Background: an optimization exercise with open tools, aiming at small area and a short achievable clock period. Do not read the settings as production practice. At most, simulation tests tie the RTL to the original design; equivalence was not proved. The series may have gaps, and a smaller design here may also do less where the tests do not look. The RTL of runs 2, 3 and 8 was laid out without a check of its function.

--- flow/design.v: outline only ---
// module C22: 6 lines
// module C32: 6 lines
// module MulCore: 5309 lines
// module Multiplier: 40 lines
module Multiplier(
  input         clock,
                reset,
                io_in_valid,
  input  [31:0] io_a,
                io_b,
  input  [1:0]  io_op,
  output [31:0] io_res,
  output        io_res_valid
);
  // ...
==> flow/run.sh <==
#!/bin/bash
# synth_recipe.tcl (not shown) runs the flow's synth.tcl, then flattens the netlist and writes it again
# the make line also repeats each setting of config.mk as NAME=value (left out here)
make -C /OpenROAD-flow-scripts/flow DESIGN_CONFIG=/design/flow/config.mk WORK_HOME=/design/flow/orfs CLKGATE_MAP_FILE= SYNTH_SCRIPT=/design/flow/synth_recipe.tcl finish
==> flow/config.mk <==
export PLATFORM = sky130hd
export DESIGN_NAME = Multiplier
export DESIGN_NICKNAME = Multiplier
export VERILOG_FILES = /design/flow/design.v
export SDC_FILE = /design/flow/constraint.sdc
export NUM_CORES = 4
export LEC_CHECK = 0
export CAP_MARGIN = 20
export CORE_MARGIN = 2
export CORE_UTILIZATION = 40
export SLEW_MARGIN = 20
==> flow/constraint.sdc <==
create_clock -name core_clock -period 5.6 [get_ports {clock}]
set_input_delay 1.1200 -clock core_clock [delete_from_list [all_inputs] [get_ports {clock}]]
set_output_delay 1.1200 -clock core_clock [all_outputs]
set_load 0.01 [all_outputs]
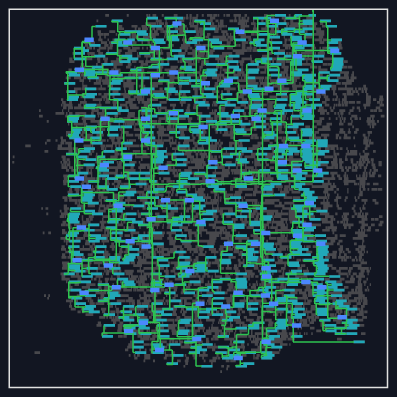
(run_1/clock_wires.png)
Drawn at 1 px/um.
clock-net drivers -> blue  # count 84
clock wires -> green  # length 10900 um
flip-flops -> cyan  # count 784
routed clock nets = 85

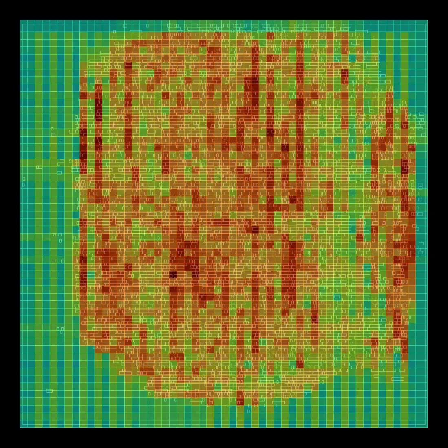
(run_1/congestion_map.png)
final core utilization: 0.445
global-route usage over all layers: 0.240
drt wl/cell: 26.2 um

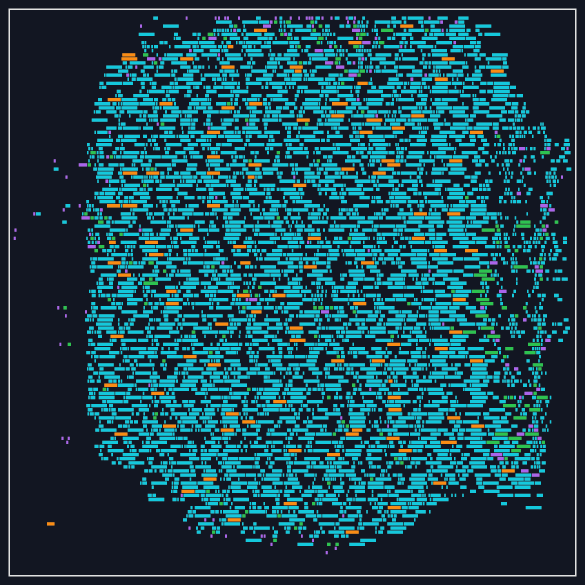
(run_1/sizing.png)
Drawn at 1.5 px/um.
x6 and larger -> orange  # cells 106
x1 and smaller -> cyan  # cells 4320
x2 -> purple  # cells 145
x3 and x4 -> green  # cells 167

==> results_dict.tcl, run 1 <==
set metrics [dict create \
    pin_count 102 \
    wirelength_mm 171 \
    rr_worst_depth 9 \
    synth_area_um2 55500 \
    critPathMaxFanout 3 \
    slew_violations 0 \
    fin_crit_sh 0.982 \
    cp-start-kind "register" \
    dr_total_vias 37500 \
    syn_avg_cell_area_um2 11.6 \
    setup_viol_count_final 0 \
    place.gp.congestion 0.877 \
    syn-num-nets 5582 \
    num_rows 136 \
    cts.root.buffer_cell "clkbuf_16" \
    rsz0062_at_grt "true" \
    final_common_cell "edfxtp_1" \
    wl_met3_mm 16.2 \
    die_w_um 377 \
    synth_compound_area_frac 0.131 \
    drt_iter0_markers 4277 \
    clk_pin_slew_ns 0.06 \
    start_util 0.404 \
    dp_hpwl_mm 116 \
    port_buffers 101 \
    ys.flop_type "edfxtp_1" \
    firstDrtPassIters 6 \
    fmax_mhz 182 \
    fp.dieArea_um2 142000 \
    yosys.area_share.simple 0.0548 \
    grt_pass1_wl_mm 252 \
    nets 5461 \
    hold_class "reg -> reg" \
    synthArstFlopShare 0 \
    synth_top_area_share 0.415 \
    top_layer "met5" \
    status "complete, no violations" \
    synth_mux_area_frac 0.000563 \
    crit_chain "ha_4 -> ha_4 -> fa_2 -> a21o_1 -> a221o_1 -> a221oi_4 -> a211oi_4 -> a221oi_2 -> buf_4 -> o31ai_1 -> buf_4 -> o21bai_4 -> nand3_1 -> a31o_1 -> clkdlybuf4s15_1" \
    antenna_found_initial 12 \
    ys_warn_count 2 \
    synth.area.top_cells "edfxtp_1 (42%), fa_1 (18%), xor2_1 (8.7%)" \
    tns_ns 0 \
    clk_path_buf_depth 3 \
    synth_adder_area_share 0.231 \
    tritoncts "built" \
    grt_overflow 0 \
    final_cell_mix "edfxtp_1 (768), inv_1 (599), xor2_1 (539), fa_1 (510), nor2_1 (349)" \
    ys_ff_latch 784 \
    cts_sinks 784 \
    cp-end-kind "output port" \
    drc 0 \
    postSynthCellCount 4793 \
    r2r_slack_ns 1.86 \
    wl_met1_mm 74.0 \
    synth_cell_types 69 \
    numCtsBuffers 84 \
    wl_met2_mm 75.9 \
    ys_seq_area_frac 0.421 \
    grt_max_degree 104 \
    period_needed_ns 5.50 \
]
==> run 1: synthesized netlist by cell type (all sizes together), types with 12 or more instances <==
master,number
inv,599
or2,17
a21o,44
a21oi,110
a22oi,180
o31a,15
clkbuf,357
a221o,287
o22ai,15
a31oi,12
xor2,554
o21bai,15
fa,511
nand4,16
nand2,138
xnor2,29
nand3,30
nor3,14
buf,71
o21ai,256
and2,69
edfxtp,768
dfxtp,16
and3,24
ha,209
nor2,367
==> run 1: routing by layer <==
| layer | track usage | vias up |
|---|---|---|
| li1 | - | 16200 |
| met1 | 0.349 | 19100 |
| met2 | 0.366 | 1920 |
| met3 | 0.0383 | 263 |
| met4 | 0.0781 | 8 |
| met5 | 0 | - |
==> run 1: cell families (layout without fill, tap and decap cells) <==
| group | count (synthesis) | in the layout |
|---|---|---|
| buffers and inverters | 1027 | 972 |
| AO/OA/AOI/OAI | 982 | 982 |
| flip-flops | 784 | 784 |
| adder cells (fa/ha/maj) | 720 | 720 |
| AND/OR/NAND/NOR | 694 | 694 |
| XOR/XNOR | 583 | 583 |
| multiplexers | 3 | 3 |
| other | 0 | 2 |
==> run 1: final cells by class <==
| type | instances | area [um2] |
|---|---|---|
| antenna | 2 | 5.00 |
| clock buffer | 104 | 2270 |
| clock inverter | 48 | 363 |
| fill | 12500 | 76300 |
| inverter | 599 | 2250 |
| multi-input combinational | 2982 | 29000 |
| sequential | 784 | 23400 |
| tap | 1794 | 2240 |
| timing repair buffer | 221 | 1790 |
==> run 1: metrics by stage <==
| step | setup slack [ns] | instance area [um2] | util | cells |
|---|---|---|---|---|
| 6_report | 0.0991 | 61300 | 0.445 | 6534 |
| 5_1_grt | -0.0352 | 61300 | 0.445 | 6533 |
| 4_1_cts | -0.0371 | 60900 | 0.443 | 6526 |
| 3_5_place_dp | 0.224 | 58100 | 0.422 | 6370 |
| 3_3_place_gp | 0.210 | 58000 | 0.422 | 6367 |
| 2_1_floorplan | 1.29 | 55500 | - | 4793 |
==> run 1: what timing repair did <==
| item | CTS | global route |
|---|---|---|
| pin swaps | 9 | 15 |
| resized for setup | 41 | 57 |
| setup endpoints to repair | 22 | 17 |
| endpoints found under the hold margin | 0 | 0 |
| buffers inserted | 4 | 4 |
==> run 1: critical path, delay by kind of cell, from the launching register on <==
kind	cells	cell delay, ns
adder cells (fa/ha/maj)	3	0.81
flip-flops	1	0.41
buffers and inverters	3	0.55
AO/OA/AOI/OAI	8	1.84
AND/OR/NAND/NOR	1	0.10
==> run_1/m3.png <==
Drawn at 1 px/um.
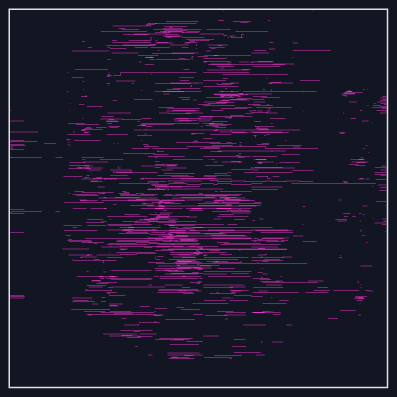

## Run 2: large edit since run 1, in outline
flow/design.v: 5361 -> 2891 lines; modules unchanged: 0
  MulCore: edited, 5309 -> 2860 lines
  Multiplier: edited, 40 -> 31 lines
  removed: C22, C32
==> module Multiplier as of run 2 <==
module Multiplier(
  input         clock,
                reset,
                io_in_valid,
  input  [31:0] io_a,
                io_b,
  input  [1:0]  io_op,
  output [31:0] io_res,
  output        io_res_valid
);
  reg valid_1;
  reg valid_2;
  always @(posedge clock) begin
    if (reset) begin
      valid_1 <= 1'h0;
      valid_2 <= 1'h0;
    end
    else begin
      valid_1 <= io_in_valid;
      valid_2 <= valid_1;
    end
  end
  MulCore mulcore_inst (
    .clock  (clock),
    .io_a   (io_a),
    .io_b   (io_b),
    .io_op  (io_op),
    .io_res (io_res)
  );
  assign io_res_valid = valid_2;
endmodule
--- a/flow/config.mk
+++ b/flow/config.mk
@@ -9,3 +9,4 @@
 export CORE_MARGIN = 2
 export CORE_UTILIZATION = 40
+export SETUP_SLACK_MARGIN = 2.4
 export SLEW_MARGIN = 20
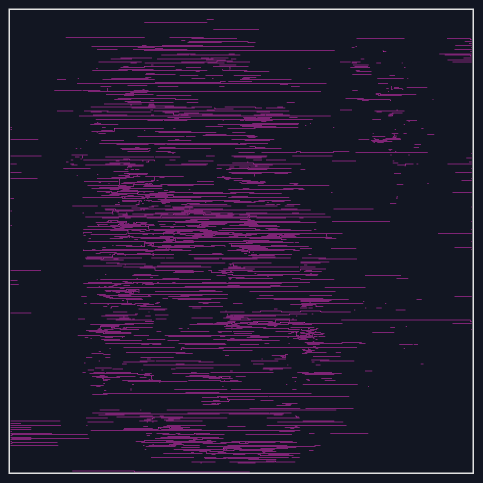
(run_2/m3.png)
Drawn at 1.5 px/um.
share of all routed wire = 12%
wire length on this layer = 18500 um
longest straight run = 167 um
nets with wire on the layer = 645
main direction = horizontal

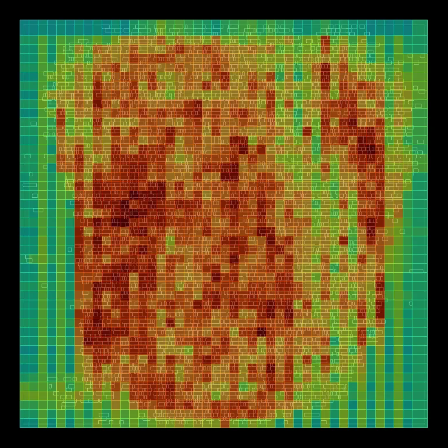
(run_2/congestion_map.png)
grt peak-use layer: met2
drt wl/cell: 25.6 um
met3 Track Usage GR: 0.0781

==> run 2 against run 1 <==
  * Maximum frequency up 29%
  * Clock-buffer cell count is 55 lower
  * Critical path depth stayed put
  * Synthesized cell count down 4.6%
  * Non-clock buffer count rose by 386
  * Clock skew increased by 0.016 ns
  * Worst hold slack gained 0.013 ns
  * Wire length down 9.7%
  * First-iteration DRC count decreased by 5.7%
  * Largest cell class unchanged
==> results_dict.tcl, run 2 <==
set metrics [dict create \
    synth_adder_area_share 0.289 \
    clk_path_buf_depth 3 \
    fin_cells 6041 \
    fin_area_um2 50100 \
    drc 0 \
    placed_area_um2 41400 \
    grt_overflow 0 \
    cp-start-kind "register" \
    cts.root.buffer_cell "clkbuf_16" \
    final_cell_mix "nor2_1 (834), xnor2_1 (519), inv_1 (436), dfxtp_1 (283), buf_4 (279)" \
    cts_sinks 294 \
    synth_mux_area_frac 0.0198 \
    hold_class "reg -> reg" \
    die_w_um 308 \
    crit_type "reg -> reg" \
    ys_warn_count 2 \
    fin_crit_sh 0.761 \
    slew_violations 0 \
    rsz0062_at_grt "true" \
    synth_compound_area_frac 0.152 \
    antenna_cells 0 \
    multiInputGateArea_um2 32100 \
    num_rows 111 \
    syn-num-nets 5204 \
    syn_avg_cell_area_um2 8.10 \
    dp_slack_ns 0.698 \
    rr_worst_depth 15 \
    grt_util_met1 0.428 \
    synth_cell_types 86 \
    grtUsageMet2 0.479 \
    setup_viol_count_final 0 \
    ys.flop_type "dfxtp_1" \
    fmax_mhz 235 \
    cts_max_level 2 \
    port_buffers 101 \
    final_common_cell "nor2_1" \
    tritoncts "built" \
    drt_iter0_markers 4032 \
    die_h_um 308 \
    cp-end-kind "register" \
    clk_latency_ns 0.60 \
    tns_ns 0 \
    antenna_found_initial 2 \
    grt_pass1_vias 32700 \
    fillers 7947 \
    synth_area_um2 37100 \
    final_core_util 0.546 \
    clk_pin_slew_ns 0.06 \
    r2r_slack_ns 1.34 \
    synth_common_cells "nor2_1 (969), inv_1 (552), xnor2_1 (546)" \
    dp_hpwl_mm 106 \
    maxCapViolations 0 \
    synth.area.top_cells "fa_1 (27%), dfxtp_1 (16%), xnor2_1 (13%)" \
    critPathMaxFanout 6 \
    whs_ns 0.434 \
    seqCellArea_um2 5900 \
    dp.cells 5640 \
    status "complete, no violations" \
    synth_most_common_cell "nor2_1" \
    postSynthCellCount 4574 \
    grt_pass1_wl_mm 223 \
    ys_ff_latch 294 \
    firstDrtPassIters 6 \
    pin_count 102 \
    grt_max_degree 59 \
    numCtsBuffers 37 \
    synth_top_area_share 0.266 \
    yosys.area_share.simple 0.138 \
    finalHoldViolCount 0 \
    period_needed_ns 4.26 \
    fp.coreArea_um2 91800 \
    synthArstFlopShare 0 \
    fp.dieArea_um2 95100 \
    synth_top_family_by_area "adder cells" \
    fin_ws_ns 1.34 \
    start_util 0.404 \
    nets 5400 \
    ys_seq_area_frac 0.159 \
    place.gp.congestion 0.917 \
]
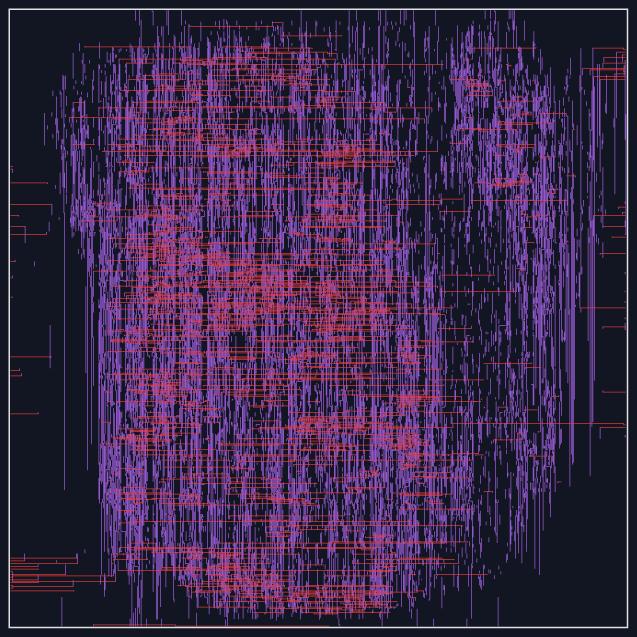
(run_2/layers.png)
Drawn at 2 px/um. Two of the layers only.
M3 -> red  # wire length 18500 um
M2 -> purple  # wire length 65.9 mm
final WL: 155 mm
global-route usage over all layers: 0.317
via count: 34100

-- run 2: worst max-delay path, stage by stage (launching register included) --
cell and delay (ns):
dfxtp_1 0.34, fa_1 0.56, inv_1 0.06, fa_2 0.33, fa_2 0.34, fa_1 0.51
inv_2 0.05, ha_4 0.32, nand4_1 0.18, nor4_4 0.23, a21bo_4 0.29, nand4b_1 0.15
a21o_1 0.21, a31oi_2 0.11, xnor2_1 0.17, mux2_2 0.28
-- run 2: area by class of cell --
class | instances | area share
clock buffer | 49 | 0.0210
timing repair buffer | 607 | 0.140
inverter | 552 | 0.0419
clock inverter | 18 | 0.00707
multi-input combinational | 3278 | 0.641
sequential | 294 | 0.118
tap | 1243 | 0.0311
-- run 2: cell families after synthesis --
kind of cell / count (synthesis)
simple gates: 1264
buf+inv: 1013
compound gates: 792
xor+xnor: 581
fa+ha+maj: 561
flops: 294
mux: 69
-- run 2: what timing repair did --
item | in CTS | in global routing
pin swaps | 219 | 236
cloned | 21 | 10
hold buffers | 0 | 0
endpoints found under the hold margin | 0 | 0
buffers inserted | 198 | 105
endpoints found under the setup margin | 304 | 144
resized for setup | 709 | 361
-- run 2: layer usage --
layer | routed length [um] | vias up
li1 | - | 14900
met3 | 18500 | 445
met5 | 0 | -
met2 | 65900 | 2179
met1 | 60700 | 16600
met4 | 9690 | 0
==> run_2/clock_wires.png <==
Drawn at 1 px/um.
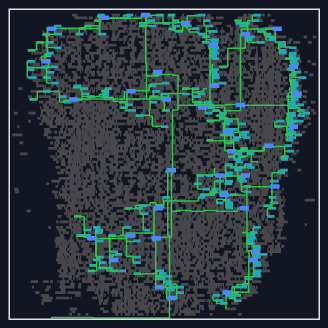

## Run 3: large edit since run 2, in outline
flow/design.v: 2891 -> 3051 lines; modules unchanged: 1
  MulCore: edited, 2860 -> 3020 lines
--- a/flow/config.mk
+++ b/flow/config.mk
@@ -6,7 +6,8 @@
 export NUM_CORES = 4
 export LEC_CHECK = 0
+export ABC_AREA = 1
 export CAP_MARGIN = 20
 export CORE_MARGIN = 2
 export CORE_UTILIZATION = 40
-export SETUP_SLACK_MARGIN = 2.4
+export SETUP_SLACK_MARGIN = 1.8
 export SLEW_MARGIN = 20
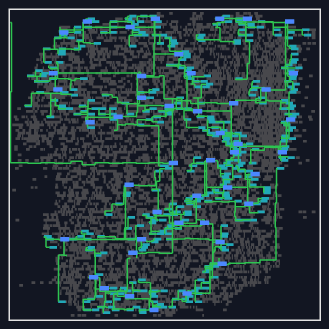
(run_3/clock_wires.png)
Drawn at 1 px/um.
clock wires -> green  # length 6160 um
flip-flops -> cyan  # count 374
clock-net drivers -> blue  # count 45
flops lie = widely spread
Skew-Pair Late Insertion Delay: 0.62 ns
Fin Clk Skew: 0.0280 ns

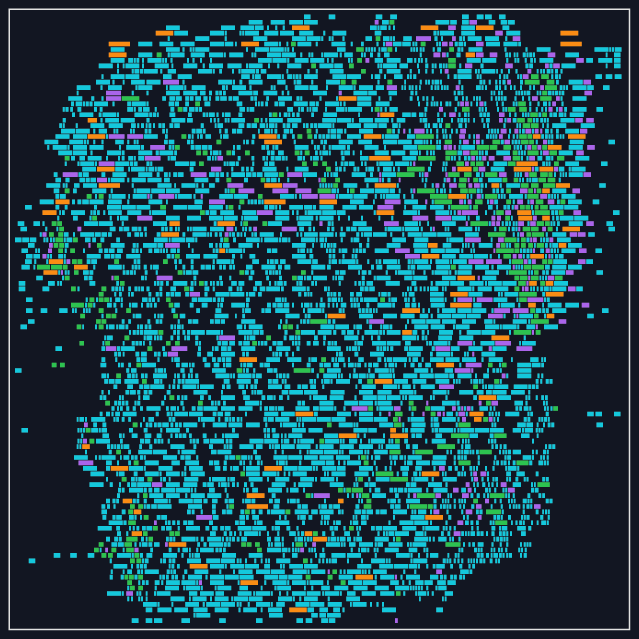
(run_3/sizing.png)
Drawn at 2 px/um.
x3 and x4 -> green  # cells 372
x1 and smaller -> cyan  # cells 4117
x2 -> purple  # cells 292
x6 and larger -> orange  # cells 93
Final Cell Area: 43600 um2
Signal buffers: 346
P&R area growth vs syn: 16.8%

==> run 3 against run 2 <==
  * Clock-buffer cell count rose by 6
  * Cell count rose by 1.5%
  * Wire length rose by 5.4%
  * Still clean on timing, DRC and antenna
  * Non-clock buffer count fell by 261
  * Highest routed layer is now met5
  * Worst hold slack got worse by 0.025 ns
  * Core utilization fell by 7.6 points
==> results_dict.tcl, run 3 <==
set metrics [dict create \
    min_path_cells 2 \
    pin_count 102 \
    cts_sinks 374 \
    die_h_um 309 \
    firstDrtPassIters 9 \
    crit_top_cell "inv_1" \
    fmax_mhz 253 \
    cp-end-kind "register" \
    hold_class "reg -> reg" \
    place.gp.congestion 0.983 \
    worstPathRequired_ns 6.14 \
    synth.area.top_cells "fa_1 (25%), dfxtp_1 (20%), inv_1 (8.7%)" \
    fp.dieArea_um2 95700 \
    setup_viol_count_final 0 \
    synthArstFlopShare 0 \
    clk_pin_slew_ns 0.06 \
    numCtsBuffers 45 \
    track_usage 0.335 \
    clk_path_buf_depth 3 \
    tns_ns 0 \
    status "complete, no violations" \
    ys_seq_area_frac 0.201 \
    ys.flop_type "dfxtp_1" \
    final_cell_mix "inv_1 (819), nand2_1 (784), fa_1 (430), dfxtp_1 (351), o21ai_0 (316)" \
    ys_ff_latch 374 \
    grt_pass1_wl_mm 235 \
    final_common_cell "inv_1" \
    crit_type "reg -> reg" \
    grt_pass1_vias 34900 \
    arrival_ns 4.49 \
    cts.root.buffer_cell "clkbuf_16" \
    critPathMaxFanout 5 \
    antenna_found_initial 9 \
    rr_worst_depth 14 \
    slew-limit-headroom 0.189 \
    crit_chain "fa_1 -> fa_1 -> inv_1 -> fa_1 -> inv_1 -> ha_1 -> nand2_1 -> o21ai_0 -> inv_1 -> nand2_1 -> inv_1 -> nand3b_1 -> nand3_1 -> o21ai_1" \
    synth_mux_area_frac 0.00966 \
    routed_via_density 6.02 \
    cp_slowest_cell "fa_1" \
    dp_hpwl_mm 115 \
    slew_violations 0 \
    synth_edf_count 0 \
    synth_cell_types 51 \
    port_buffers 101 \
    ys_warn_count 2 \
    drc 0 \
    yosys.area.top_type "fa_1" \
    grt_overflow 0 \
    synth_top_family_by_area "adder cells" \
    syn-num-nets 5519 \
    grt_max_degree 54 \
    synth_xor_area_frac 0.00188 \
    maxCapViolations 0 \
    dr_total_vias 36900 \
    wirelength_mm 163 \
    postSynthCellCount 4862 \
    period_needed_ns 3.95 \
    rsz0062_at_grt "true" \
    ant_nets 0 \
    placed_area_um2 39700 \
    synth_adder_area_share 0.291 \
    finalHoldViolCount 0 \
    tritoncts "built" \
    synth_top_area_share 0.250 \
    fp.coreArea_um2 92900 \
    cp-start-kind "register" \
    hold_buffers 0 \
    num_rows 112 \
    path_delay_family "adder cells" \
    cp_slowest_stage_delay_ns 0.62 \
    fin_crit_sh 0.706 \
    synth_area_um2 37300 \
    synth_compound_area_frac 0.223 \
    yosys.area_share.simple 0.139 \
    routedWlPerCell_um 26.6 \
    r2r_slack_ns 1.65 \
    critical_path_depth 14 \
    tightest_slew_ns 1.21 \
    die_w_um 309 \
    nets 5496 \
    start_util 0.402 \
    drt_iter0_markers 5516 \
    syn_avg_cell_area_um2 7.67 \
    crit_buf_inv 4 \
    cts_max_level 2 \
    synth_common_cells "inv_1 (864), nand2_1 (864), fa_1 (466)" \
    drive_gt1_frac 0.155 \
]
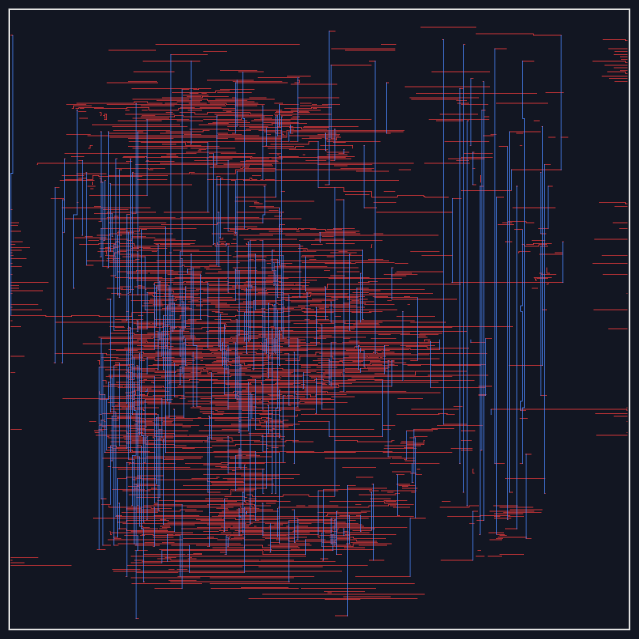
(run_3/layers.png)
Drawn at 2 px/um. Two of the layers only.
M3 -> red  # wire length 24.9 mm
M4 -> blue  # wire length 12200 um

run 3: cell count changes in the layout (fill, tap and decap cells not counted), sizes merged, moves of 308 or more:
| cell | delta |
|---|---|
| buf | -308 |
| xnor2 | -545 |
| a211oi | -447 |
| nor2 | -760 |
| inv | +321 |
| nand2 | +708 |
run 3: through the flow:
step           hold WS (ns)   util  setup WS (ns)  cells
3_3_place_gp          0.395  0.427          0.802   5974
6_report              0.410  0.469           1.65   6129
3_5_place_dp          0.406  0.427          0.822   5974
4_1_cts               0.416  0.457           1.67   6086
5_1_grt               0.441  0.469           1.51   6128
2_1_floorplan         0.388      -           1.82   4862
run 3: cell families (layout without fill, tap and decap cells):
logic type | after synthesis | count (layout)
multiplexers | 32 | 32
flip-flops | 374 | 374
XOR/XNOR | 8 | 8
adder cells (fa/ha/maj) | 588 | 588
buffers and inverters | 1307 | 1319
AO/OA/AOI/OAI | 1303 | 1303
other | 0 | 1
AND/OR/NAND/NOR | 1250 | 1250
run 3: timing repair:
action / CTS / global route
pin swaps: 88 / 138
resized for setup: 221 / 256
setup buffers: 29 / 40
endpoints found under the setup margin: 126 / 171
gates cloned: 1 / 1
run 3: per-layer routing:
metal  part of all wire  wire, um  global-route usage  vias to the layer above
li1                   -         -                   -                    16000
met1               0.37     61000               0.435                    17200
met2               0.40     65000               0.481                     2984
met3               0.15     24900               0.124                      680
met4              0.075     12200               0.179                        6
met5            0.00029        47                   0                        -
run 3: cell type report:
type	count	area, um2
timing repair inverter	2	15.0
clock buffer	55	1230
timing repair buffer	346	3030
clock inverter	27	394
multi-input combinational	3181	26400
tap	1254	1570
inverter	889	3410
antenna	1	2.50
fill	9051	49300
sequential	374	7520
run 3: worst reg2reg max path, cell delays in order, from the launching register on:
cell and delay, ns:
dfxtp_1 0.31, fa_1 0.44, fa_1 0.51, inv_1 0.05, fa_1 0.62, inv_1 0.06
ha_1 0.44, nand2_1 0.20, o21ai_0 0.31, inv_1 0.07, nand2_1 0.11, inv_1 0.06
nand3b_1 0.09, nand3_1 0.37, o21ai_1 0.24
==> run_3/congestion_map.png <==
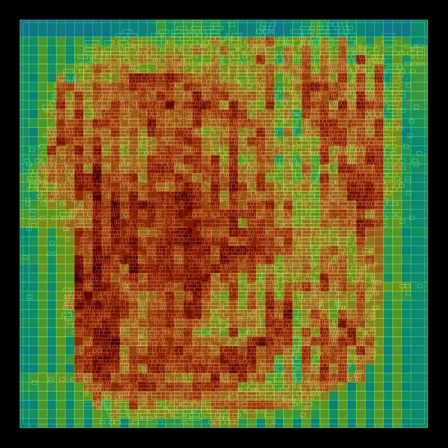

--- run 4: outline of the changes from run 3 ---
flow/design.v: 3051 -> 3007 lines; modules unchanged: 1
  MulCore: edited, 3020 -> 2976 lines
--- a/flow/config.mk
+++ b/flow/config.mk
@@ -10,4 +10,4 @@
 export CORE_MARGIN = 2
 export CORE_UTILIZATION = 40
-export SETUP_SLACK_MARGIN = 1.8
+export SETUP_SLACK_MARGIN = 2.0
 export SLEW_MARGIN = 20
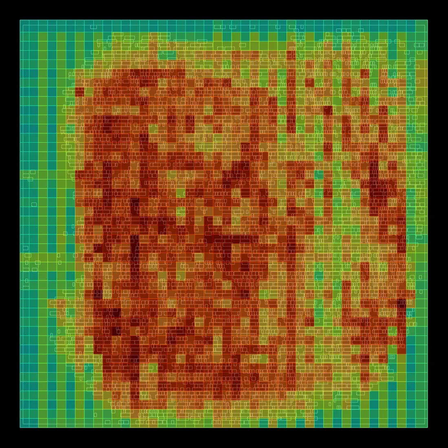
(run_4/congestion_map.png)
met3 Track Usage GR: 0.113
drt wl/cell: 28.0 um
GR met1 Demand/Resource: 0.459
final core utilization: 0.496
global-route usage over all layers: 0.348

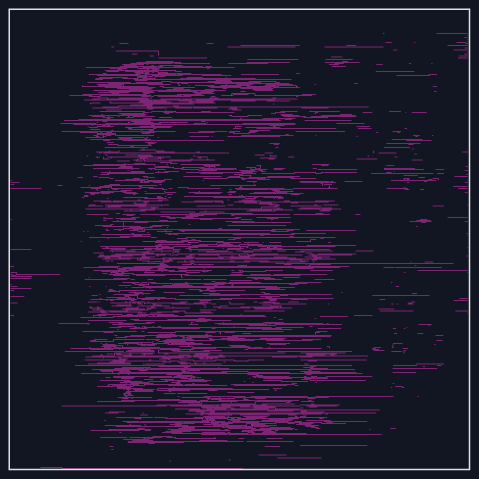
(run_4/m3.png)
Drawn at 1.5 px/um.
share of all routed wire = 14%
longest straight run = 187 um
wire length on this layer = 23.3 mm
via count: 36900
final WL: 167 mm

==> run 4 against run 3 <==
  * Die area decreased by 2.3%
  * Register-to-register slack gained 0.33 ns
  * Maximum frequency up 8.8%
  * Largest cell class unchanged
  * Still clean on timing, DRC and antenna
  * Critical endpoint is now mulcore_inst.q897
==> results_dict.tcl, run 4 <==
set metrics [dict create \
    status "complete, no violations" \
    grtUsageMet2 0.507 \
    slew-limit-headroom 0.400 \
    clk_latency_ns 0.63 \
    place.gp.congestion 1.02 \
    tightest_slew_ns 0.898 \
    setup_viol_count_final 0 \
    synthArstFlopShare 0 \
    firstDrtPassIters 8 \
    ys_seq_area_frac 0.193 \
    grt_busiest_layer "met2" \
    finalHoldViolCount 0 \
    port_buffers 101 \
    nets 5397 \
    period_needed_ns 3.63 \
    grt_pass1_wl_mm 239 \
    fin_cells 5952 \
    num_rows 110 \
    r2r_slack_ns 1.98 \
    worstPathRequired_ns 6.14 \
    synth_cell_types 55 \
    grt_overflow 0 \
    maxCapViolations 0 \
    grt_max_degree 63 \
    synth_area_um2 36400 \
    antenna_found_initial 4 \
    die_w_um 306 \
    arrival_ns 4.17 \
    cp-end-kind "register" \
    dp_slack_ns 0.632 \
    routed_via_density 6.20 \
    start_util 0.404 \
    synth_top_area_share 0.258 \
    ys_warn_count 2 \
    syn-num-nets 5286 \
    clk_pin_slew_ns 0.07 \
    drt_iter0_markers 5304 \
    ys_ff_latch 352 \
    fin_area_um2 44700 \
    cp-start-kind "input port" \
    skew_ns 0.0372 \
    rsz0062_at_grt "true" \
    cts.root.buffer_cell "clkbuf_16" \
]
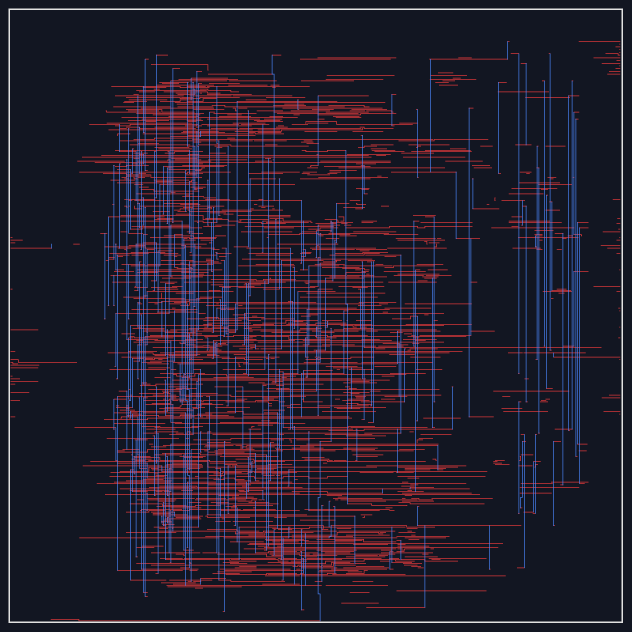
(run_4/layers.png)
Drawn at 2 px/um. Two of the layers only.
M4 -> blue  # wire length 12000 um
M3 -> red  # wire length 23.3 mm

## run 4: cell families after synthesis
group | after synthesis | share of synthesized area
compound gates | 1302 | 0.237
xor+xnor | 7 | 0.00168
fa+ha+maj | 584 | 0.297
buf+inv | 1254 | 0.133
flops | 352 | 0.193
mux | 32 | 0.00989
simple gates | 1102 | 0.128
## run 4: final cells by class
class,instances,area share
timing repair buffer,478,0.0991
inverter,836,0.0735
timing repair inverter,6,0.000952
tap,1176,0.0329
multi-input combinational,3028,0.603
sequential,352,0.158
clock buffer,59,0.0279
clock inverter,17,0.00501
## run 4: critical path, stage by stage
cell and delay (ns):
clkdlybuf4s50_1 0.50, inv_1 0.17, buf_12 0.22, o22ai_1 0.15, a221oi_2 0.33, fa_1 0.53
fa_2 0.51, fa_1 0.55, inv_1 0.04
## run 4: layer usage
layer | wire (um) | vias to the layer above
li1 | - | 15800
met1 | 63500 | 17600
met2 | 67900 | 2805
met3 | 23300 | 656
met4 | 12000 | 6
met5 | 40 | -
## run 4: timing repair
item,CTS,global route
setup endpoints to repair,245,138
pin swaps,52,112
hold buffers,0,0
buffers inserted,109,61
endpoints found under the hold margin,0,0
resized for setup,379,370
gates cloned,8,2
==> run_4/clock_wires.png <==
Drawn at 1 px/um.
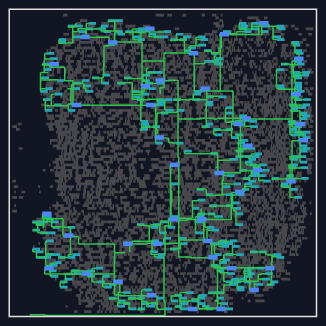

## Run 5: large edit since run 4, in outline
flow/design.v: 3007 -> 2991 lines; modules unchanged: 1
  MulCore: edited, 2976 -> 2960 lines
==> flow/flow/run.sh (new file) <==
#!/bin/bash
# Own layout flow: the standard flow (standard.sh), with one extra step
# between synthesis and floorplan: flow/polfix.py removes the needless
# inverters that Yosys's full-adder extraction leaves around full-adder cells
# (a full adder is self-dual, so each may be built in either polarity).
# Registers, ports and all other cells are kept as synthesis made them.
# Each tool's output goes to a log file of its own in the work folder.
set -euo pipefail
cd "$(dirname "$0")/.."
R=orfs/results/${FLOW_PLATFORM:-sky130hd}/Multiplier/base
bash standard.sh synth > flow_synth.log 2>&1
cp "$R/1_2_yosys.v" 1_2_yosys.std.v
python3 flow/polfix.py 1_2_yosys.std.v 1_2_yosys.pol.v > flow_polfix.log 2>&1
cp 1_2_yosys.pol.v "$R/1_2_yosys.v"
rm -f "$R/1_synth.odb" "$R/1_synth.sdc"
bash standard.sh > flow_finish.log 2>&1
==> flow/flow/polfix.py (new file) <==
#!/usr/bin/env python3
"""Remove needless inverters around full-adder cells in a Yosys netlist.

Yosys's extract_fa leaves many inverters between sky130 full-adder cells.  A
full adder is self-dual, fa(~a, ~b, ~c) = ~fa(a, b, c) on both outputs, so each
full adder may be built in either polarity.  This script resolves every net to
a (root signal, parity) pair through chains of inverters, picks a polarity for
each full adder that needs few inverters (local search), deletes the old
inverters and adds one inverter per root signal that some load needs inverted.
Registers, ports and all other cells keep their function and names.

usage: polfix.py IN.v OUT.v
"""
import re
import sys
import random

OUT_PINS = {'X', 'Y', 'Q', 'Q_N', 'SUM', 'COUT', 'HI', 'LO'}

src = open(sys.argv[1]).read()

mod_m = re.search(r'\bmodule\s+(\S+)\s*\((.*?)\);', src, re.S)
ports = set(p.strip() for p in mod_m.group(2).split(','))
port_bases = set(ports)

inst_re = re.compile(r'^(\s*)(sky130_fd_sc_hd__\w+)\s+(\\\S+\s|\S+)\s*\((.*?)\);\n', re.S | re.M)
pin_re = re.compile(r'\.(\w+)\(\s*(.*?)\s*\)(?=\s*[,)]|\s*$)', re.S)

cells = []  # dict(type, name, pins{pin: net}, span)
for m in inst_re.finditer(src):
    typ, name, body = m.group(2), m.group(3).strip(), m.group(4)
    pins = {}
    for pm in re.finditer(r'\.(\w+)\(([^()]*)\)', body):
        pins[pm.group(1)] = pm.group(2).strip()
    cells.append({'type': typ, 'name': name, 'pins': pins, 'span': m.span()})


def is_port_net(n):
    base = n.split('[')[0].strip()
    return base in port_bases


def is_inv(c):
    return re.match(r'sky130_fd_sc_hd__(inv|clkinv)_\d+$', c['type']) is not None


def is_fa(c):
    return re.match(r'sky130_fd_sc_hd__fa_\d+$', c['type']) is not None


driver = {}
loads = {}
for i, c in enumerate(cells):
    for p, n in c['pins'].items():
        if p in OUT_PINS:
            driver[n] = (i, p)
        else:
            loads.setdefault(n, []).append((i, p))

# inverters we may remove: output net is not a port, input is a real net
free = set()
for i, c in enumerate(cells):
    if is_inv(c):
        y = c['pins']['Y']
        a = c['pins']['A']
        if not is_port_net(y) and not a.startswith("1'") and a != 'clock':
            free.add(i)


def root(n):
    par = 0
    seen = 0
    while n in driver and driver[n][0] in free:
        n = cells[driver[n][0]]['pins']['A']
        par ^= 1
        seen += 1
        if seen > 1000:
            raise SystemExit('inverter loop')
    return n, par


# requirements: (cell index, pin) -> (root net, parity); only pins of kept cells
req = {}
for i, c in enumerate(cells):
    if i in free:
        continue
    for p, n in c['pins'].items():
        if p in OUT_PINS:
            continue
        req[(i, p)] = root(n)

fa_idx = [i for i, c in enumerate(cells) if is_fa(c) and i not in free]
x = {i: 0 for i in fa_idx}
root_fa = {}
for i in fa_idx:
    for p in ('SUM', 'COUT'):
        root_fa[cells[i]['pins'][p]] = i

by_root = {}
for (i, p), (r, par) in req.items():
    by_root.setdefault(r, []).append((i, p, par))


def phys(r):
    f = root_fa.get(r)
    return x[f] if f is not None else 0


def root_cost(r):
    ph = phys(r)
    for (i, p, par) in by_root.get(r, []):
        need = par ^ x.get(i, 0)
        if need != ph:
            return 1
    return 0


def fa_roots(i):
    rs = set()
    for p in ('SUM', 'COUT'):
        rs.add(cells[i]['pins'][p])
    for p in ('A', 'B', 'CIN'):
        rs.add(req[(i, p)][0])
    return rs


def total():
    return sum(root_cost(r) for r in by_root)


before = total()
orig_inv = len(free)
best = before
random.seed(1)
for sweep in range(50):
    improved = False
    order = list(fa_idx)
    random.shuffle(order)
    for i in order:
        rs = fa_roots(i)
        c0 = sum(root_cost(r) for r in rs)
        x[i] ^= 1
        c1 = sum(root_cost(r) for r in rs)
        if c1 < c0 or (c1 == c0 and random.random() < 0.1 and sweep < 40):
            if c1 < c0:
                improved = True
        else:
            x[i] ^= 1
    if not improved and sweep >= 40:
        break
after = total()
sys.stderr.write(f'inverters: {orig_inv} removable, {before} needed as is, {after} after flipping '
                 f'{sum(x.values())} of {len(fa_idx)} full adders\n')

def esc(n):
    return n + ' ' if n.startswith('\\') else n


# build the new netlist
new_inv = {}
k = 0
for r in sorted(by_root):
    if root_cost(r):
        k += 1
        new_inv[r] = f'_polinv{k}_'

conn = {}
for (i, p), (r, par) in req.items():
    need = par ^ x.get(i, 0)
    conn[(i, p)] = r if need == phys(r) else new_inv[r]

pieces = []
pos = 0
for i, c in enumerate(cells):
    s, e = c['span']
    pieces.append(src[pos:s])
    pos = e
    if i in free:
        continue
    text = src[s:e]
    if any((i, p) in conn for p in c['pins']):
        def fix(m, i=i):
            p = m.group(1)
            if (i, p) in conn:
                return f'.{p}({esc(conn[(i, p)])})'
            return m.group(0)
        text = re.sub(r'\.(\w+)\(([^()]*)\)', fix, text)
    pieces.append(text)
rest = src[pos:]
# declare the new nets and add the inverters before endmodule
add = []
for r, y in new_inv.items():
    add.append(f'  wire {y};\n')
for r, y in new_inv.items():
    add.append(f'  sky130_fd_sc_hd__inv_1 {y}inst (\n    .A({esc(r)}),\n    .Y({y})\n  );\n')
idx = rest.rfind('endmodule')
rest = rest[:idx] + ''.join(add) + rest[idx:]
open(sys.argv[2], 'w').write(''.join(pieces) + rest)
==> flow/standard.sh (new file) <==
#!/bin/bash
# synth_recipe.tcl (not shown) runs the flow's synth.tcl, then flattens the netlist and writes it again
# the make line also repeats each setting of config.mk as NAME=value (left out here)
make -C /OpenROAD-flow-scripts/flow DESIGN_CONFIG=/design/flow/config.mk WORK_HOME=/design/flow/orfs CLKGATE_MAP_FILE= SYNTH_SCRIPT=/design/flow/synth_recipe.tcl "${@:-finish}"
removed: flow/run.sh
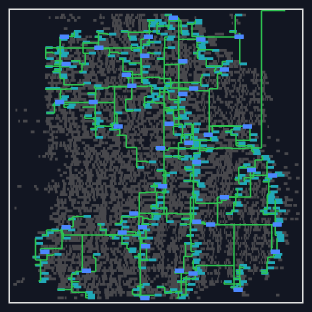
(run_5/clock_wires.png)
Drawn at 1 px/um.
clock-net drivers -> blue  # count 42
clock wires -> green  # length 5290 um
flip-flops -> cyan  # count 352
flops lie = widely spread

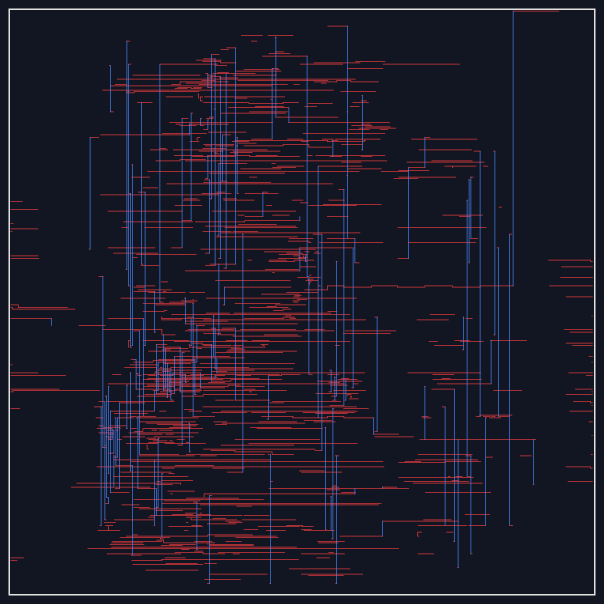
(run_5/layers.png)
Drawn at 2 px/um. Two of the layers only.
M4 -> blue  # wire length 5630 um
M3 -> red  # wire length 12200 um
global-route usage over all layers: 0.271
final WL: 118 mm

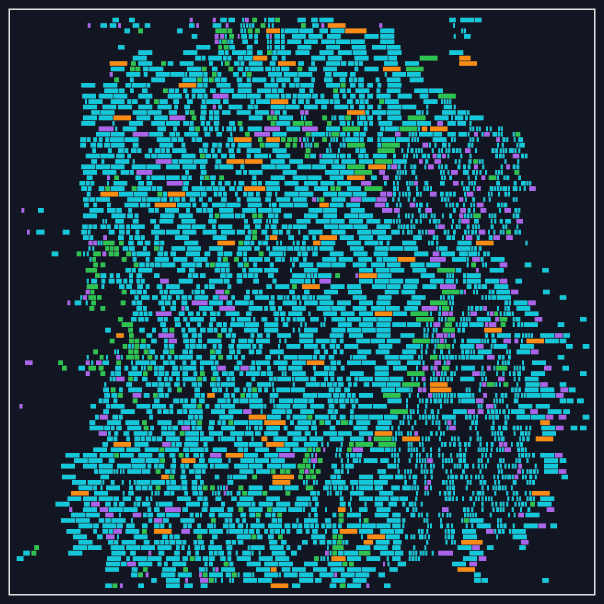
(run_5/sizing.png)
Drawn at 2 px/um.
x6 and larger -> orange  # cells 68
x3 and x4 -> green  # cells 275
x1 and smaller -> cyan  # cells 3193
x2 -> purple  # cells 232
Final Cell Area: 38400 um2
Signal buffers: 283
P&R area growth vs syn: 15.8%

==> run 5 against run 4 <==
  * Via count shrank 26%
  * Wire length shrank 29%
  * Cell count shrank 19%
  * Worst hold slack gained 0.0058 ns
  * Critical endpoint is now mulcore_inst.q873
  * Highest routed layer unchanged
==> results_dict.tcl, run 5 <==
set metrics [dict create \
    status "complete, no violations" \
    routed_via_density 5.64 \
    cts.root.buffer_cell "clkbuf_16" \
    min_path_cells 2 \
    nets 4389 \
    fmax_mhz 278 \
    dp_hpwl_mm 92.9 \
    crit_type "in -> reg" \
    clk_path_buf_depth 3 \
    pin_count 102 \
    grt_pass1_vias 26700 \
    num_rows 105 \
    drt_iter0_markers 2830 \
    fin_crit_sh 0.642 \
    port_buffers 101 \
    hold_class "reg -> reg" \
    antenna_cells 0 \
    crit_chain "dlygate4sd2_1 -> xnor2_1 -> o22ai_1 -> fa_1 -> fa_1 -> fa_1" \
    drive_gt1_frac 0.153 \
    crit_top_cell "fa_1" \
    slew_violations 0 \
    period_needed_ns 3.60 \
    syn_avg_cell_area_um2 9.11 \
    postSynthCellCount 3639 \
    antenna_found_initial 3 \
    clk_latency_ns 0.58 \
    dp_slack_ns 0.937 \
    worstPathRequired_ns 6.05 \
    tightest_slew_ns 1.07 \
    cp-start-kind "input port" \
    final_core_util 0.468 \
    die_w_um 292 \
    grt_overflow 0 \
    ant_nets 0 \
    syn-num-nets 4292 \
    final_common_cell "xnor2_1" \
    cts_max_level 2 \
    place.gp.congestion 0.978 \
    grt_pass1_wl_mm 173 \
    r2r_slack_ns 2.02 \
    dr_total_vias 27300 \
    setup_viol_count_final 0 \
    routedWlPerCell_um 24.5 \
    skew_ns 0.0202 \
    start_util 0.404 \
    fp.coreArea_um2 82100 \
]
==> run 5: layout make-up <==
cell class / count / area [um2]
sequential: 352 / 7050
multi-input combinational: 2708 / 24800
tap: 1070 / 1340
clock inverter: 26 / 345
clock buffer: 50 / 1130
timing repair buffer: 283 / 2340
fill: 7813 / 43700
inverter: 333 / 1320
timing repair inverter: 16 / 115
==> run 5: per-layer routing <==
layer | global-route usage | share of wire
met1 | 0.371 | 0.42
met2 | 0.412 | 0.43
met3 | 0.0661 | 0.10
met4 | 0.107 | 0.048
met5 | 0 | 0.00035
==> run 5: stage by stage <==
stage / cell area [um2] / hold slack (ns) / std cells
after detailed placement: 35100 / 0.407 / 4672
after floorplan: 33200 / 0.388 / 3639
after global placement: 35100 / 0.393 / 4672
after CTS: 37200 / 0.415 / 4789
after global routing: 38400 / 0.434 / 4838
final: 38400 / 0.409 / 4838
==> run 5: repair_timing <==
action,in CTS,in global routing
setup endpoints to repair,163,128
pin swaps,2,26
gates cloned,10,6
resized for setup,131,209
buffers inserted,31,43
==> run 5: tightest hold or removal path, stage by stage, from the launching register on <==
cell	delay, ns
dfxtp_1	0.30
inv_1	0.04
nor2_1	0.03
==> run_5/m3.png <==
Drawn at 1.5 px/um.
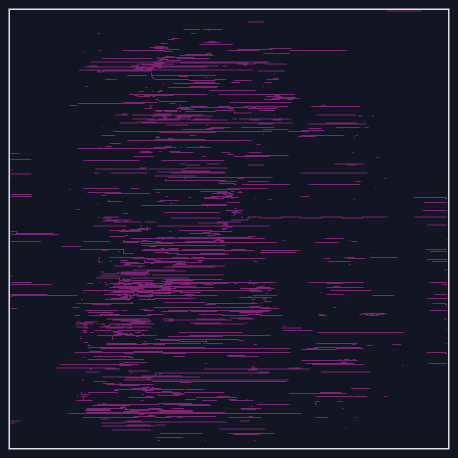

## Run 6: what changed since run 5
--- a/flow/flow/run.sh
+++ b/flow/flow/run.sh
@@ -9,8 +9,11 @@
 cd "$(dirname "$0")/.."
 R=orfs/results/${FLOW_PLATFORM:-sky130hd}/Multiplier/base
-bash standard.sh synth > flow_synth.log 2>&1
+# Port buffers: buf_4 instead of the delay cell buffer_ports picks by default
+# (every port still gets its own buffer).
+PORTBUF="BUFFER_PORTS_ARGS=-buffer_cell sky130_fd_sc_hd__buf_4"
+bash standard.sh "$PORTBUF" synth > flow_synth.log 2>&1
 cp "$R/1_2_yosys.v" 1_2_yosys.std.v
 python3 flow/polfix.py 1_2_yosys.std.v 1_2_yosys.pol.v > flow_polfix.log 2>&1
 cp 1_2_yosys.pol.v "$R/1_2_yosys.v"
 rm -f "$R/1_synth.odb" "$R/1_synth.sdc"
-bash standard.sh > flow_finish.log 2>&1
+bash standard.sh "$PORTBUF" finish > flow_finish.log 2>&1
--- a/flow/config.mk
+++ b/flow/config.mk
@@ -10,4 +10,4 @@
 export CORE_MARGIN = 2
 export CORE_UTILIZATION = 40
-export SETUP_SLACK_MARGIN = 2.0
+export SETUP_SLACK_MARGIN = 2.4
 export SLEW_MARGIN = 20
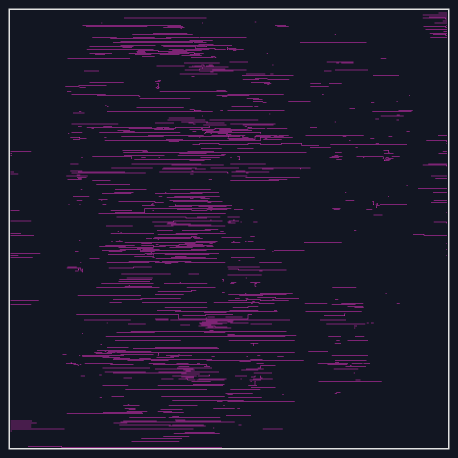
(run_6/m3.png)
Drawn at 1.5 px/um.
main direction = horizontal
longest straight run = 122 um
wire length on this layer = 11200 um
nets with wire on the layer = 402
final WL: 121 mm
met3 Track Usage GR: 0.0552
via count: 27100

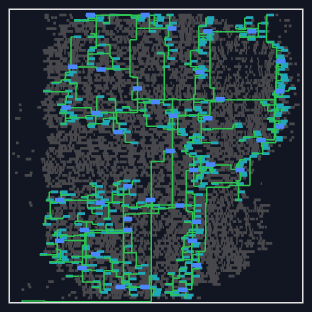
(run_6/clock_wires.png)
Drawn at 1 px/um.
clock-net drivers -> blue  # count 41
flip-flops -> cyan  # count 352
clock wires -> green  # length 5350 um
flops lie = widely spread
routed clock nets = 42

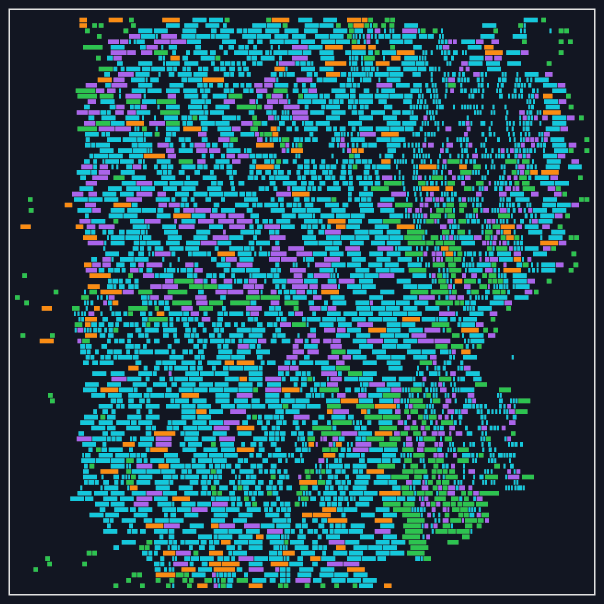
(run_6/sizing.png)
Drawn at 2 px/um.
x3 and x4 -> green  # cells 406
x2 -> purple  # cells 484
x1 and smaller -> cyan  # cells 2678
x6 and larger -> orange  # cells 131

==> run 6 against run 5 <==
  * Still clean on timing, DRC and antenna
  * Highest routed layer is now met4
  * Critical path depth up 5
  * Critical path type is now reg -> reg
  * Cell count down 1.4%
  * Final area up 6.9%
==> results_dict.tcl, run 6 <==
set metrics [dict create \
    antenna_cells 0 \
    crit_buf_inv 0 \
    final_common_cell "xnor2_1" \
    final_cell_mix "xnor2_1 (433), o22ai_1 (413), nand2_1 (396), fa_1 (376), dfxtp_1 (337)" \
    nets 4323 \
    dp_hpwl_mm 91.1 \
    arrival_ns 3.97 \
    fmax_mhz 289 \
    synth_area_um2 33200 \
    min_path_cells 2 \
    finalHoldViolCount 0 \
    dp.cells 4607 \
    fin_cells 4769 \
    grt_pass1_vias 26900 \
    fp.dieArea_um2 85200 \
    port_buffers 101 \
    maxCapViolations 0 \
    die_h_um 292 \
    rr_worst_depth 11 \
    slew_violations 0 \
    period_needed_ns 3.46 \
    clk_path_buf_depth 3 \
    drive_gt1_frac 0.276 \
    ant_nets 0 \
    crit_type "reg -> reg" \
    grtUsageMet2 0.435 \
    critical_path_depth 11 \
    worstPathRequired_ns 6.11 \
    ys_warn_count 2 \
    crit_chain "fa_1 -> fa_1 -> fa_2 -> ha_4 -> a21oi_4 -> nand2_2 -> o21bai_4 -> a21oi_2 -> or2_1 -> nand3_4 -> nand2_4" \
    tritoncts "built" \
    grt_busiest_layer "met2" \
    syn_avg_cell_area_um2 9.11 \
    clk_pin_slew_ns 0.06 \
    firstDrtPassIters 5 \
    drt_iter0_markers 2599 \
    routed_via_density 5.68 \
    tns_ns 0 \
    tightest_slew_ns 0.863 \
    fillers 7440 \
    start_util 0.404 \
    r2r_slack_ns 2.14 \
    die_w_um 292 \
    status "complete, no violations" \
    grt_util_met1 0.387 \
    drc 0 \
    slew-limit-headroom 0.419 \
    final_core_util 0.500 \
    critPathMaxFanout 4 \
    cts_max_level 2 \
    syn-num-nets 4292 \
    place.gp.congestion 0.946 \
    hold_class "reg -> reg" \
    cp-end-kind "register" \
    fin_crit_sh 0.619 \
    postSynthCellCount 3639 \
    pin_count 102 \
    track_usage 0.278 \
    area_delta_synth_final_pct 23.8 \
    path_delay_family "adder cells" \
    rsz0062_at_grt "true" \
    setup_viol_count_final 0 \
    numCtsBuffers 41 \
    fp.coreArea_um2 82100 \
    cp_slowest_cell "fa_2" \
    cts.root.buffer_cell "clkbuf_16" \
    cp-start-kind "register" \
    grt_overflow 0 \
    antenna_found_initial 1 \
    cp_slowest_stage_delay_ns 0.70 \
    skew_ns 0.0312 \
    routedWlPerCell_um 25.3 \
    num_rows 105 \
    grt_max_degree 54 \
    grt_pass1_wl_mm 177 \
    crit_top_cell "fa_1" \
    clk_latency_ns 0.57 \
    cts_sinks 352 \
]
-- run 6: metrics by stage --
step                      setup WS [ns]  hold slack (ns)  instance area (um2)
final                              2.14            0.403                41100
after global routing               2.06            0.424                41100
after CTS                          2.18            0.406                39600
after detailed placement           1.28            0.399                36200
after global placement             1.35            0.392                36200
after floorplan                    2.21            0.388                36100
-- run 6: metal layers --
layer | vias to the layer above | share of wire
met2 | 1305 | 0.44
met3 | 230 | 0.093
met4 | 0 | 0.040
li1 | 12200 | -
met5 | - | 0
met1 | 13400 | 0.43
-- run 6: area by class of cell --
type	instances	area (um2)	area share
inverter	333	1550	0.0378
sequential	352	7070	0.172
multi-input combinational	2709	27500	0.670
clock buffer	57	1230	0.0299
timing repair buffer	229	2090	0.0510
tap	1070	1340	0.0326
clock inverter	15	239	0.00582
timing repair inverter	4	22.5	0.000548
-- run 6: timing repair --
item | 4_1_cts | 5_1_grt
endpoints found under the setup margin | 203 | 92
resized for setup | 396 | 279
cloned | 0 | 7
hold buffers | 0 | 0
pin swaps | 65 | 144
buffers inserted | 42 | 41
-- run 6: tightest hold or removal path: cells and delay by family, from the launching register on --
family,cells,cell delay (ns)
DFF,1,0.29
buffers and inverters,1,0.04
and+or+nand+nor,1,0.03
==> run_6/layers.png <==
Drawn at 2 px/um. Two of the layers only.
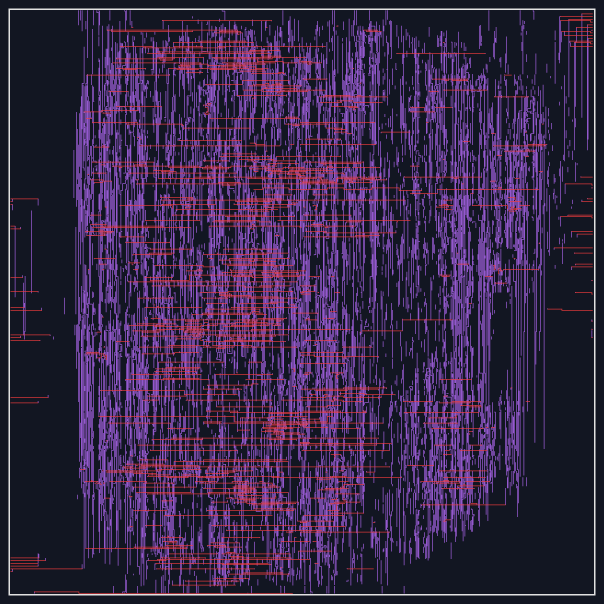

## Run 7: what changed since run 6
--- a/flow/config.mk
+++ b/flow/config.mk
@@ -10,4 +10,4 @@
 export CORE_MARGIN = 2
 export CORE_UTILIZATION = 40
-export SETUP_SLACK_MARGIN = 2.4
+export SETUP_SLACK_MARGIN = 2.0
 export SLEW_MARGIN = 20
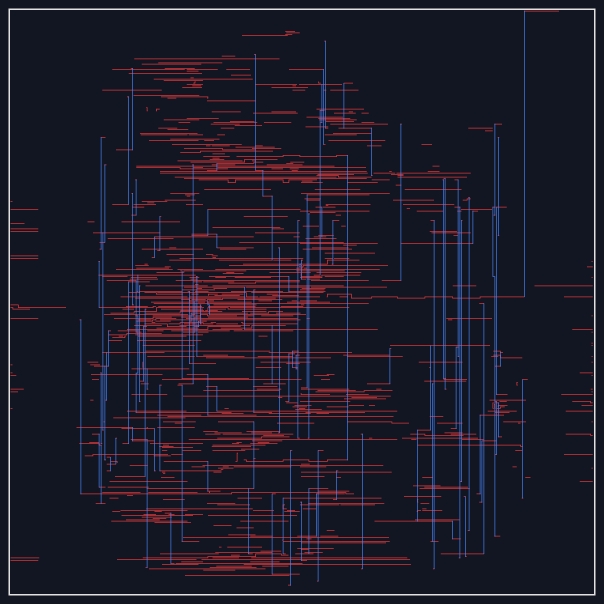
(run_7/layers.png)
Drawn at 2 px/um. Two of the layers only.
M3 -> red  # wire length 12400 um
M4 -> blue  # wire length 5260 um
drt wl/cell: 24.3 um
via count: 26800

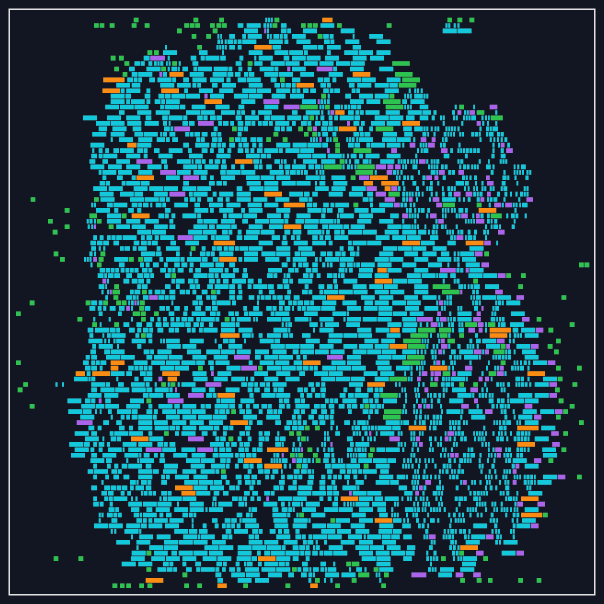
(run_7/sizing.png)
Drawn at 2 px/um.
x6 and larger -> orange  # cells 66
x3 and x4 -> green  # cells 237
x2 -> purple  # cells 181
x1 and smaller -> cyan  # cells 3176
final critical-path setup slack: 2.04 ns
Final Cell Area: 37100 um2
Signal buffers: 182
P&R area growth vs syn: 11.9%

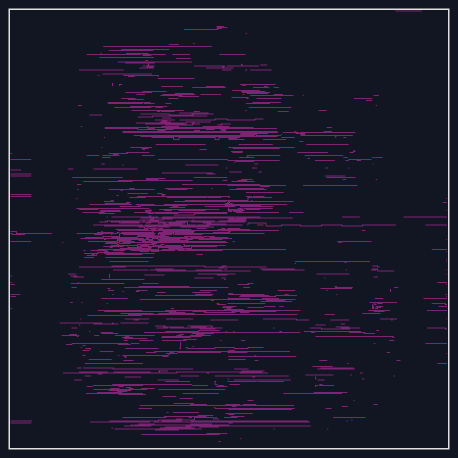
(run_7/m3.png)
Drawn at 1.5 px/um.
nets with wire on the layer = 417
wire length on this layer = 12400 um
main direction = horizontal
share of all routed wire = 11%
met3 Track Usage GR: 0.0646
final WL: 115 mm

==> run 7 against run 6 <==
  * Still clean
  * Cell count shrank 0.82%
  * Worst hold slack gained 0.0015 ns
  * Final area shrank 9.6%
  * Via count shrank 1.2%
==> results_dict.tcl, run 7 <==
set metrics [dict create \
    setup_viol_count_final 0 \
    drt_iter0_markers 2474 \
    die_h_um 292 \
    crit_chain "buf_4 -> nor2_1 -> nand2_1 -> o21ai_0 -> inv_1 -> o22ai_1 -> fa_1 -> fa_1 -> fa_1" \
    ys_warn_count 2 \
    cts.root.buffer_cell "clkbuf_16" \
    cp_slowest_cell "fa_1" \
    path_delay_family "adder cells" \
    pin_count 102 \
    cts_sinks 352 \
    tns_ns 0 \
    postSynthCellCount 3639 \
    cp-end-kind "register" \
    min_path_cells 2 \
    clk_path_buf_depth 3 \
    tritoncts "built" \
    fp.dieArea_um2 85200 \
    arrival_ns 4.00 \
    hold_class "reg -> reg" \
    die_w_um 292 \
    maxCapViolations 0 \
    tightest_slew_ns 0.846 \
    grt_pass1_vias 26500 \
    clk_pin_slew_ns 0.07 \
    firstDrtPassIters 8 \
    fillers 7730 \
    cts_max_level 2 \
    grt_max_degree 54 \
    track_usage 0.266 \
    crit_buf_inv 2 \
    place.gp.congestion 0.946 \
    start_util 0.404 \
    rsz0062_at_grt "true" \
    slew-limit-headroom 0.435 \
    numCtsBuffers 42 \
    fin_crit_sh 0.637 \
    clk_latency_ns 0.59 \
    crit_top_cell "fa_1" \
    syn-num-nets 4292 \
    worstPathRequired_ns 6.03 \
    antenna_found_initial 1 \
    placed_area_um2 34600 \
    cp-start-kind "input port" \
    fmax_mhz 281 \
    dp_slack_ns 1.09 \
    crit_type "in -> reg" \
    ant_nets 0 \
    routed_via_density 5.66 \
    fp.coreArea_um2 82100 \
    final_cell_mix "nand2_1 (504), xnor2_1 (504), o22ai_1 (498), fa_1 (449), dfxtp_1 (349)" \
    dp_hpwl_mm 88.4 \
    whs_ns 0.405 \
    num_rows 105 \
    grt_overflow 0 \
    status "complete, no violations" \
    drive_gt1_frac 0.132 \
    syn_avg_cell_area_um2 9.11 \
    skew_ns 0.0411 \
    critPathMaxFanout 16 \
    r2r_slack_ns 2.08 \
    nets 4281 \
    rr_worst_depth 11 \
    synth_area_um2 33200 \
    antenna_cells 0 \
    slew_violations 0 \
    drc 0 \
    cp_slowest_stage_delay_ns 0.59 \
    grt_pass1_wl_mm 170 \
    critical_path_depth 9 \
]
[run 7: area by class of cell]
class	count	area [um2]	share of cell area
well taps	1070	1340	0.0361
clock buffers	55	1180	0.0318
clock inverters	21	297	0.00799
flip-flops and latches	352	7050	0.190
inverters	333	1290	0.0347
repair buffers	182	1450	0.0391
repair inverters	9	60.1	0.00162
multi-input cells	2708	24500	0.659
[run 7: timing repair]
item | CTS | global route
hold buffers | 0 | 0
pin swaps | 2 | 19
endpoints found under the setup margin | 118 | 121
gates cloned | 4 | 5
setup buffers | 9 | 20
resized for setup | 89 | 115
[run 7: worst reg2reg max path, cell delays in order (launching register included)]
cell	delay, ns
dfxtp_1	0.33
fa_1	0.50
fa_1	0.54
fa_1	0.57
ha_2	0.43
nand2_1	0.14
o21ai_0	0.36
a21oi_1	0.11
nand3_1	0.10
nand2_1	0.05
nand3_1	0.19
nand2_1	0.09
[run 7: per-layer routing]
metal	up-vias	share of wire	global-route usage
li1	12000	-	-
met3	253	0.11	0.0646
met4	2	0.046	0.101
met5	-	0.00011	0
met2	1404	0.43	0.405
met1	13100	0.41	0.365
[run 7: metrics by stage]
step	utilization	cells
4_1_cts	0.444	4705
3_5_place_dp	0.421	4616
5_1_grt	0.452	4730
6_report	0.452	4730
3_3_place_gp	0.421	4615
2_1_floorplan	-	3639
==> run_7/clock_wires.png <==
Drawn at 1 px/um.
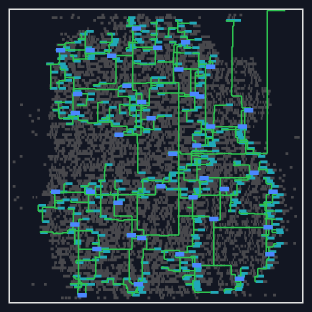

## Run 8: what changed since run 7
--- a/flow/design.v
+++ b/flow/design.v
@@ -2949,13 +2949,19 @@
   assign hs0[31] = H_p[31] ^ H_G1818;
   assign hs1[31] = H_p[31] ^ (H_G1818 | H_P1819);
-  reg [31:0] r0;
-  reg [31:0] r1;
-  reg rc;
+  reg [31:0] rlo;
+  reg [31:0] rh0;
+  reg [31:0] rh1;
+  reg rs1;
+  reg rs0;
+  reg rsl;
   always @(posedge clock) begin
-    r0 <= hi1 ? hs0 : L;
-    r1 <= hi1 ? hs1 : L;
-    rc <= hi1 & L_co;
+    rlo <= L;
+    rh0 <= hs0;
+    rh1 <= hs1;
+    rs1 <= hi1 & L_co;
+    rs0 <= hi1 & ~L_co;
+    rsl <= ~hi1;
   end
-  assign io_res = rc ? r1 : r0;
+  assign io_res = ({32{rs1}} & rh1) | ({32{rs0}} & rh0) | ({32{rsl}} & rlo);
 endmodule
 module Multiplier(
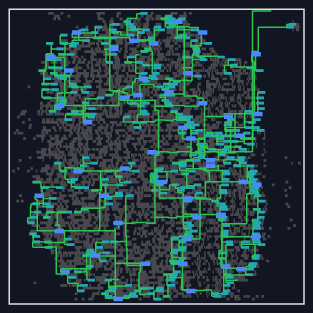
(run_8/clock_wires.png)
Drawn at 1 px/um.
flip-flops -> cyan  # count 386
clock-net drivers -> blue  # count 47
clock wires -> green  # length 6030 um
flops lie = widely spread
routed clock nets = 48

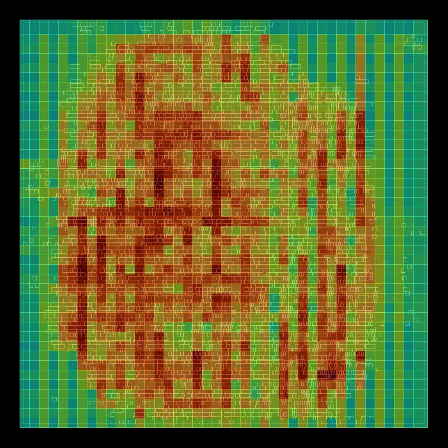
(run_8/congestion_map.png)
final core utilization: 0.443
GR Util met2: 0.394
drt wl/cell: 24.1 um
GR met1 Demand/Resource: 0.340
global-route usage over all layers: 0.260

==> run 8 against run 7 <==
  * Final area down 0.71%
  * Largest cell class unchanged
  * Critical path type unchanged
  * Clock skew shrank 0.010 ns
  * Global-route usage is 0.66 points lower
  * Highest routed layer unchanged
  * Still clean on timing, DRC and antenna
==> results_dict.tcl, run 8 <==
set metrics [dict create \
    status "complete, no violations" \
    syn-num-nets 4257 \
    worstPathRequired_ns 6.05 \
    fp.dieArea_um2 85900 \
    drc 0 \
    syn_avg_cell_area_um2 9.28 \
    slew_violations 0 \
    clk_path_buf_depth 3 \
    hold_buffers 0 \
    antenna_cells 0 \
    fin_crit_sh 0.634 \
    crit_type "in -> reg" \
    tightest_slew_ns 0.929 \
    rsz0062_at_grt "true" \
    skew_ns 0.0309 \
    top_layer "met5" \
    whs_ns 0.397 \
    multiInputGateArea_um2 23500 \
    cp-end-kind "register" \
    drive_gt1_frac 0.0969 \
    ys_warn_count 2 \
    wirelength_mm 113 \
    antenna_found_initial 1 \
    fillers 8023 \
    synth_area_um2 33400 \
    postSynthCellCount 3604 \
    fmax_mhz 282 \
    slew-limit-headroom 0.380 \
    die_w_um 293 \
    wl_met1_mm 46.4 \
    setup_viol_count_final 0 \
    final_cell_mix "nand2_1 (545), xnor2_1 (516), o22ai_1 (497), fa_1 (462), dfxtp_1 (386)" \
    grt_overflow 0 \
    area_delta_synth_final_pct 10.2 \
    cp-start-kind "input port" \
    port_buffers 101 \
    grt_pass1_vias 26000 \
    cts.root.buffer_cell "clkbuf_16" \
    fp.coreArea_um2 83200 \
    tns_ns 0 \
    dr_total_vias 26100 \
    rr_worst_depth 10 \
    hold_class "reg -> reg" \
    wl_met3_mm 12.8 \
    min_path_cells 1 \
    num_rows 106 \
    dp_hpwl_mm 88.2 \
    cts_max_level 2 \
    grt_max_degree 40 \
    clk_pin_slew_ns 0.06 \
    wl_met2_mm 48.7 \
    clk_latency_ns 0.61 \
    critPathMaxFanout 12 \
    seqCellArea_um2 7730 \
    numCtsBuffers 47 \
    cts_sinks 386 \
    routed_via_density 5.53 \
    ant_nets 0 \
    die_h_um 293 \
    maxCapViolations 0 \
    dp.cells 4607 \
    r2r_slack_ns 2.09 \
    finalHoldViolCount 0 \
    place.gp.congestion 0.922 \
    start_util 0.402 \
    period_needed_ns 3.55 \
    pin_count 102 \
    fin_cells 4713 \
    firstDrtPassIters 6 \
    final_common_cell "nand2_1" \
    arrival_ns 3.99 \
    nets 4251 \
    grt_pass1_wl_mm 165 \
    drt_iter0_markers 2557 \
    tritoncts "built" \
]
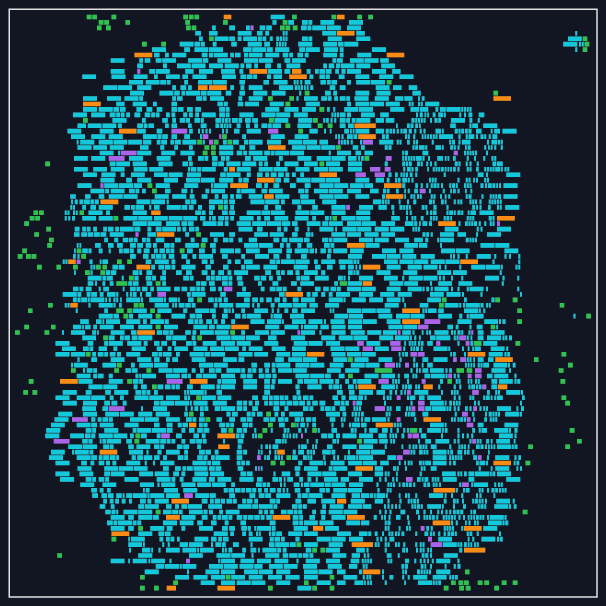
(run_8/sizing.png)
Drawn at 2 px/um.
x3 and x4 -> green  # cells 196
x6 and larger -> orange  # cells 72
x1 and smaller -> cyan  # cells 3281
x2 -> purple  # cells 84

## run 8: cell count changes in the layout (fill, tap and decap cells not counted), moves of 14 or more
cell / delta
nand2_1: +41
dfxtp_1: +37
mux2_2: -32
xor2_1: +30
o21ai_0: -26
ha_4: -23
ha_1: +17
nor2_1: +14
## run 8: layout make-up
type                            instances  area share
Clock buffer                           63      0.0363
Clock inverter                         21     0.00652
Inverter                              320      0.0334
Multi-Input combinational cell       2660       0.639
Sequential cell                       386       0.210
Tap cell                             1080      0.0367
Timing Repair Buffer                  177      0.0377
Timing Repair inverter                  6     0.00115
## run 8: what timing repair did
action,4_1_cts,5_1_grt
endpoints found under the setup margin,14,114
resized for setup,8,76
pin swaps,0,3
setup buffers,4,12
gates cloned,1,5
## run 8: per-layer routing
layer | up-vias | track usage
met3 | 266 | 0.0852
met2 | 1333 | 0.394
met5 | - | 0
met1 | 12600 | 0.340
li1 | 11800 | -
met4 | 2 | 0.107
## run 8: stage by stage
step | cell area, um2 | worst slack, ns
after detailed placement | 34900 | 1.26
after CTS | 36500 | 1.98
final | 36900 | 2.05
after global placement | 34900 | 1.33
after floorplan | 33400 | 2.02
after global routing | 36900 | 1.95
## run 8: critical path: stages
cell and delay [ns]:
buf_4 0.12, nand2_1 0.12, inv_1 0.05, nor2_1 0.43
clkinvlp_4 0.48, buf_4 0.31, o22ai_1 0.31, fa_1 0.53
fa_1 0.50
==> run_8/m3.png <==
Drawn at 1.5 px/um.
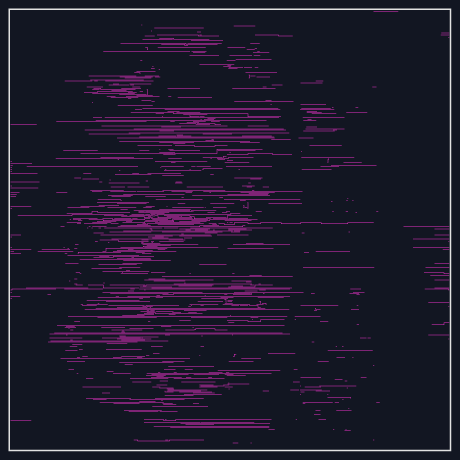

==> run 9: too many edits to list; what changed since run 8 <==
flow/design.v: 2997 -> 2801 lines; modules unchanged: 1
  MulCore: edited, 2966 -> 2770 lines
--- a/flow/config.mk
+++ b/flow/config.mk
@@ -10,4 +10,4 @@
 export CORE_MARGIN = 2
 export CORE_UTILIZATION = 40
-export SETUP_SLACK_MARGIN = 2.0
+export SETUP_SLACK_MARGIN = 2.2
 export SLEW_MARGIN = 20
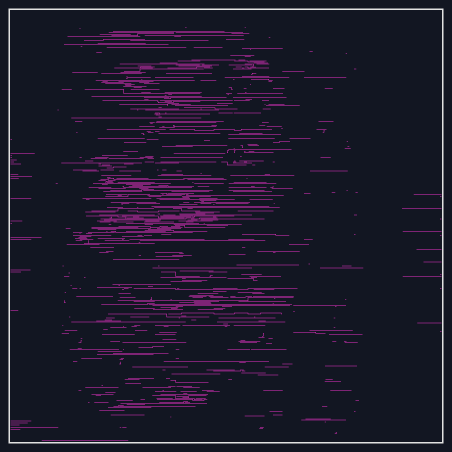
(run_9/m3.png)
Drawn at 1.5 px/um.
nets with wire on the layer = 339
main direction = horizontal
via count: 24600
final WL: 109 mm
met3 Track Usage GR: 0.0593

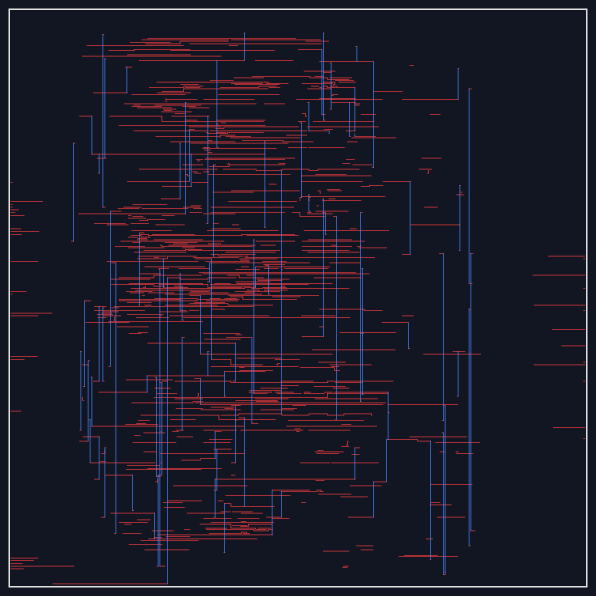
(run_9/layers.png)
Drawn at 2 px/um. Two of the layers only.
M3 -> red  # wire length 10400 um
M4 -> blue  # wire length 3720 um
global-route usage over all layers: 0.259
drt wl/cell: 24.5 um

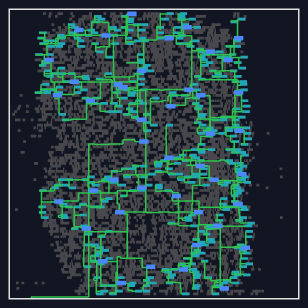
(run_9/clock_wires.png)
Drawn at 1 px/um.
clock wires -> green  # length 5720 um
clock-net drivers -> blue  # count 44
flip-flops -> cyan  # count 386
routed clock nets = 45
Fin Clk Skew: 0.0254 ns

==> run 9 against run 8 <==
  * Clock-buffer cell count rose by 1
  * Flip-flop and latch count did not move
  * Still clean
  * Via count fell by 5.7%
  * Largest cell class unchanged
==> results_dict.tcl, run 9 <==
set metrics [dict create \
    hold_class "reg -> reg" \
    path_delay_family "adder cells" \
    cp-end-kind "register" \
    seqCellArea_um2 7740 \
    critPathMaxFanout 4 \
    dp.cells 4290 \
    maxCapViolations 0 \
    routed_via_density 5.54 \
    arrival_ns 4.01 \
    crit_top_cell "fa_1" \
    firstDrtPassIters 6 \
    numCtsBuffers 44 \
    syn-num-nets 3987 \
    cts_max_level 2 \
    period_needed_ns 3.53 \
    min_path_cells 2 \
    tns_ns 0 \
    area_delta_synth_final_pct 16.4 \
    fillers 7485 \
    grt_pass1_vias 24100 \
    fmax_mhz 283 \
    drc 0 \
    cts.root.buffer_cell "clkbuf_16" \
    place.gp.congestion 0.887 \
    syn_avg_cell_area_um2 9.70 \
    final_cell_mix "xnor2_1 (497), o22ai_1 (436), fa_1 (435), dfxtp_1 (377), nand2_1 (374)" \
    multiInputGateArea_um2 24100 \
    final_common_cell "xnor2_1" \
    die_h_um 288 \
    crit_chain "fa_1 -> fa_1 -> fa_1 -> ha_4 -> a21oi_4 -> a21boi_4 -> nand3_4 -> fa_2 -> xor2_2" \
    pin_count 102 \
    dp_hpwl_mm 81.1 \
    drive_gt1_frac 0.184 \
    fin_cells 4440 \
    slew_violations 0 \
    antenna_found_initial 1 \
    crit_buf_inv 0 \
    fp.coreArea_um2 80200 \
    r2r_slack_ns 2.07 \
    fp.dieArea_um2 82900 \
    cp_slowest_cell "fa_1" \
    rsz0062_at_grt "true" \
    num_rows 104 \
    die_w_um 288 \
    drt_iter0_markers 2326 \
    cp-start-kind "register" \
    postSynthCellCount 3326 \
    port_buffers 101 \
    grt_overflow 0 \
    worstPathRequired_ns 6.08 \
    grt_pass1_wl_mm 158 \
    clk_pin_slew_ns 0.06 \
    synth_area_um2 32300 \
    status "complete, no violations" \
    nets 4007 \
    start_util 0.402 \
    grt_max_degree 39 \
    crit_type "reg -> reg" \
    setup_viol_count_final 0 \
    cp_slowest_stage_delay_ns 0.63 \
    clk_path_buf_depth 3 \
    ant_nets 0 \
    finalHoldViolCount 0 \
    rr_worst_depth 9 \
    clk_latency_ns 0.59 \
]
## run 9: area by class of cell
class,count,share of cell area
Clock buffer,64,0.0348
Clock inverter,16,0.00636
Tap cell,1060,0.0353
Timing Repair Buffer,205,0.0476
Timing Repair inverter,8,0.00153
Multi-Input combinational cell,2449,0.641
Inverter,252,0.0270
Sequential cell,386,0.206
## run 9: metrics by stage
| step | worst slack, ns | cell area, um2 | utilization | hold WS [ns] |
|---|---|---|---|---|
| 2_1_floorplan | 1.98 | 33400 | - | 0.375 |
| 3_3_place_gp | 0.947 | 34100 | 0.426 | 0.390 |
| 3_5_place_dp | 1.20 | 34200 | 0.426 | 0.400 |
| 4_1_cts | 1.98 | 36600 | 0.457 | 0.407 |
| 5_1_grt | 1.98 | 37600 | 0.469 | 0.442 |
| 6_report | 2.07 | 37600 | 0.469 | 0.404 |
## run 9: routing by layer
layer / routed length (um) / up-vias / GRT usage
li1: - / 11000 / -
met4: 3720 / 2 / 0.0828
met1: 46300 / 12200 / 0.365
met5: 12 / - / 0
met3: 10400 / 204 / 0.0593
met2: 48100 / 1193 / 0.394
## run 9: repair_timing
action                     in CTS  in global routing
cloned                          8                  3
setup endpoints to repair     190                142
buffers inserted               36                 23
hold buffers                    0                  0
pin swaps                      33                 72
gates resized for setup       134                189
## run 9: worst min-delay path: cells and delay by family, from the launching register on
kind / cells / cell delay [ns]
flops: 1 / 0.30
simple gates: 1 / 0.03
buf+inv: 1 / 0.04
==> run_9/sizing.png <==
Drawn at 2 px/um.
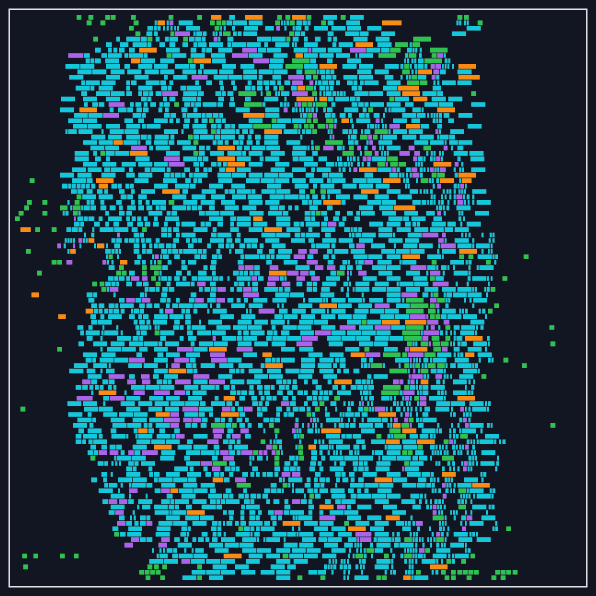

## Run 10: what changed since run 9
--- a/flow/config.mk
+++ b/flow/config.mk
@@ -9,5 +9,6 @@
 export CAP_MARGIN = 20
 export CORE_MARGIN = 2
-export CORE_UTILIZATION = 40
+export CORE_UTILIZATION = 50
+export PLACE_DENSITY = 0.75
 export SETUP_SLACK_MARGIN = 2.2
 export SLEW_MARGIN = 20
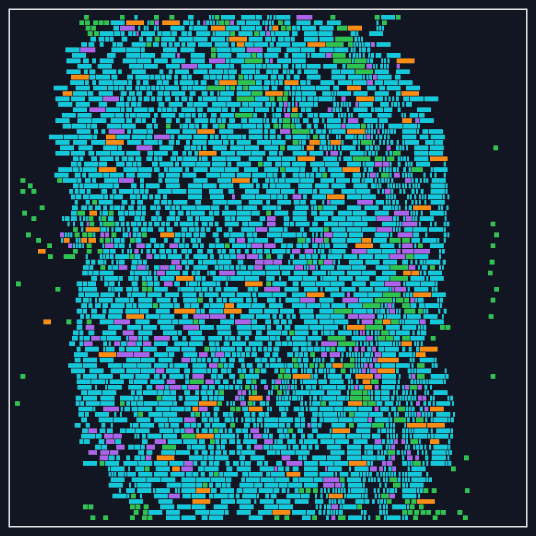
(run_10/sizing.png)
Drawn at 2 px/um.
x6 and larger -> orange  # cells 87
x1 and smaller -> cyan  # cells 2777
x3 and x4 -> green  # cells 279
x2 -> purple  # cells 229
P&R area growth vs syn: 14.7%
final critical-path setup slack: 1.90 ns

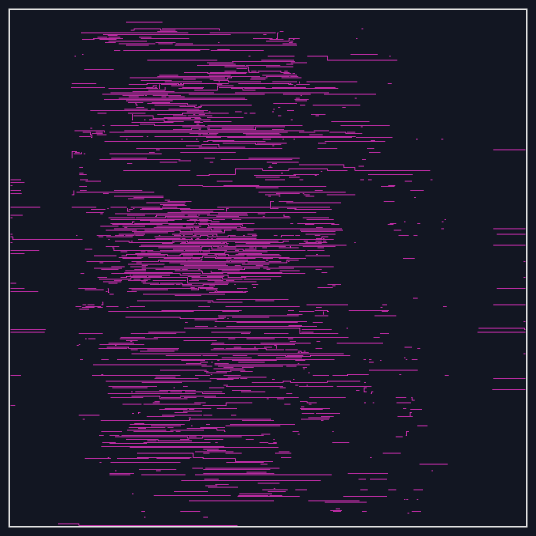
(run_10/m3.png)
Drawn at 2 px/um.
nets with wire on the layer = 492
share of all routed wire = 13%
main direction = horizontal
longest straight run = 109 um
met3 Track Usage GR: 0.100
via count: 25600
final WL: 105 mm

==> run 10 against run 9 <==
  * Sequential share of layout area is 0.32 points higher
  * First-iteration DRC count is 35% higher
  * Clock skew is 0.0063 ns lower
  * Cell count is 4.8% lower
  * Global-route usage is 4.8 points higher
  * Still clean
  * Non-clock buffer count is 1 higher
  * Synthesized cell count stayed put
==> results_dict.tcl, run 10 <==
set metrics [dict create \
    tritoncts "built" \
    ant_nets 0 \
    antenna_found_initial 1 \
    pin_count 102 \
    crit_top_cell "nand2_4" \
    period_needed_ns 3.70 \
    cp_slowest_stage_delay_ns 0.57 \
    slew-limit-headroom 0.460 \
    wl_met1_mm 39.4 \
    hold_class "reg -> reg" \
    cts.root.buffer_cell "clkbuf_16" \
    syn_avg_cell_area_um2 9.70 \
    setup_viol_count_final 0 \
    syn-num-nets 3987 \
    fp.dieArea_um2 66500 \
    final_common_cell "xnor2_1" \
    critPathMaxFanout 7 \
    top_layer "met4" \
    skew_ns 0.0191 \
    status "complete, no violations" \
    crit_type "reg -> reg" \
    grt_max_degree 39 \
    rr_worst_depth 18 \
    dp_hpwl_mm 75.9 \
    crit_buf_inv 3 \
    fin_crit_sh 0.661 \
    crit_chain "fa_1 -> fa_1 -> fa_1 -> ha_2 -> fa_2 -> nand3_2 -> nand2_4 -> nand2_4 -> nand2_4 -> nand2_4 -> nand2_8 -> buf_4 -> buf_6 -> buf_12 -> nand2_8 -> nand3_2 -> nand2_1 -> nand2_1" \
    path_delay_family "adder cells" \
    start_util 0.503 \
    grt_pass1_wl_mm 154 \
    dp_slack_ns 0.953 \
    finalHoldViolCount 0 \
    critical_path_depth 18 \
    cts_max_level 2 \
    cts_sinks 386 \
    routed_via_density 6.06 \
    grt_overflow 0 \
    tns_ns 0 \
    tightest_slew_ns 0.801 \
    fp.coreArea_um2 64100 \
    worstPathRequired_ns 6.05 \
    min_path_cells 2 \
    port_buffers 101 \
    final_cell_mix "xnor2_1 (497), fa_1 (445), o22ai_1 (441), nand2_1 (380), dfxtp_1 (378)" \
    drc 0 \
    r2r_slack_ns 1.90 \
    firstDrtPassIters 9 \
    numCtsBuffers 42 \
    die_h_um 258 \
    drt_iter0_markers 3140 \
    cp-end-kind "register" \
    arrival_ns 4.16 \
    cp-start-kind "register" \
    maxCapViolations 0 \
    wl_met3_mm 13.5 \
    hold_buffers 0 \
    rsz0062_at_grt "true" \
    clk_path_buf_depth 3 \
    cp_slowest_cell "fa_1" \
    clk_latency_ns 0.58 \
    synth_area_um2 32300 \
    num_rows 93 \
    fin_area_um2 37000 \
    placed_area_um2 33900 \
    drive_gt1_frac 0.176 \
    grt_pass1_vias 25200 \
    wl_met2_mm 44.7 \
    slew_violations 0 \
]
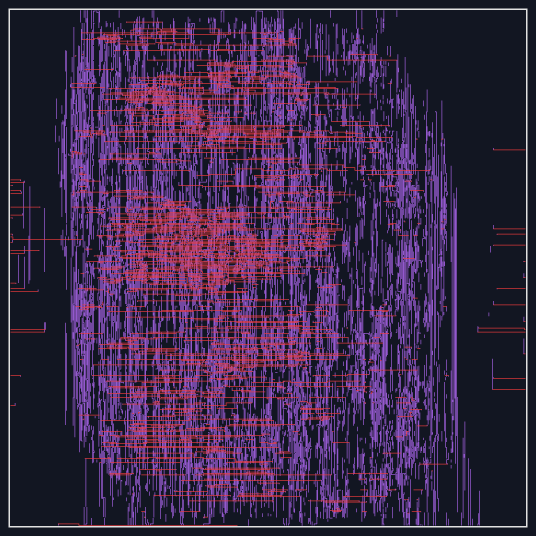
(run_10/layers.png)
Drawn at 2 px/um. Two of the layers only.
M2 -> purple  # wire length 44.7 mm
M3 -> red  # wire length 13500 um
global-route usage over all layers: 0.307
drt wl/cell: 24.8 um

## run 10: tightest hold or removal path: cells and delay by family (launching register included)
kind | cells | cell delay [ns]
flip-flops | 1 | 0.30
AND/OR/NAND/NOR | 1 | 0.03
buffers and inverters | 1 | 0.04
## run 10: per-layer routing
metal,vias up,GRT usage
li1,11000,-
met1,12400,0.397
met2,1782,0.457
met3,426,0.100
met4,0,0.167
met5,-,0
## run 10: area by class of cell
type	count	area, um2
Fill cell	5144	27100
Clock inverter	16	149
Multi-Input combinational cell	2449	24000
Inverter	252	1020
Antenna cell	1	2.50
Timing Repair inverter	7	50.0
Tap cell	855	1070
Timing Repair Buffer	206	1780
Sequential cell	386	7740
Clock buffer	56	1190
## run 10: per-stage QoR
step / util / instances / hold WS (ns)
finish: 0.577 / 4228 / 0.405
global route: 0.577 / 4227 / 0.462
CTS: 0.562 / 4191 / 0.407
detailed placement: 0.528 / 4082 / 0.398
global placement: 0.528 / 4082 / 0.389
floorplan: - / 3326 / 0.375
## run 10: repair_timing
action                     in CTS  in global routing
pin swaps                      23                 62
gates cloned                    7                  2
setup endpoints to repair     209                156
gates resized for setup       120                167
setup buffers                  30                 34
==> run_10/congestion_map.png <==
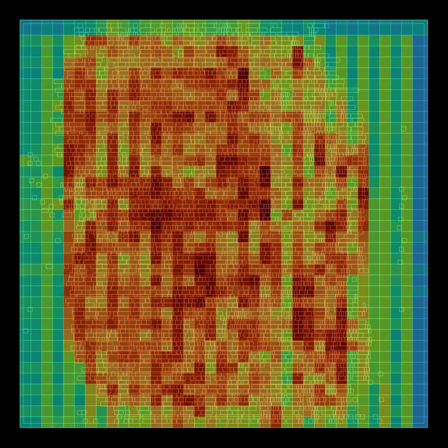

## Run 11: what changed since run 10
--- a/flow/config.mk
+++ b/flow/config.mk
@@ -9,6 +9,5 @@
 export CAP_MARGIN = 20
 export CORE_MARGIN = 2
-export CORE_UTILIZATION = 50
-export PLACE_DENSITY = 0.75
-export SETUP_SLACK_MARGIN = 2.2
+export CORE_UTILIZATION = 40
+export SETUP_SLACK_MARGIN = 1.8
 export SLEW_MARGIN = 20
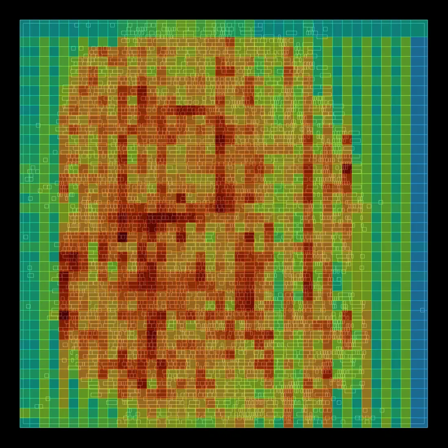
(run_11/congestion_map.png)
global-route usage over all layers: 0.256
GR Util met2: 0.383
final core utilization: 0.444
GR met1 Demand/Resource: 0.362

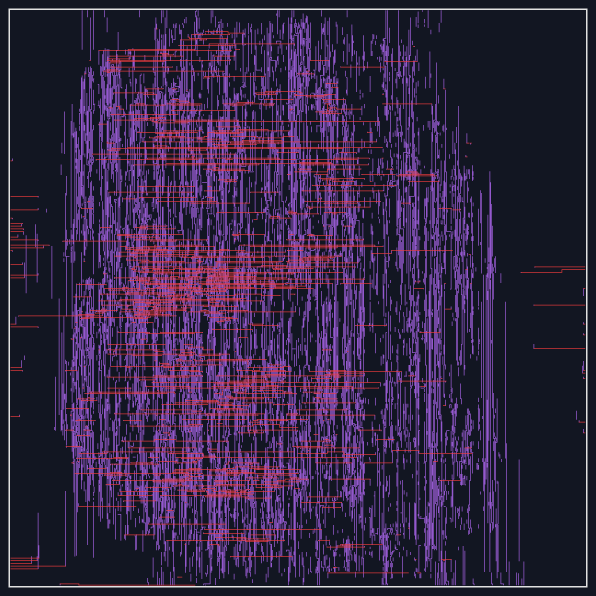
(run_11/layers.png)
Drawn at 2 px/um. Two of the layers only.
M3 -> red  # wire length 10700 um
M2 -> purple  # wire length 46.5 mm

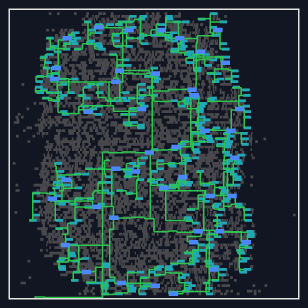
(run_11/clock_wires.png)
Drawn at 1 px/um.
clock-net drivers -> blue  # count 43
clock wires -> green  # length 5460 um
flip-flops -> cyan  # count 386
routed clock nets = 44
Skew-Pair Late Insertion Delay: 0.59 ns

==> run 11 against run 10 <==
  * Flip-flop and latch count stayed put
  * Critical endpoint is now mulcore_inst.rh1[17]
  * Critical path depth shrank 3
  * Sequential share of layout area grew 0.81 points
  * Via count is 4.5% lower
  * Core utilization fell by 13 points
  * Largest cell class unchanged
  * Critical path type unchanged
  * Still clean on timing, DRC and antenna
==> results_dict.tcl, run 11 <==
set metrics [dict create \
    ant_nets 0 \
    path_delay_family "adder cells" \
    maxCapViolations 0 \
    skew_ns 0.0253 \
    fin_cells 4402 \
    rsz0062_at_grt "true" \
    firstDrtPassIters 8 \
    antenna_cells 0 \
    fmax_mhz 261 \
    tritoncts "built" \
    cp_slowest_stage_delay_ns 0.57 \
    grt_pass1_wl_mm 157 \
    routedWlPerCell_um 24.3 \
    die_w_um 288 \
    cp_slowest_cell "fa_1" \
    synth_area_um2 32300 \
    worstPathRequired_ns 6.11 \
    final_cell_mix "xnor2_1 (512), o22ai_1 (500), fa_1 (467), nand2_1 (426), dfxtp_1 (386)" \
    dp.cells 4290 \
    min_path_cells 2 \
    cts.root.buffer_cell "clkbuf_16" \
    slew-limit-headroom 0.327 \
    cp-end-kind "register" \
    dp_hpwl_mm 81.1 \
    antenna_found_initial 0 \
    arrival_ns 4.34 \
    slew_violations 0 \
    crit_type "reg -> reg" \
    status "complete, no violations" \
    drt_iter0_markers 2628 \
    crit_buf_inv 2 \
    clk_pin_slew_ns 0.06 \
    grt_max_degree 39 \
    numCtsBuffers 43 \
    period_needed_ns 3.83 \
    routed_via_density 5.55 \
    grt_overflow 0 \
    rr_worst_depth 15 \
    syn_avg_cell_area_um2 9.70 \
    fp.coreArea_um2 80200 \
    clk_path_buf_depth 3 \
    postSynthCellCount 3326 \
    die_h_um 288 \
    drc 0 \
    num_rows 104 \
    fp.dieArea_um2 82900 \
    pin_count 102 \
    cts_sinks 386 \
]
run 11: cell types whose count changed in the layout (fill, tap and decap cells not counted), moves of 20 or more:
cell,previous run,this run
fa_2,31,9
nand2_4,26,3
o22ai_1,441,500
nand2_1,380,426
inv_1,216,236
nand2_2,37,15
o22ai_2,56,0
a21oi_1,55,75
buf_4,179,158
fa_1,445,467
ha_1,90,110
run 11: worst min-delay path, stage by stage, from the launching register on:
cell	delay [ns]
dfxtp_1	0.29
inv_1	0.04
nor2_1	0.03
run 11: layout make-up:
class | count | area, um2
Fill cell | 7776 | 44600
Multi-Input combinational cell | 2448 | 22600
Sequential cell | 386 | 7730
Timing Repair Buffer | 170 | 1360
Tap cell | 1060 | 1330
Clock buffer | 59 | 1270
Inverter | 252 | 993
Clock inverter | 16 | 199
Timing Repair inverter | 11 | 77.6
run 11: stage by stage:
stage	instance area (um2)	setup slack (ns)	utilization
3_3_place_gp	33500	0.819	0.418
3_5_place_dp	33600	0.883	0.419
2_1_floorplan	32300	1.81	-
4_1_cts	35300	1.72	0.440
6_report	35600	1.77	0.444
5_1_grt	35600	1.60	0.444
run 11: layer usage:
metal,track usage,vias to the layer above,part of all wire
met5,0,-,0
met4,0.0968,0,0.041
met3,0.0545,200,0.10
met2,0.383,1273,0.43
met1,0.362,12000,0.42
li1,-,11000,-
run 11: timing repair:
item / in CTS / in global routing
gates cloned: 5 / 6
setup endpoints to repair: 65 / 82
hold buffers: 0 / 0
setup buffers: 12 / 14
pin swaps: 2 / 9
resized for setup: 30 / 42
==> run_11/sizing.png <==
Drawn at 2 px/um.
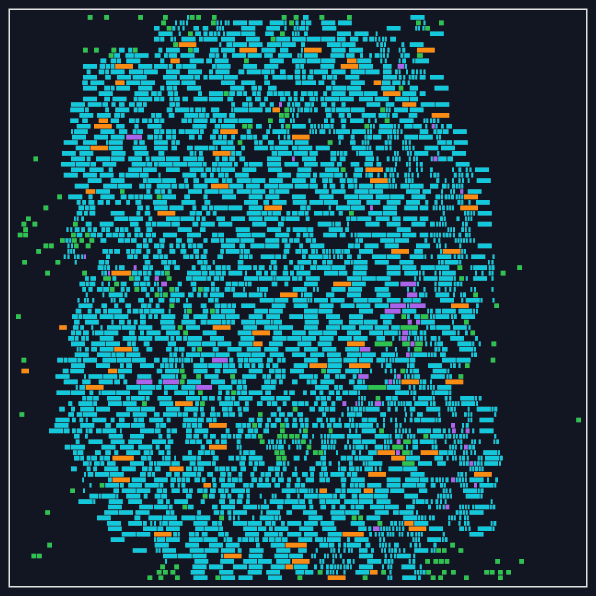

## Run 12: what changed since run 11
--- a/flow/config.mk
+++ b/flow/config.mk
@@ -6,8 +6,7 @@
 export NUM_CORES = 4
 export LEC_CHECK = 0
-export ABC_AREA = 1
 export CAP_MARGIN = 20
 export CORE_MARGIN = 2
 export CORE_UTILIZATION = 40
-export SETUP_SLACK_MARGIN = 1.8
+export SETUP_SLACK_MARGIN = 2.0
 export SLEW_MARGIN = 20
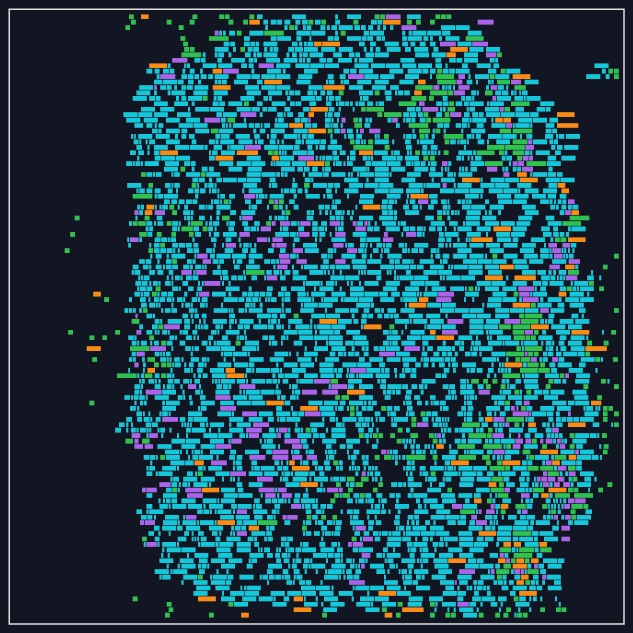
(run_12/sizing.png)
Drawn at 2 px/um.
x6 and larger -> orange  # cells 107
x1 and smaller -> cyan  # cells 3208
x2 -> purple  # cells 244
x3 and x4 -> green  # cells 365

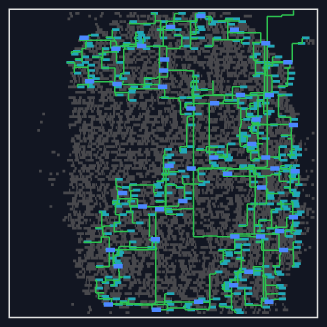
(run_12/clock_wires.png)
Drawn at 1 px/um.
clock wires -> green  # length 5980 um
clock-net drivers -> blue  # count 46
flip-flops -> cyan  # count 386
routed clock nets = 47
Fin Clk Skew: 0.0311 ns
Skew-Pair Late Insertion Delay: 0.61 ns

==> run 12 against run 11 <==
  * Final area rose by 20%
  * Cell count rose by 16%
  * Still clean
  * Core utilization up 2.2 points
  * Worst hold slack better by 0.012 ns
==> results_dict.tcl, run 12 <==
set metrics [dict create \
    clk_path_buf_depth 3 \
    crit_top_cell "fa_1" \
    drc 0 \
    status "complete, no violations" \
    whs_ns 0.418 \
    fp.dieArea_um2 94000 \
    tightest_slew_ns 1.06 \
    wl_met2_mm 58.7 \
    hold_class "reg -> reg" \
    tritoncts "built" \
    firstDrtPassIters 6 \
    cp_slowest_stage_delay_ns 0.55 \
    routed_via_density 6.01 \
    slew_violations 0 \
    die_w_um 307 \
    final_common_cell "fa_1" \
    maxCapViolations 0 \
    worstPathRequired_ns 6.08 \
    ys_warn_count 2 \
    drive_gt1_frac 0.182 \
    fin_crit_sh 0.691 \
    rr_worst_depth 11 \
    slew-limit-headroom 0.287 \
    dp_hpwl_mm 99.8 \
    start_util 0.402 \
    final_cell_mix "fa_1 (430), nor2_1 (425), dfxtp_1 (377), xor2_1 (324), inv_1 (272)" \
    syn-num-nets 4660 \
    fmax_mhz 259 \
    cts_max_level 2 \
    clk_pin_slew_ns 0.06 \
    grt_pass1_vias 28700 \
    critPathMaxFanout 3 \
    period_needed_ns 3.87 \
    drt_iter0_markers 3722 \
    hold_buffers 0 \
    ant_nets 0 \
    wl_met3_mm 15.3 \
    cp-end-kind "register" \
    cts.root.buffer_cell "clkbuf_16" \
    syn_avg_cell_area_um2 9.16 \
    cts_sinks 386 \
    setup_viol_count_final 0 \
    cp_slowest_cell "fa_1" \
    synth_area_um2 36600 \
    crit_chain "fa_1 -> fa_1 -> fa_1 -> ha_4 -> a21o_1 -> o21bai_4 -> a221oi_4 -> nand2_2 -> fa_2 -> xor2_1 -> buf_4" \
    postSynthCellCount 3999 \
    grt_overflow 0 \
    fp.coreArea_um2 91200 \
    top_layer "met5" \
    num_rows 111 \
    pin_count 102 \
    antenna_found_initial 7 \
    place.gp.congestion 0.930 \
    crit_type "reg -> reg" \
    routedWlPerCell_um 27.1 \
    tns_ns 0 \
    numCtsBuffers 46 \
    min_path_cells 1 \
    dr_total_vias 30700 \
    finalHoldViolCount 0 \
    rsz0062_at_grt "true" \
    fin_area_um2 42500 \
    r2r_slack_ns 1.73 \
]
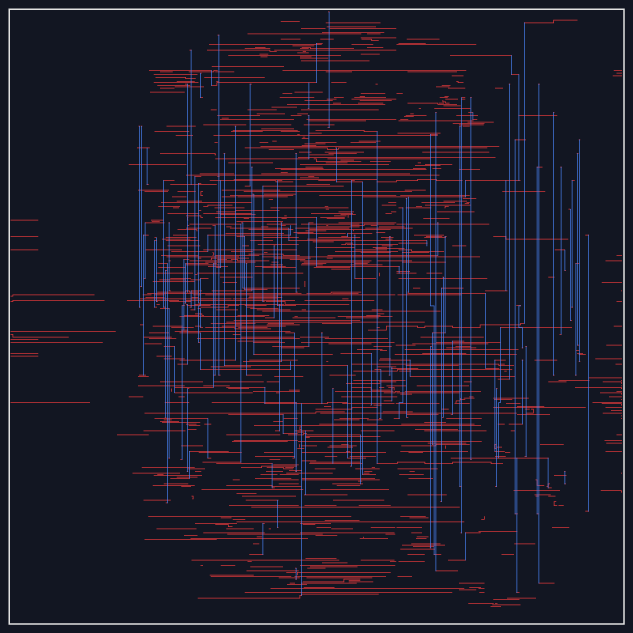
(run_12/layers.png)
Drawn at 2 px/um. Two of the layers only.
M4 -> blue  # wire length 7930 um
M3 -> red  # wire length 15300 um

run 12: stage by stage:
| stage | setup slack [ns] | utilization |
|---|---|---|
| after global placement | 0.931 | 0.424 |
| after detailed placement | 0.868 | 0.424 |
| final | 1.73 | 0.466 |
| after CTS | 1.74 | 0.455 |
| after floorplan | 1.92 | - |
| after global routing | 1.64 | 0.466 |
run 12: cell type report:
class	count	area, um2
diodes	4	10.0
clock buffers	58	1300
clock inverters	24	327
fillers	8407	48700
inverters	280	1050
multi-input cells	2885	28200
flip-flops and latches	386	7740
well taps	1186	1480
repair buffers	291	2380
run 12: per-layer routing:
metal / track usage / vias up
met4: 0.143 / 8
met1: 0.401 / 15300
met2: 0.416 / 1829
li1: - / 13300
met3: 0.0677 / 280
met5: 0 / -
run 12: timing repair:
item | CTS | global route
resized for setup | 198 | 151
setup buffers | 41 | 37
pin swaps | 92 | 95
gates cloned | 0 | 3
setup endpoints to repair | 177 | 93
run 12: critical path: cells and delay by family (launching register included):
kind                     cells  cell delay, ns
adder cells (fa/ha/maj)      5            2.21
XOR/XNOR                     1            0.15
flip-flops                   1            0.32
buffers and inverters        1            0.18
AO/OA/AOI/OAI                3            0.68
AND/OR/NAND/NOR              1            0.19
==> run_12/m3.png <==
Drawn at 1.5 px/um.
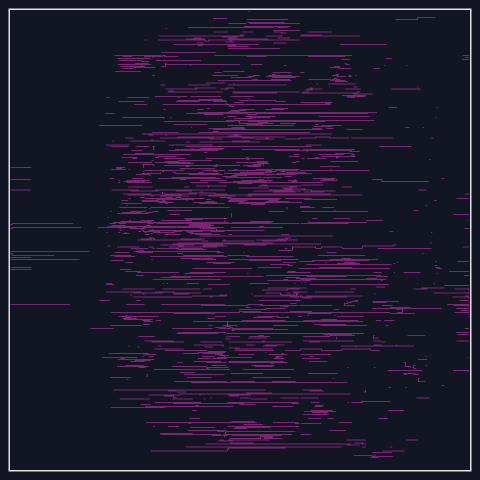

## Run 13: what changed since run 12
--- a/flow/config.mk
+++ b/flow/config.mk
@@ -6,4 +6,5 @@
 export NUM_CORES = 4
 export LEC_CHECK = 0
+export ABC_AREA = 1
 export CAP_MARGIN = 20
 export CORE_MARGIN = 2
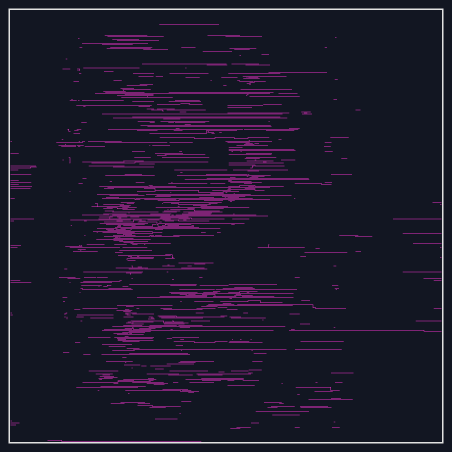
(run_13/m3.png)
Drawn at 1.5 px/um.
nets with wire on the layer = 361
main direction = horizontal
share of all routed wire = 10%
wire length on this layer = 10800 um
longest straight run = 120 um
via count: 24500
met3 Track Usage GR: 0.0609

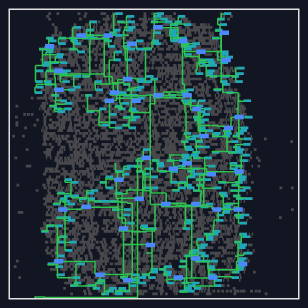
(run_13/clock_wires.png)
Drawn at 1 px/um.
clock-net drivers -> blue  # count 43
clock wires -> green  # length 5610 um
flip-flops -> cyan  # count 386
routed clock nets = 44
Skew-Pair Late Insertion Delay: 0.59 ns

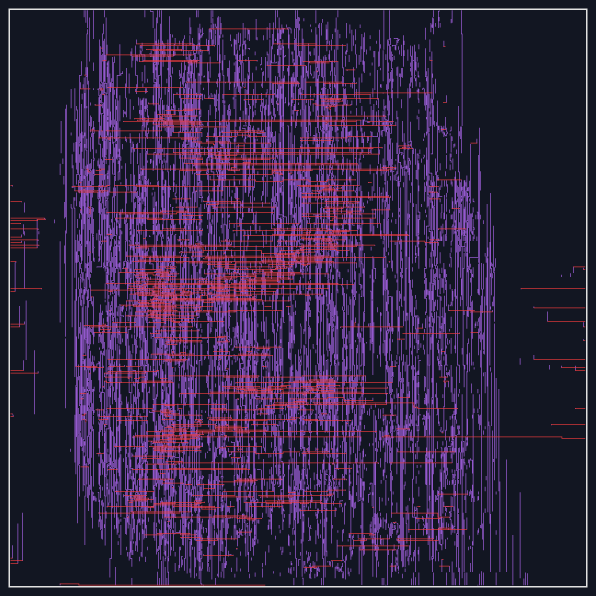
(run_13/layers.png)
Drawn at 2 px/um. Two of the layers only.
M3 -> red  # wire length 10800 um
M2 -> purple  # wire length 46.6 mm

==> run 13 against run 12 <==
  * Setup slack improved by 0.30 ns
  * Clock-buffer cell count rose by 2
  * Maximum frequency rose by 8.3%
  * Largest cell class unchanged
  * Synthesized area fell by 12%
  * Still clean
==> results_dict.tcl, run 13 <==
set metrics [dict create \
    place.gp.congestion 0.916 \
    firstDrtPassIters 5 \
    dp_slack_ns 1.12 \
    cts_max_level 2 \
    start_util 0.402 \
    grt_overflow 0 \
    die_w_um 288 \
    cts_sinks 386 \
    nets 3999 \
    port_buffers 101 \
    crit_type "reg -> reg" \
    routed_via_density 5.52 \
    area_delta_synth_final_pct 11.5 \
    arrival_ns 4.08 \
    final_cell_mix "xnor2_1 (511), o22ai_1 (500), fa_1 (457), nand2_1 (421), dfxtp_1 (383)" \
    crit_chain "fa_1 -> fa_2 -> fa_2 -> ha_4 -> nand2_1 -> inv_1 -> a21oi_2 -> nand2_4 -> nand2_4 -> nand2_8 -> fa_2 -> inv_2 -> xnor2_2 -> a21oi_1 -> a21oi_1" \
    syn_avg_cell_area_um2 9.70 \
    wirelength_mm 106 \
    cp-start-kind "register" \
    fin_ws_ns 2.03 \
    period_needed_ns 3.57 \
    fp.dieArea_um2 82900 \
    hold_buffers 0 \
    num_rows 104 \
    numCtsBuffers 43 \
    cp-end-kind "register" \
    grt_pass1_vias 24000 \
    grt_max_degree 39 \
    pin_count 102 \
    final_common_cell "xnor2_1" \
    r2r_slack_ns 2.03 \
    finalHoldViolCount 0 \
    rsz0062_at_grt "true" \
    status "complete, no violations" \
    fp.coreArea_um2 80200 \
    synth_area_um2 32300 \
    postSynthCellCount 3326 \
    tns_ns 0 \
    setup_viol_count_final 0 \
    critPathMaxFanout 4 \
    clk_path_buf_depth 3 \
    cp_slowest_cell "fa_2" \
    track_usage 0.253 \
    min_path_cells 2 \
    grt_pass1_wl_mm 155 \
    maxCapViolations 0 \
    dp_hpwl_mm 80.8 \
    drc 0 \
    whs_ns 0.404 \
    syn-num-nets 3987 \
    slew-limit-headroom 0.374 \
    cts.root.buffer_cell "clkbuf_16" \
    worstPathRequired_ns 6.11 \
    crit_top_cell "fa_2" \
    ant_nets 0 \
    cp_slowest_stage_delay_ns 0.60 \
    ys_warn_count 2 \
    antenna_found_initial 1 \
    fmax_mhz 280 \
    clk_pin_slew_ns 0.07 \
    routedWlPerCell_um 24.0 \
    rr_worst_depth 15 \
    tightest_slew_ns 0.937 \
    skew_ns 0.0181 \
    hold_class "reg -> reg" \
    tritoncts "built" \
    drt_iter0_markers 2512 \
    slew_violations 0 \
    drive_gt1_frac 0.117 \
    fin_crit_sh 0.638 \
    die_h_um 288 \
]
## run 13: layout make-up
cell class	instances	area [um2]
diodes	1	2.50
clock buffers	60	1240
clock inverters	18	223
fillers	7734	44200
inverters	252	993
multi-input cells	2449	22800
flip-flops and latches	386	7730
well taps	1060	1330
repair buffers	192	1530
repair inverters	14	85.1
## run 13: critical path: cells and delay by family (launching register included)
kind                       cells  cell delay (ns)
adders and majority gates      5             2.18
and+or+nand+nor                4             0.38
DFF                            1             0.32
xor gates and xnor gates       1             0.11
AOI/OAI and AO/OA              3             0.35
buffers and inverters          2             0.14
## run 13: what timing repair did
action | in CTS | in global routing
setup buffers | 17 | 24
gates cloned | 4 | 11
endpoints found under the hold margin | 0 | 0
pin swaps | 10 | 26
endpoints found under the setup margin | 116 | 138
resized for setup | 39 | 91
## run 13: routing by layer
layer / up-vias / GRT usage / wire length [um]
met5: - / 0 / 0
met4: 0 / 0.0890 / 4510
met3: 231 / 0.0609 / 10800
met2: 1196 / 0.388 / 46600
met1: 12000 / 0.347 / 44600
li1: 11000 / - / -
## run 13: stage by stage
step | instance area (um2) | cells | utilization
final | 36000 | 4432 | 0.449
after global routing | 36000 | 4431 | 0.449
after CTS | 35400 | 4396 | 0.442
after detailed placement | 33600 | 4297 | 0.420
after global placement | 33600 | 4296 | 0.419
after floorplan | 32300 | 3326 | -
==> run_13/sizing.png <==
Drawn at 2 px/um.
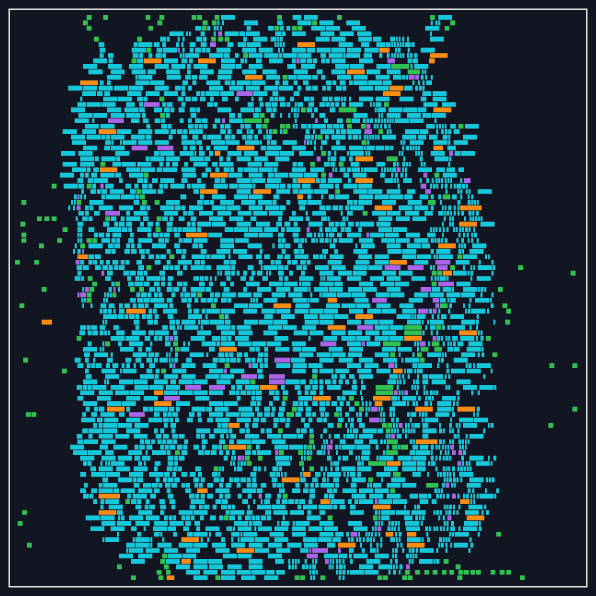

## Run 14: what changed since run 13
--- a/flow/config.mk
+++ b/flow/config.mk
@@ -7,7 +7,7 @@
 export LEC_CHECK = 0
 export ABC_AREA = 1
-export CAP_MARGIN = 20
+export CAP_MARGIN = 5
 export CORE_MARGIN = 2
 export CORE_UTILIZATION = 40
 export SETUP_SLACK_MARGIN = 2.0
-export SLEW_MARGIN = 20
+export SLEW_MARGIN = 5
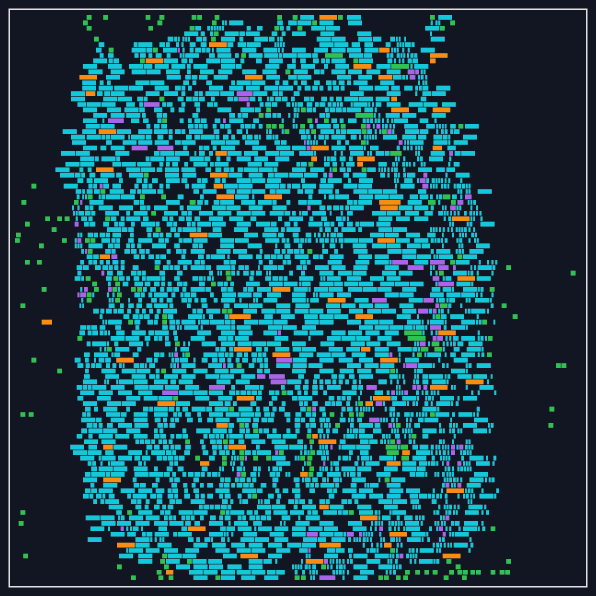
(run_14/sizing.png)
Drawn at 2 px/um.
x1 and smaller -> cyan  # cells 2975
x2 -> purple  # cells 103
x3 and x4 -> green  # cells 226
x6 and larger -> orange  # cells 72
P&R area growth vs syn: 11.4%
final critical-path setup slack: 1.93 ns
Final Cell Area: 35900 um2
Signal buffers: 194

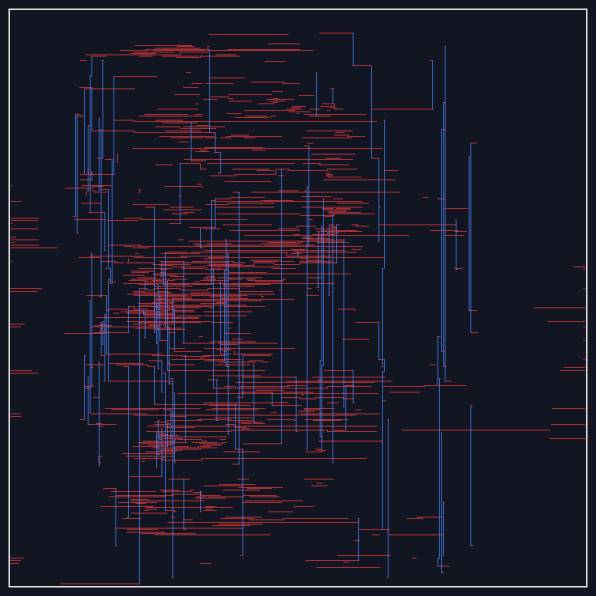
(run_14/layers.png)
Drawn at 2 px/um. Two of the layers only.
M3 -> red  # wire length 10400 um
M4 -> blue  # wire length 5080 um

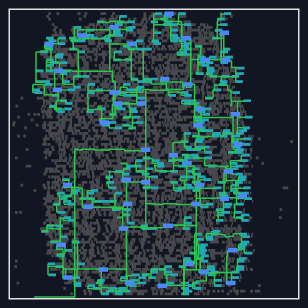
(run_14/clock_wires.png)
Drawn at 1 px/um.
clock wires -> green  # length 5320 um
flip-flops -> cyan  # count 386
clock-net drivers -> blue  # count 45
routed clock nets = 46

==> run 14 against run 13 <==
  * Still clean
  * Non-clock buffer count increased by 2
  * Via count about the same
  * Synthesized area unchanged
  * Maximum frequency fell by 2.7%
  * Sequential share of layout area barely moved
  * Critical endpoint unchanged
==> results_dict.tcl, run 14 <==
set metrics [dict create \
    status "complete, no violations" \
    grt_overflow 0 \
    die_h_um 288 \
    crit_type "reg -> reg" \
    die_w_um 288 \
    clk_pin_slew_ns 0.06 \
    routed_via_density 5.52 \
    port_buffers 101 \
    crit_top_cell "fa_2" \
    hold_buffers 0 \
    arrival_ns 4.19 \
    slew_violations 0 \
    routedWlPerCell_um 24.0 \
    finalHoldViolCount 0 \
    antenna_found_initial 2 \
    pin_count 102 \
    critPathMaxFanout 4 \
    firstDrtPassIters 5 \
    grt_pass1_vias 24100 \
    nets 4002 \
    slew-limit-headroom 0.371 \
    setup_viol_count_final 0 \
    ant_nets 0 \
    numCtsBuffers 45 \
    fin_cells 4438 \
    min_path_cells 2 \
    clk_latency_ns 0.59 \
    num_rows 104 \
    fin_crit_sh 0.656 \
    track_usage 0.253 \
    tritoncts "built" \
    fillers 7735 \
    drive_gt1_frac 0.119 \
    grt_pass1_wl_mm 155 \
    clk_path_buf_depth 3 \
    fp.dieArea_um2 82900 \
    grt_max_degree 39 \
    fmax_mhz 272 \
    cp-end-kind "register" \
    crit_chain "fa_1 -> fa_2 -> fa_2 -> ha_4 -> nand2_1 -> inv_1 -> a21oi_2 -> nand2_4 -> nand2_4 -> nand2_8 -> fa_2 -> inv_2 -> xnor2_2 -> a21oi_1 -> a21oi_1" \
    place.gp.congestion 0.916 \
    syn-num-nets 3987 \
    final_common_cell "xnor2_1" \
    dr_total_vias 24500 \
    drt_iter0_markers 2480 \
    syn_avg_cell_area_um2 9.70 \
    final_cell_mix "xnor2_1 (509), o22ai_1 (499), fa_1 (462), nand2_1 (416), dfxtp_1 (384)" \
    cp_slowest_cell "fa_2" \
    rsz0062_at_grt "true" \
    dp_hpwl_mm 80.8 \
    final_core_util 0.448 \
    worstPathRequired_ns 6.12 \
]
-- run 14: layout make-up --
cell class | instances | area [um2] | share of cell area
repair buffers | 194 | 1520 | 0.0424
clock buffers | 57 | 1220 | 0.0340
repair inverters | 14 | 87.6 | 0.00244
inverters | 252 | 995 | 0.0277
clock inverters | 25 | 260 | 0.00724
flip-flops and latches | 386 | 7730 | 0.215
well taps | 1060 | 1330 | 0.0369
multi-input cells | 2448 | 22800 | 0.634
diodes | 2 | 5.00 | 0.000139
-- run 14: worst max-delay path: cells and delay by family (launching register included) --
kind / cells / cell delay (ns)
AOI/OAI and AO/OA: 3 / 0.36
DFF: 1 / 0.32
buffers and inverters: 2 / 0.15
adders and majority gates: 5 / 2.28
xor gates and xnor gates: 1 / 0.12
and+or+nand+nor: 4 / 0.38
-- run 14: metrics by stage --
step / setup slack [ns] / hold slack, ns
detailed placement: 1.10 / 0.397
finish: 1.93 / 0.404
global placement: 1.13 / 0.390
floorplan: 1.97 / 0.375
global route: 1.79 / 0.448
CTS: 1.85 / 0.405
-- run 14: repair_timing --
item	CTS	global route
cloned	6	8
endpoints found under the setup margin	119	149
resized for setup	35	92
buffers inserted	23	21
pin swaps	10	13
-- run 14: layer usage --
layer / vias to the layer above / global-route usage / share of wire
li1: 11000 / - / -
met1: 11900 / 0.348 / 0.42
met2: 1261 / 0.384 / 0.43
met3: 256 / 0.0600 / 0.098
met4: 2 / 0.102 / 0.048
met5: - / 0.00756 / 0.00081

==> gallery <==
M3 wires.
Drawn at 1.5 px/um.
image #1
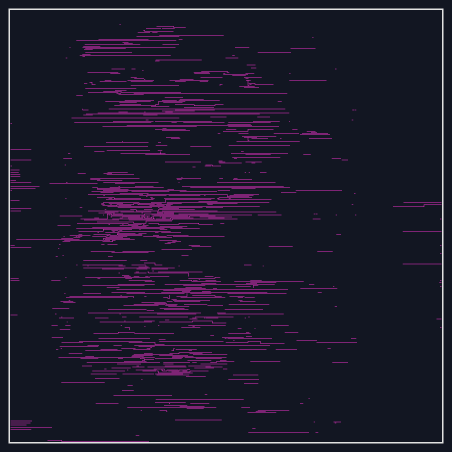
image #2
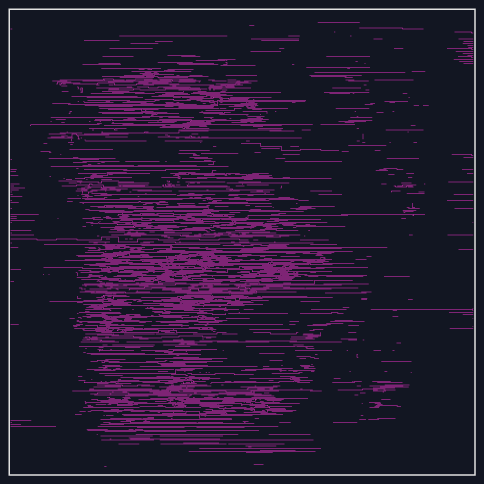
The one with the largest die is image #2.
run 3 -> image #2
run 11 -> image #1


## Gallery

Routing congestion map.
panel A
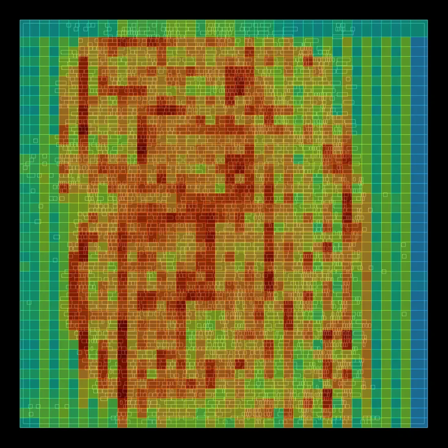
panel B
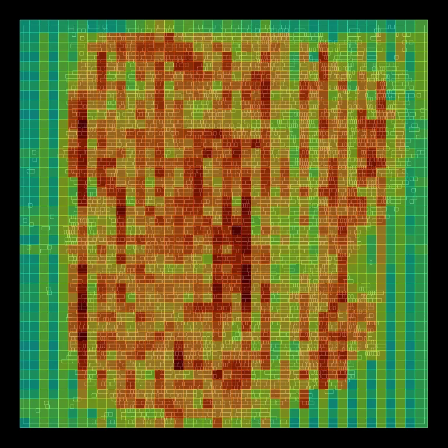
panel C
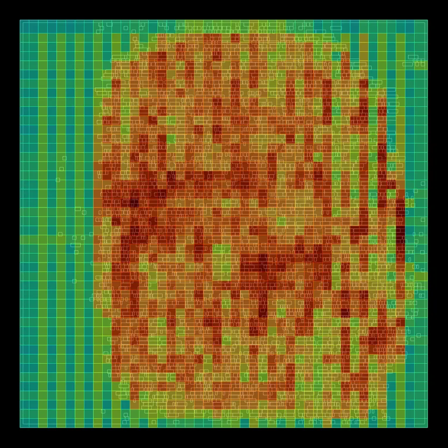
panel D
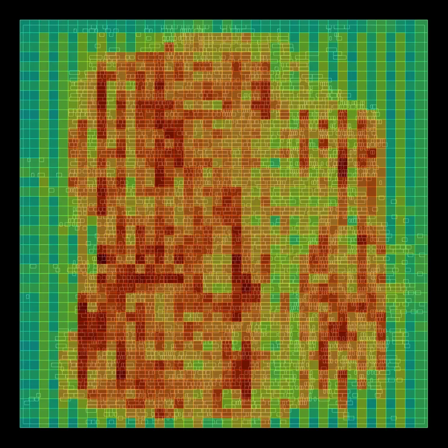
| picture | from |
|---|---|
| panel A | run 9 |
| panel D | run 5 |
| panel B | run 6 |
| panel C | run 12 |

[static timing again, ports no longer ideal]
How much do the figures lean on ideal ports? The routed layouts below were timed once more, with nothing changed but the port constraints. Step 1 sets driving cells, clkbuf_16 on the clock port and buf_2 on the other inputs (assumed; they add their load-dependent delay and slew). Step 2 times the ports against the registers' clock, not the clock port: input delays grow and output delays shrink by t, the midpoint of the rising clock arrivals with the driver on. Three values: ideal ports, drivers, drivers and shift; two values: the first two.
run	t (ns)	setup slack, ns	hold WS [ns]	latest minus earliest clock arrival (ns)
run 1	0.718	0.099 / 0.028 / 0.746	0.421 / 0.421 / 0.421	0.029 / 0.029
run 2	0.645	1.340 / 1.340 / 1.340	0.434 / 0.434 / 0.434	0.045 / 0.045
run 3	0.684	1.647 / 1.647 / 1.153	0.410 / 0.410 / 0.410	0.040 / 0.039
run 4	0.679	1.965 / 1.982 / 1.326	0.404 / 0.404 / 0.404	0.044 / 0.045
run 5	0.643	2.003 / 2.016 / 1.415	0.409 / 0.409 / 0.409	0.021 / 0.020
run 6	0.631	2.135 / 2.135 / 1.755	0.403 / 0.403 / 0.403	0.044 / 0.045
run 7	0.635	2.035 / 2.074 / 1.439	0.405 / 0.405 / 0.405	0.044 / 0.044
run 8	0.661	2.051 / 2.087 / 1.425	0.397 / 0.397 / 0.397	0.035 / 0.035
run 9	0.643	2.066 / 2.066 / 1.601	0.404 / 0.404 / 0.404	0.032 / 0.032
run 10	0.627	1.897 / 1.897 / 1.581	0.405 / 0.405 / 0.405	0.021 / 0.021
run 11	0.643	1.770 / 1.770 / 1.205	0.406 / 0.406 / 0.406	0.031 / 0.031
run 12	0.659	1.733 / 1.733 / 1.353	0.418 / 0.418 / 0.418	0.032 / 0.032
run 13	0.637	2.028 / 2.028 / 1.413	0.404 / 0.404 / 0.404	0.021 / 0.021
run 14	0.653	1.928 / 1.928 / 1.346	0.404 / 0.404 / 0.404	0.021 / 0.021
After both steps every run listed still meets setup and hold. The setup slack of run 4, which loses most, moves by +0.017 ns with the drivers and by -0.639 ns with both steps.
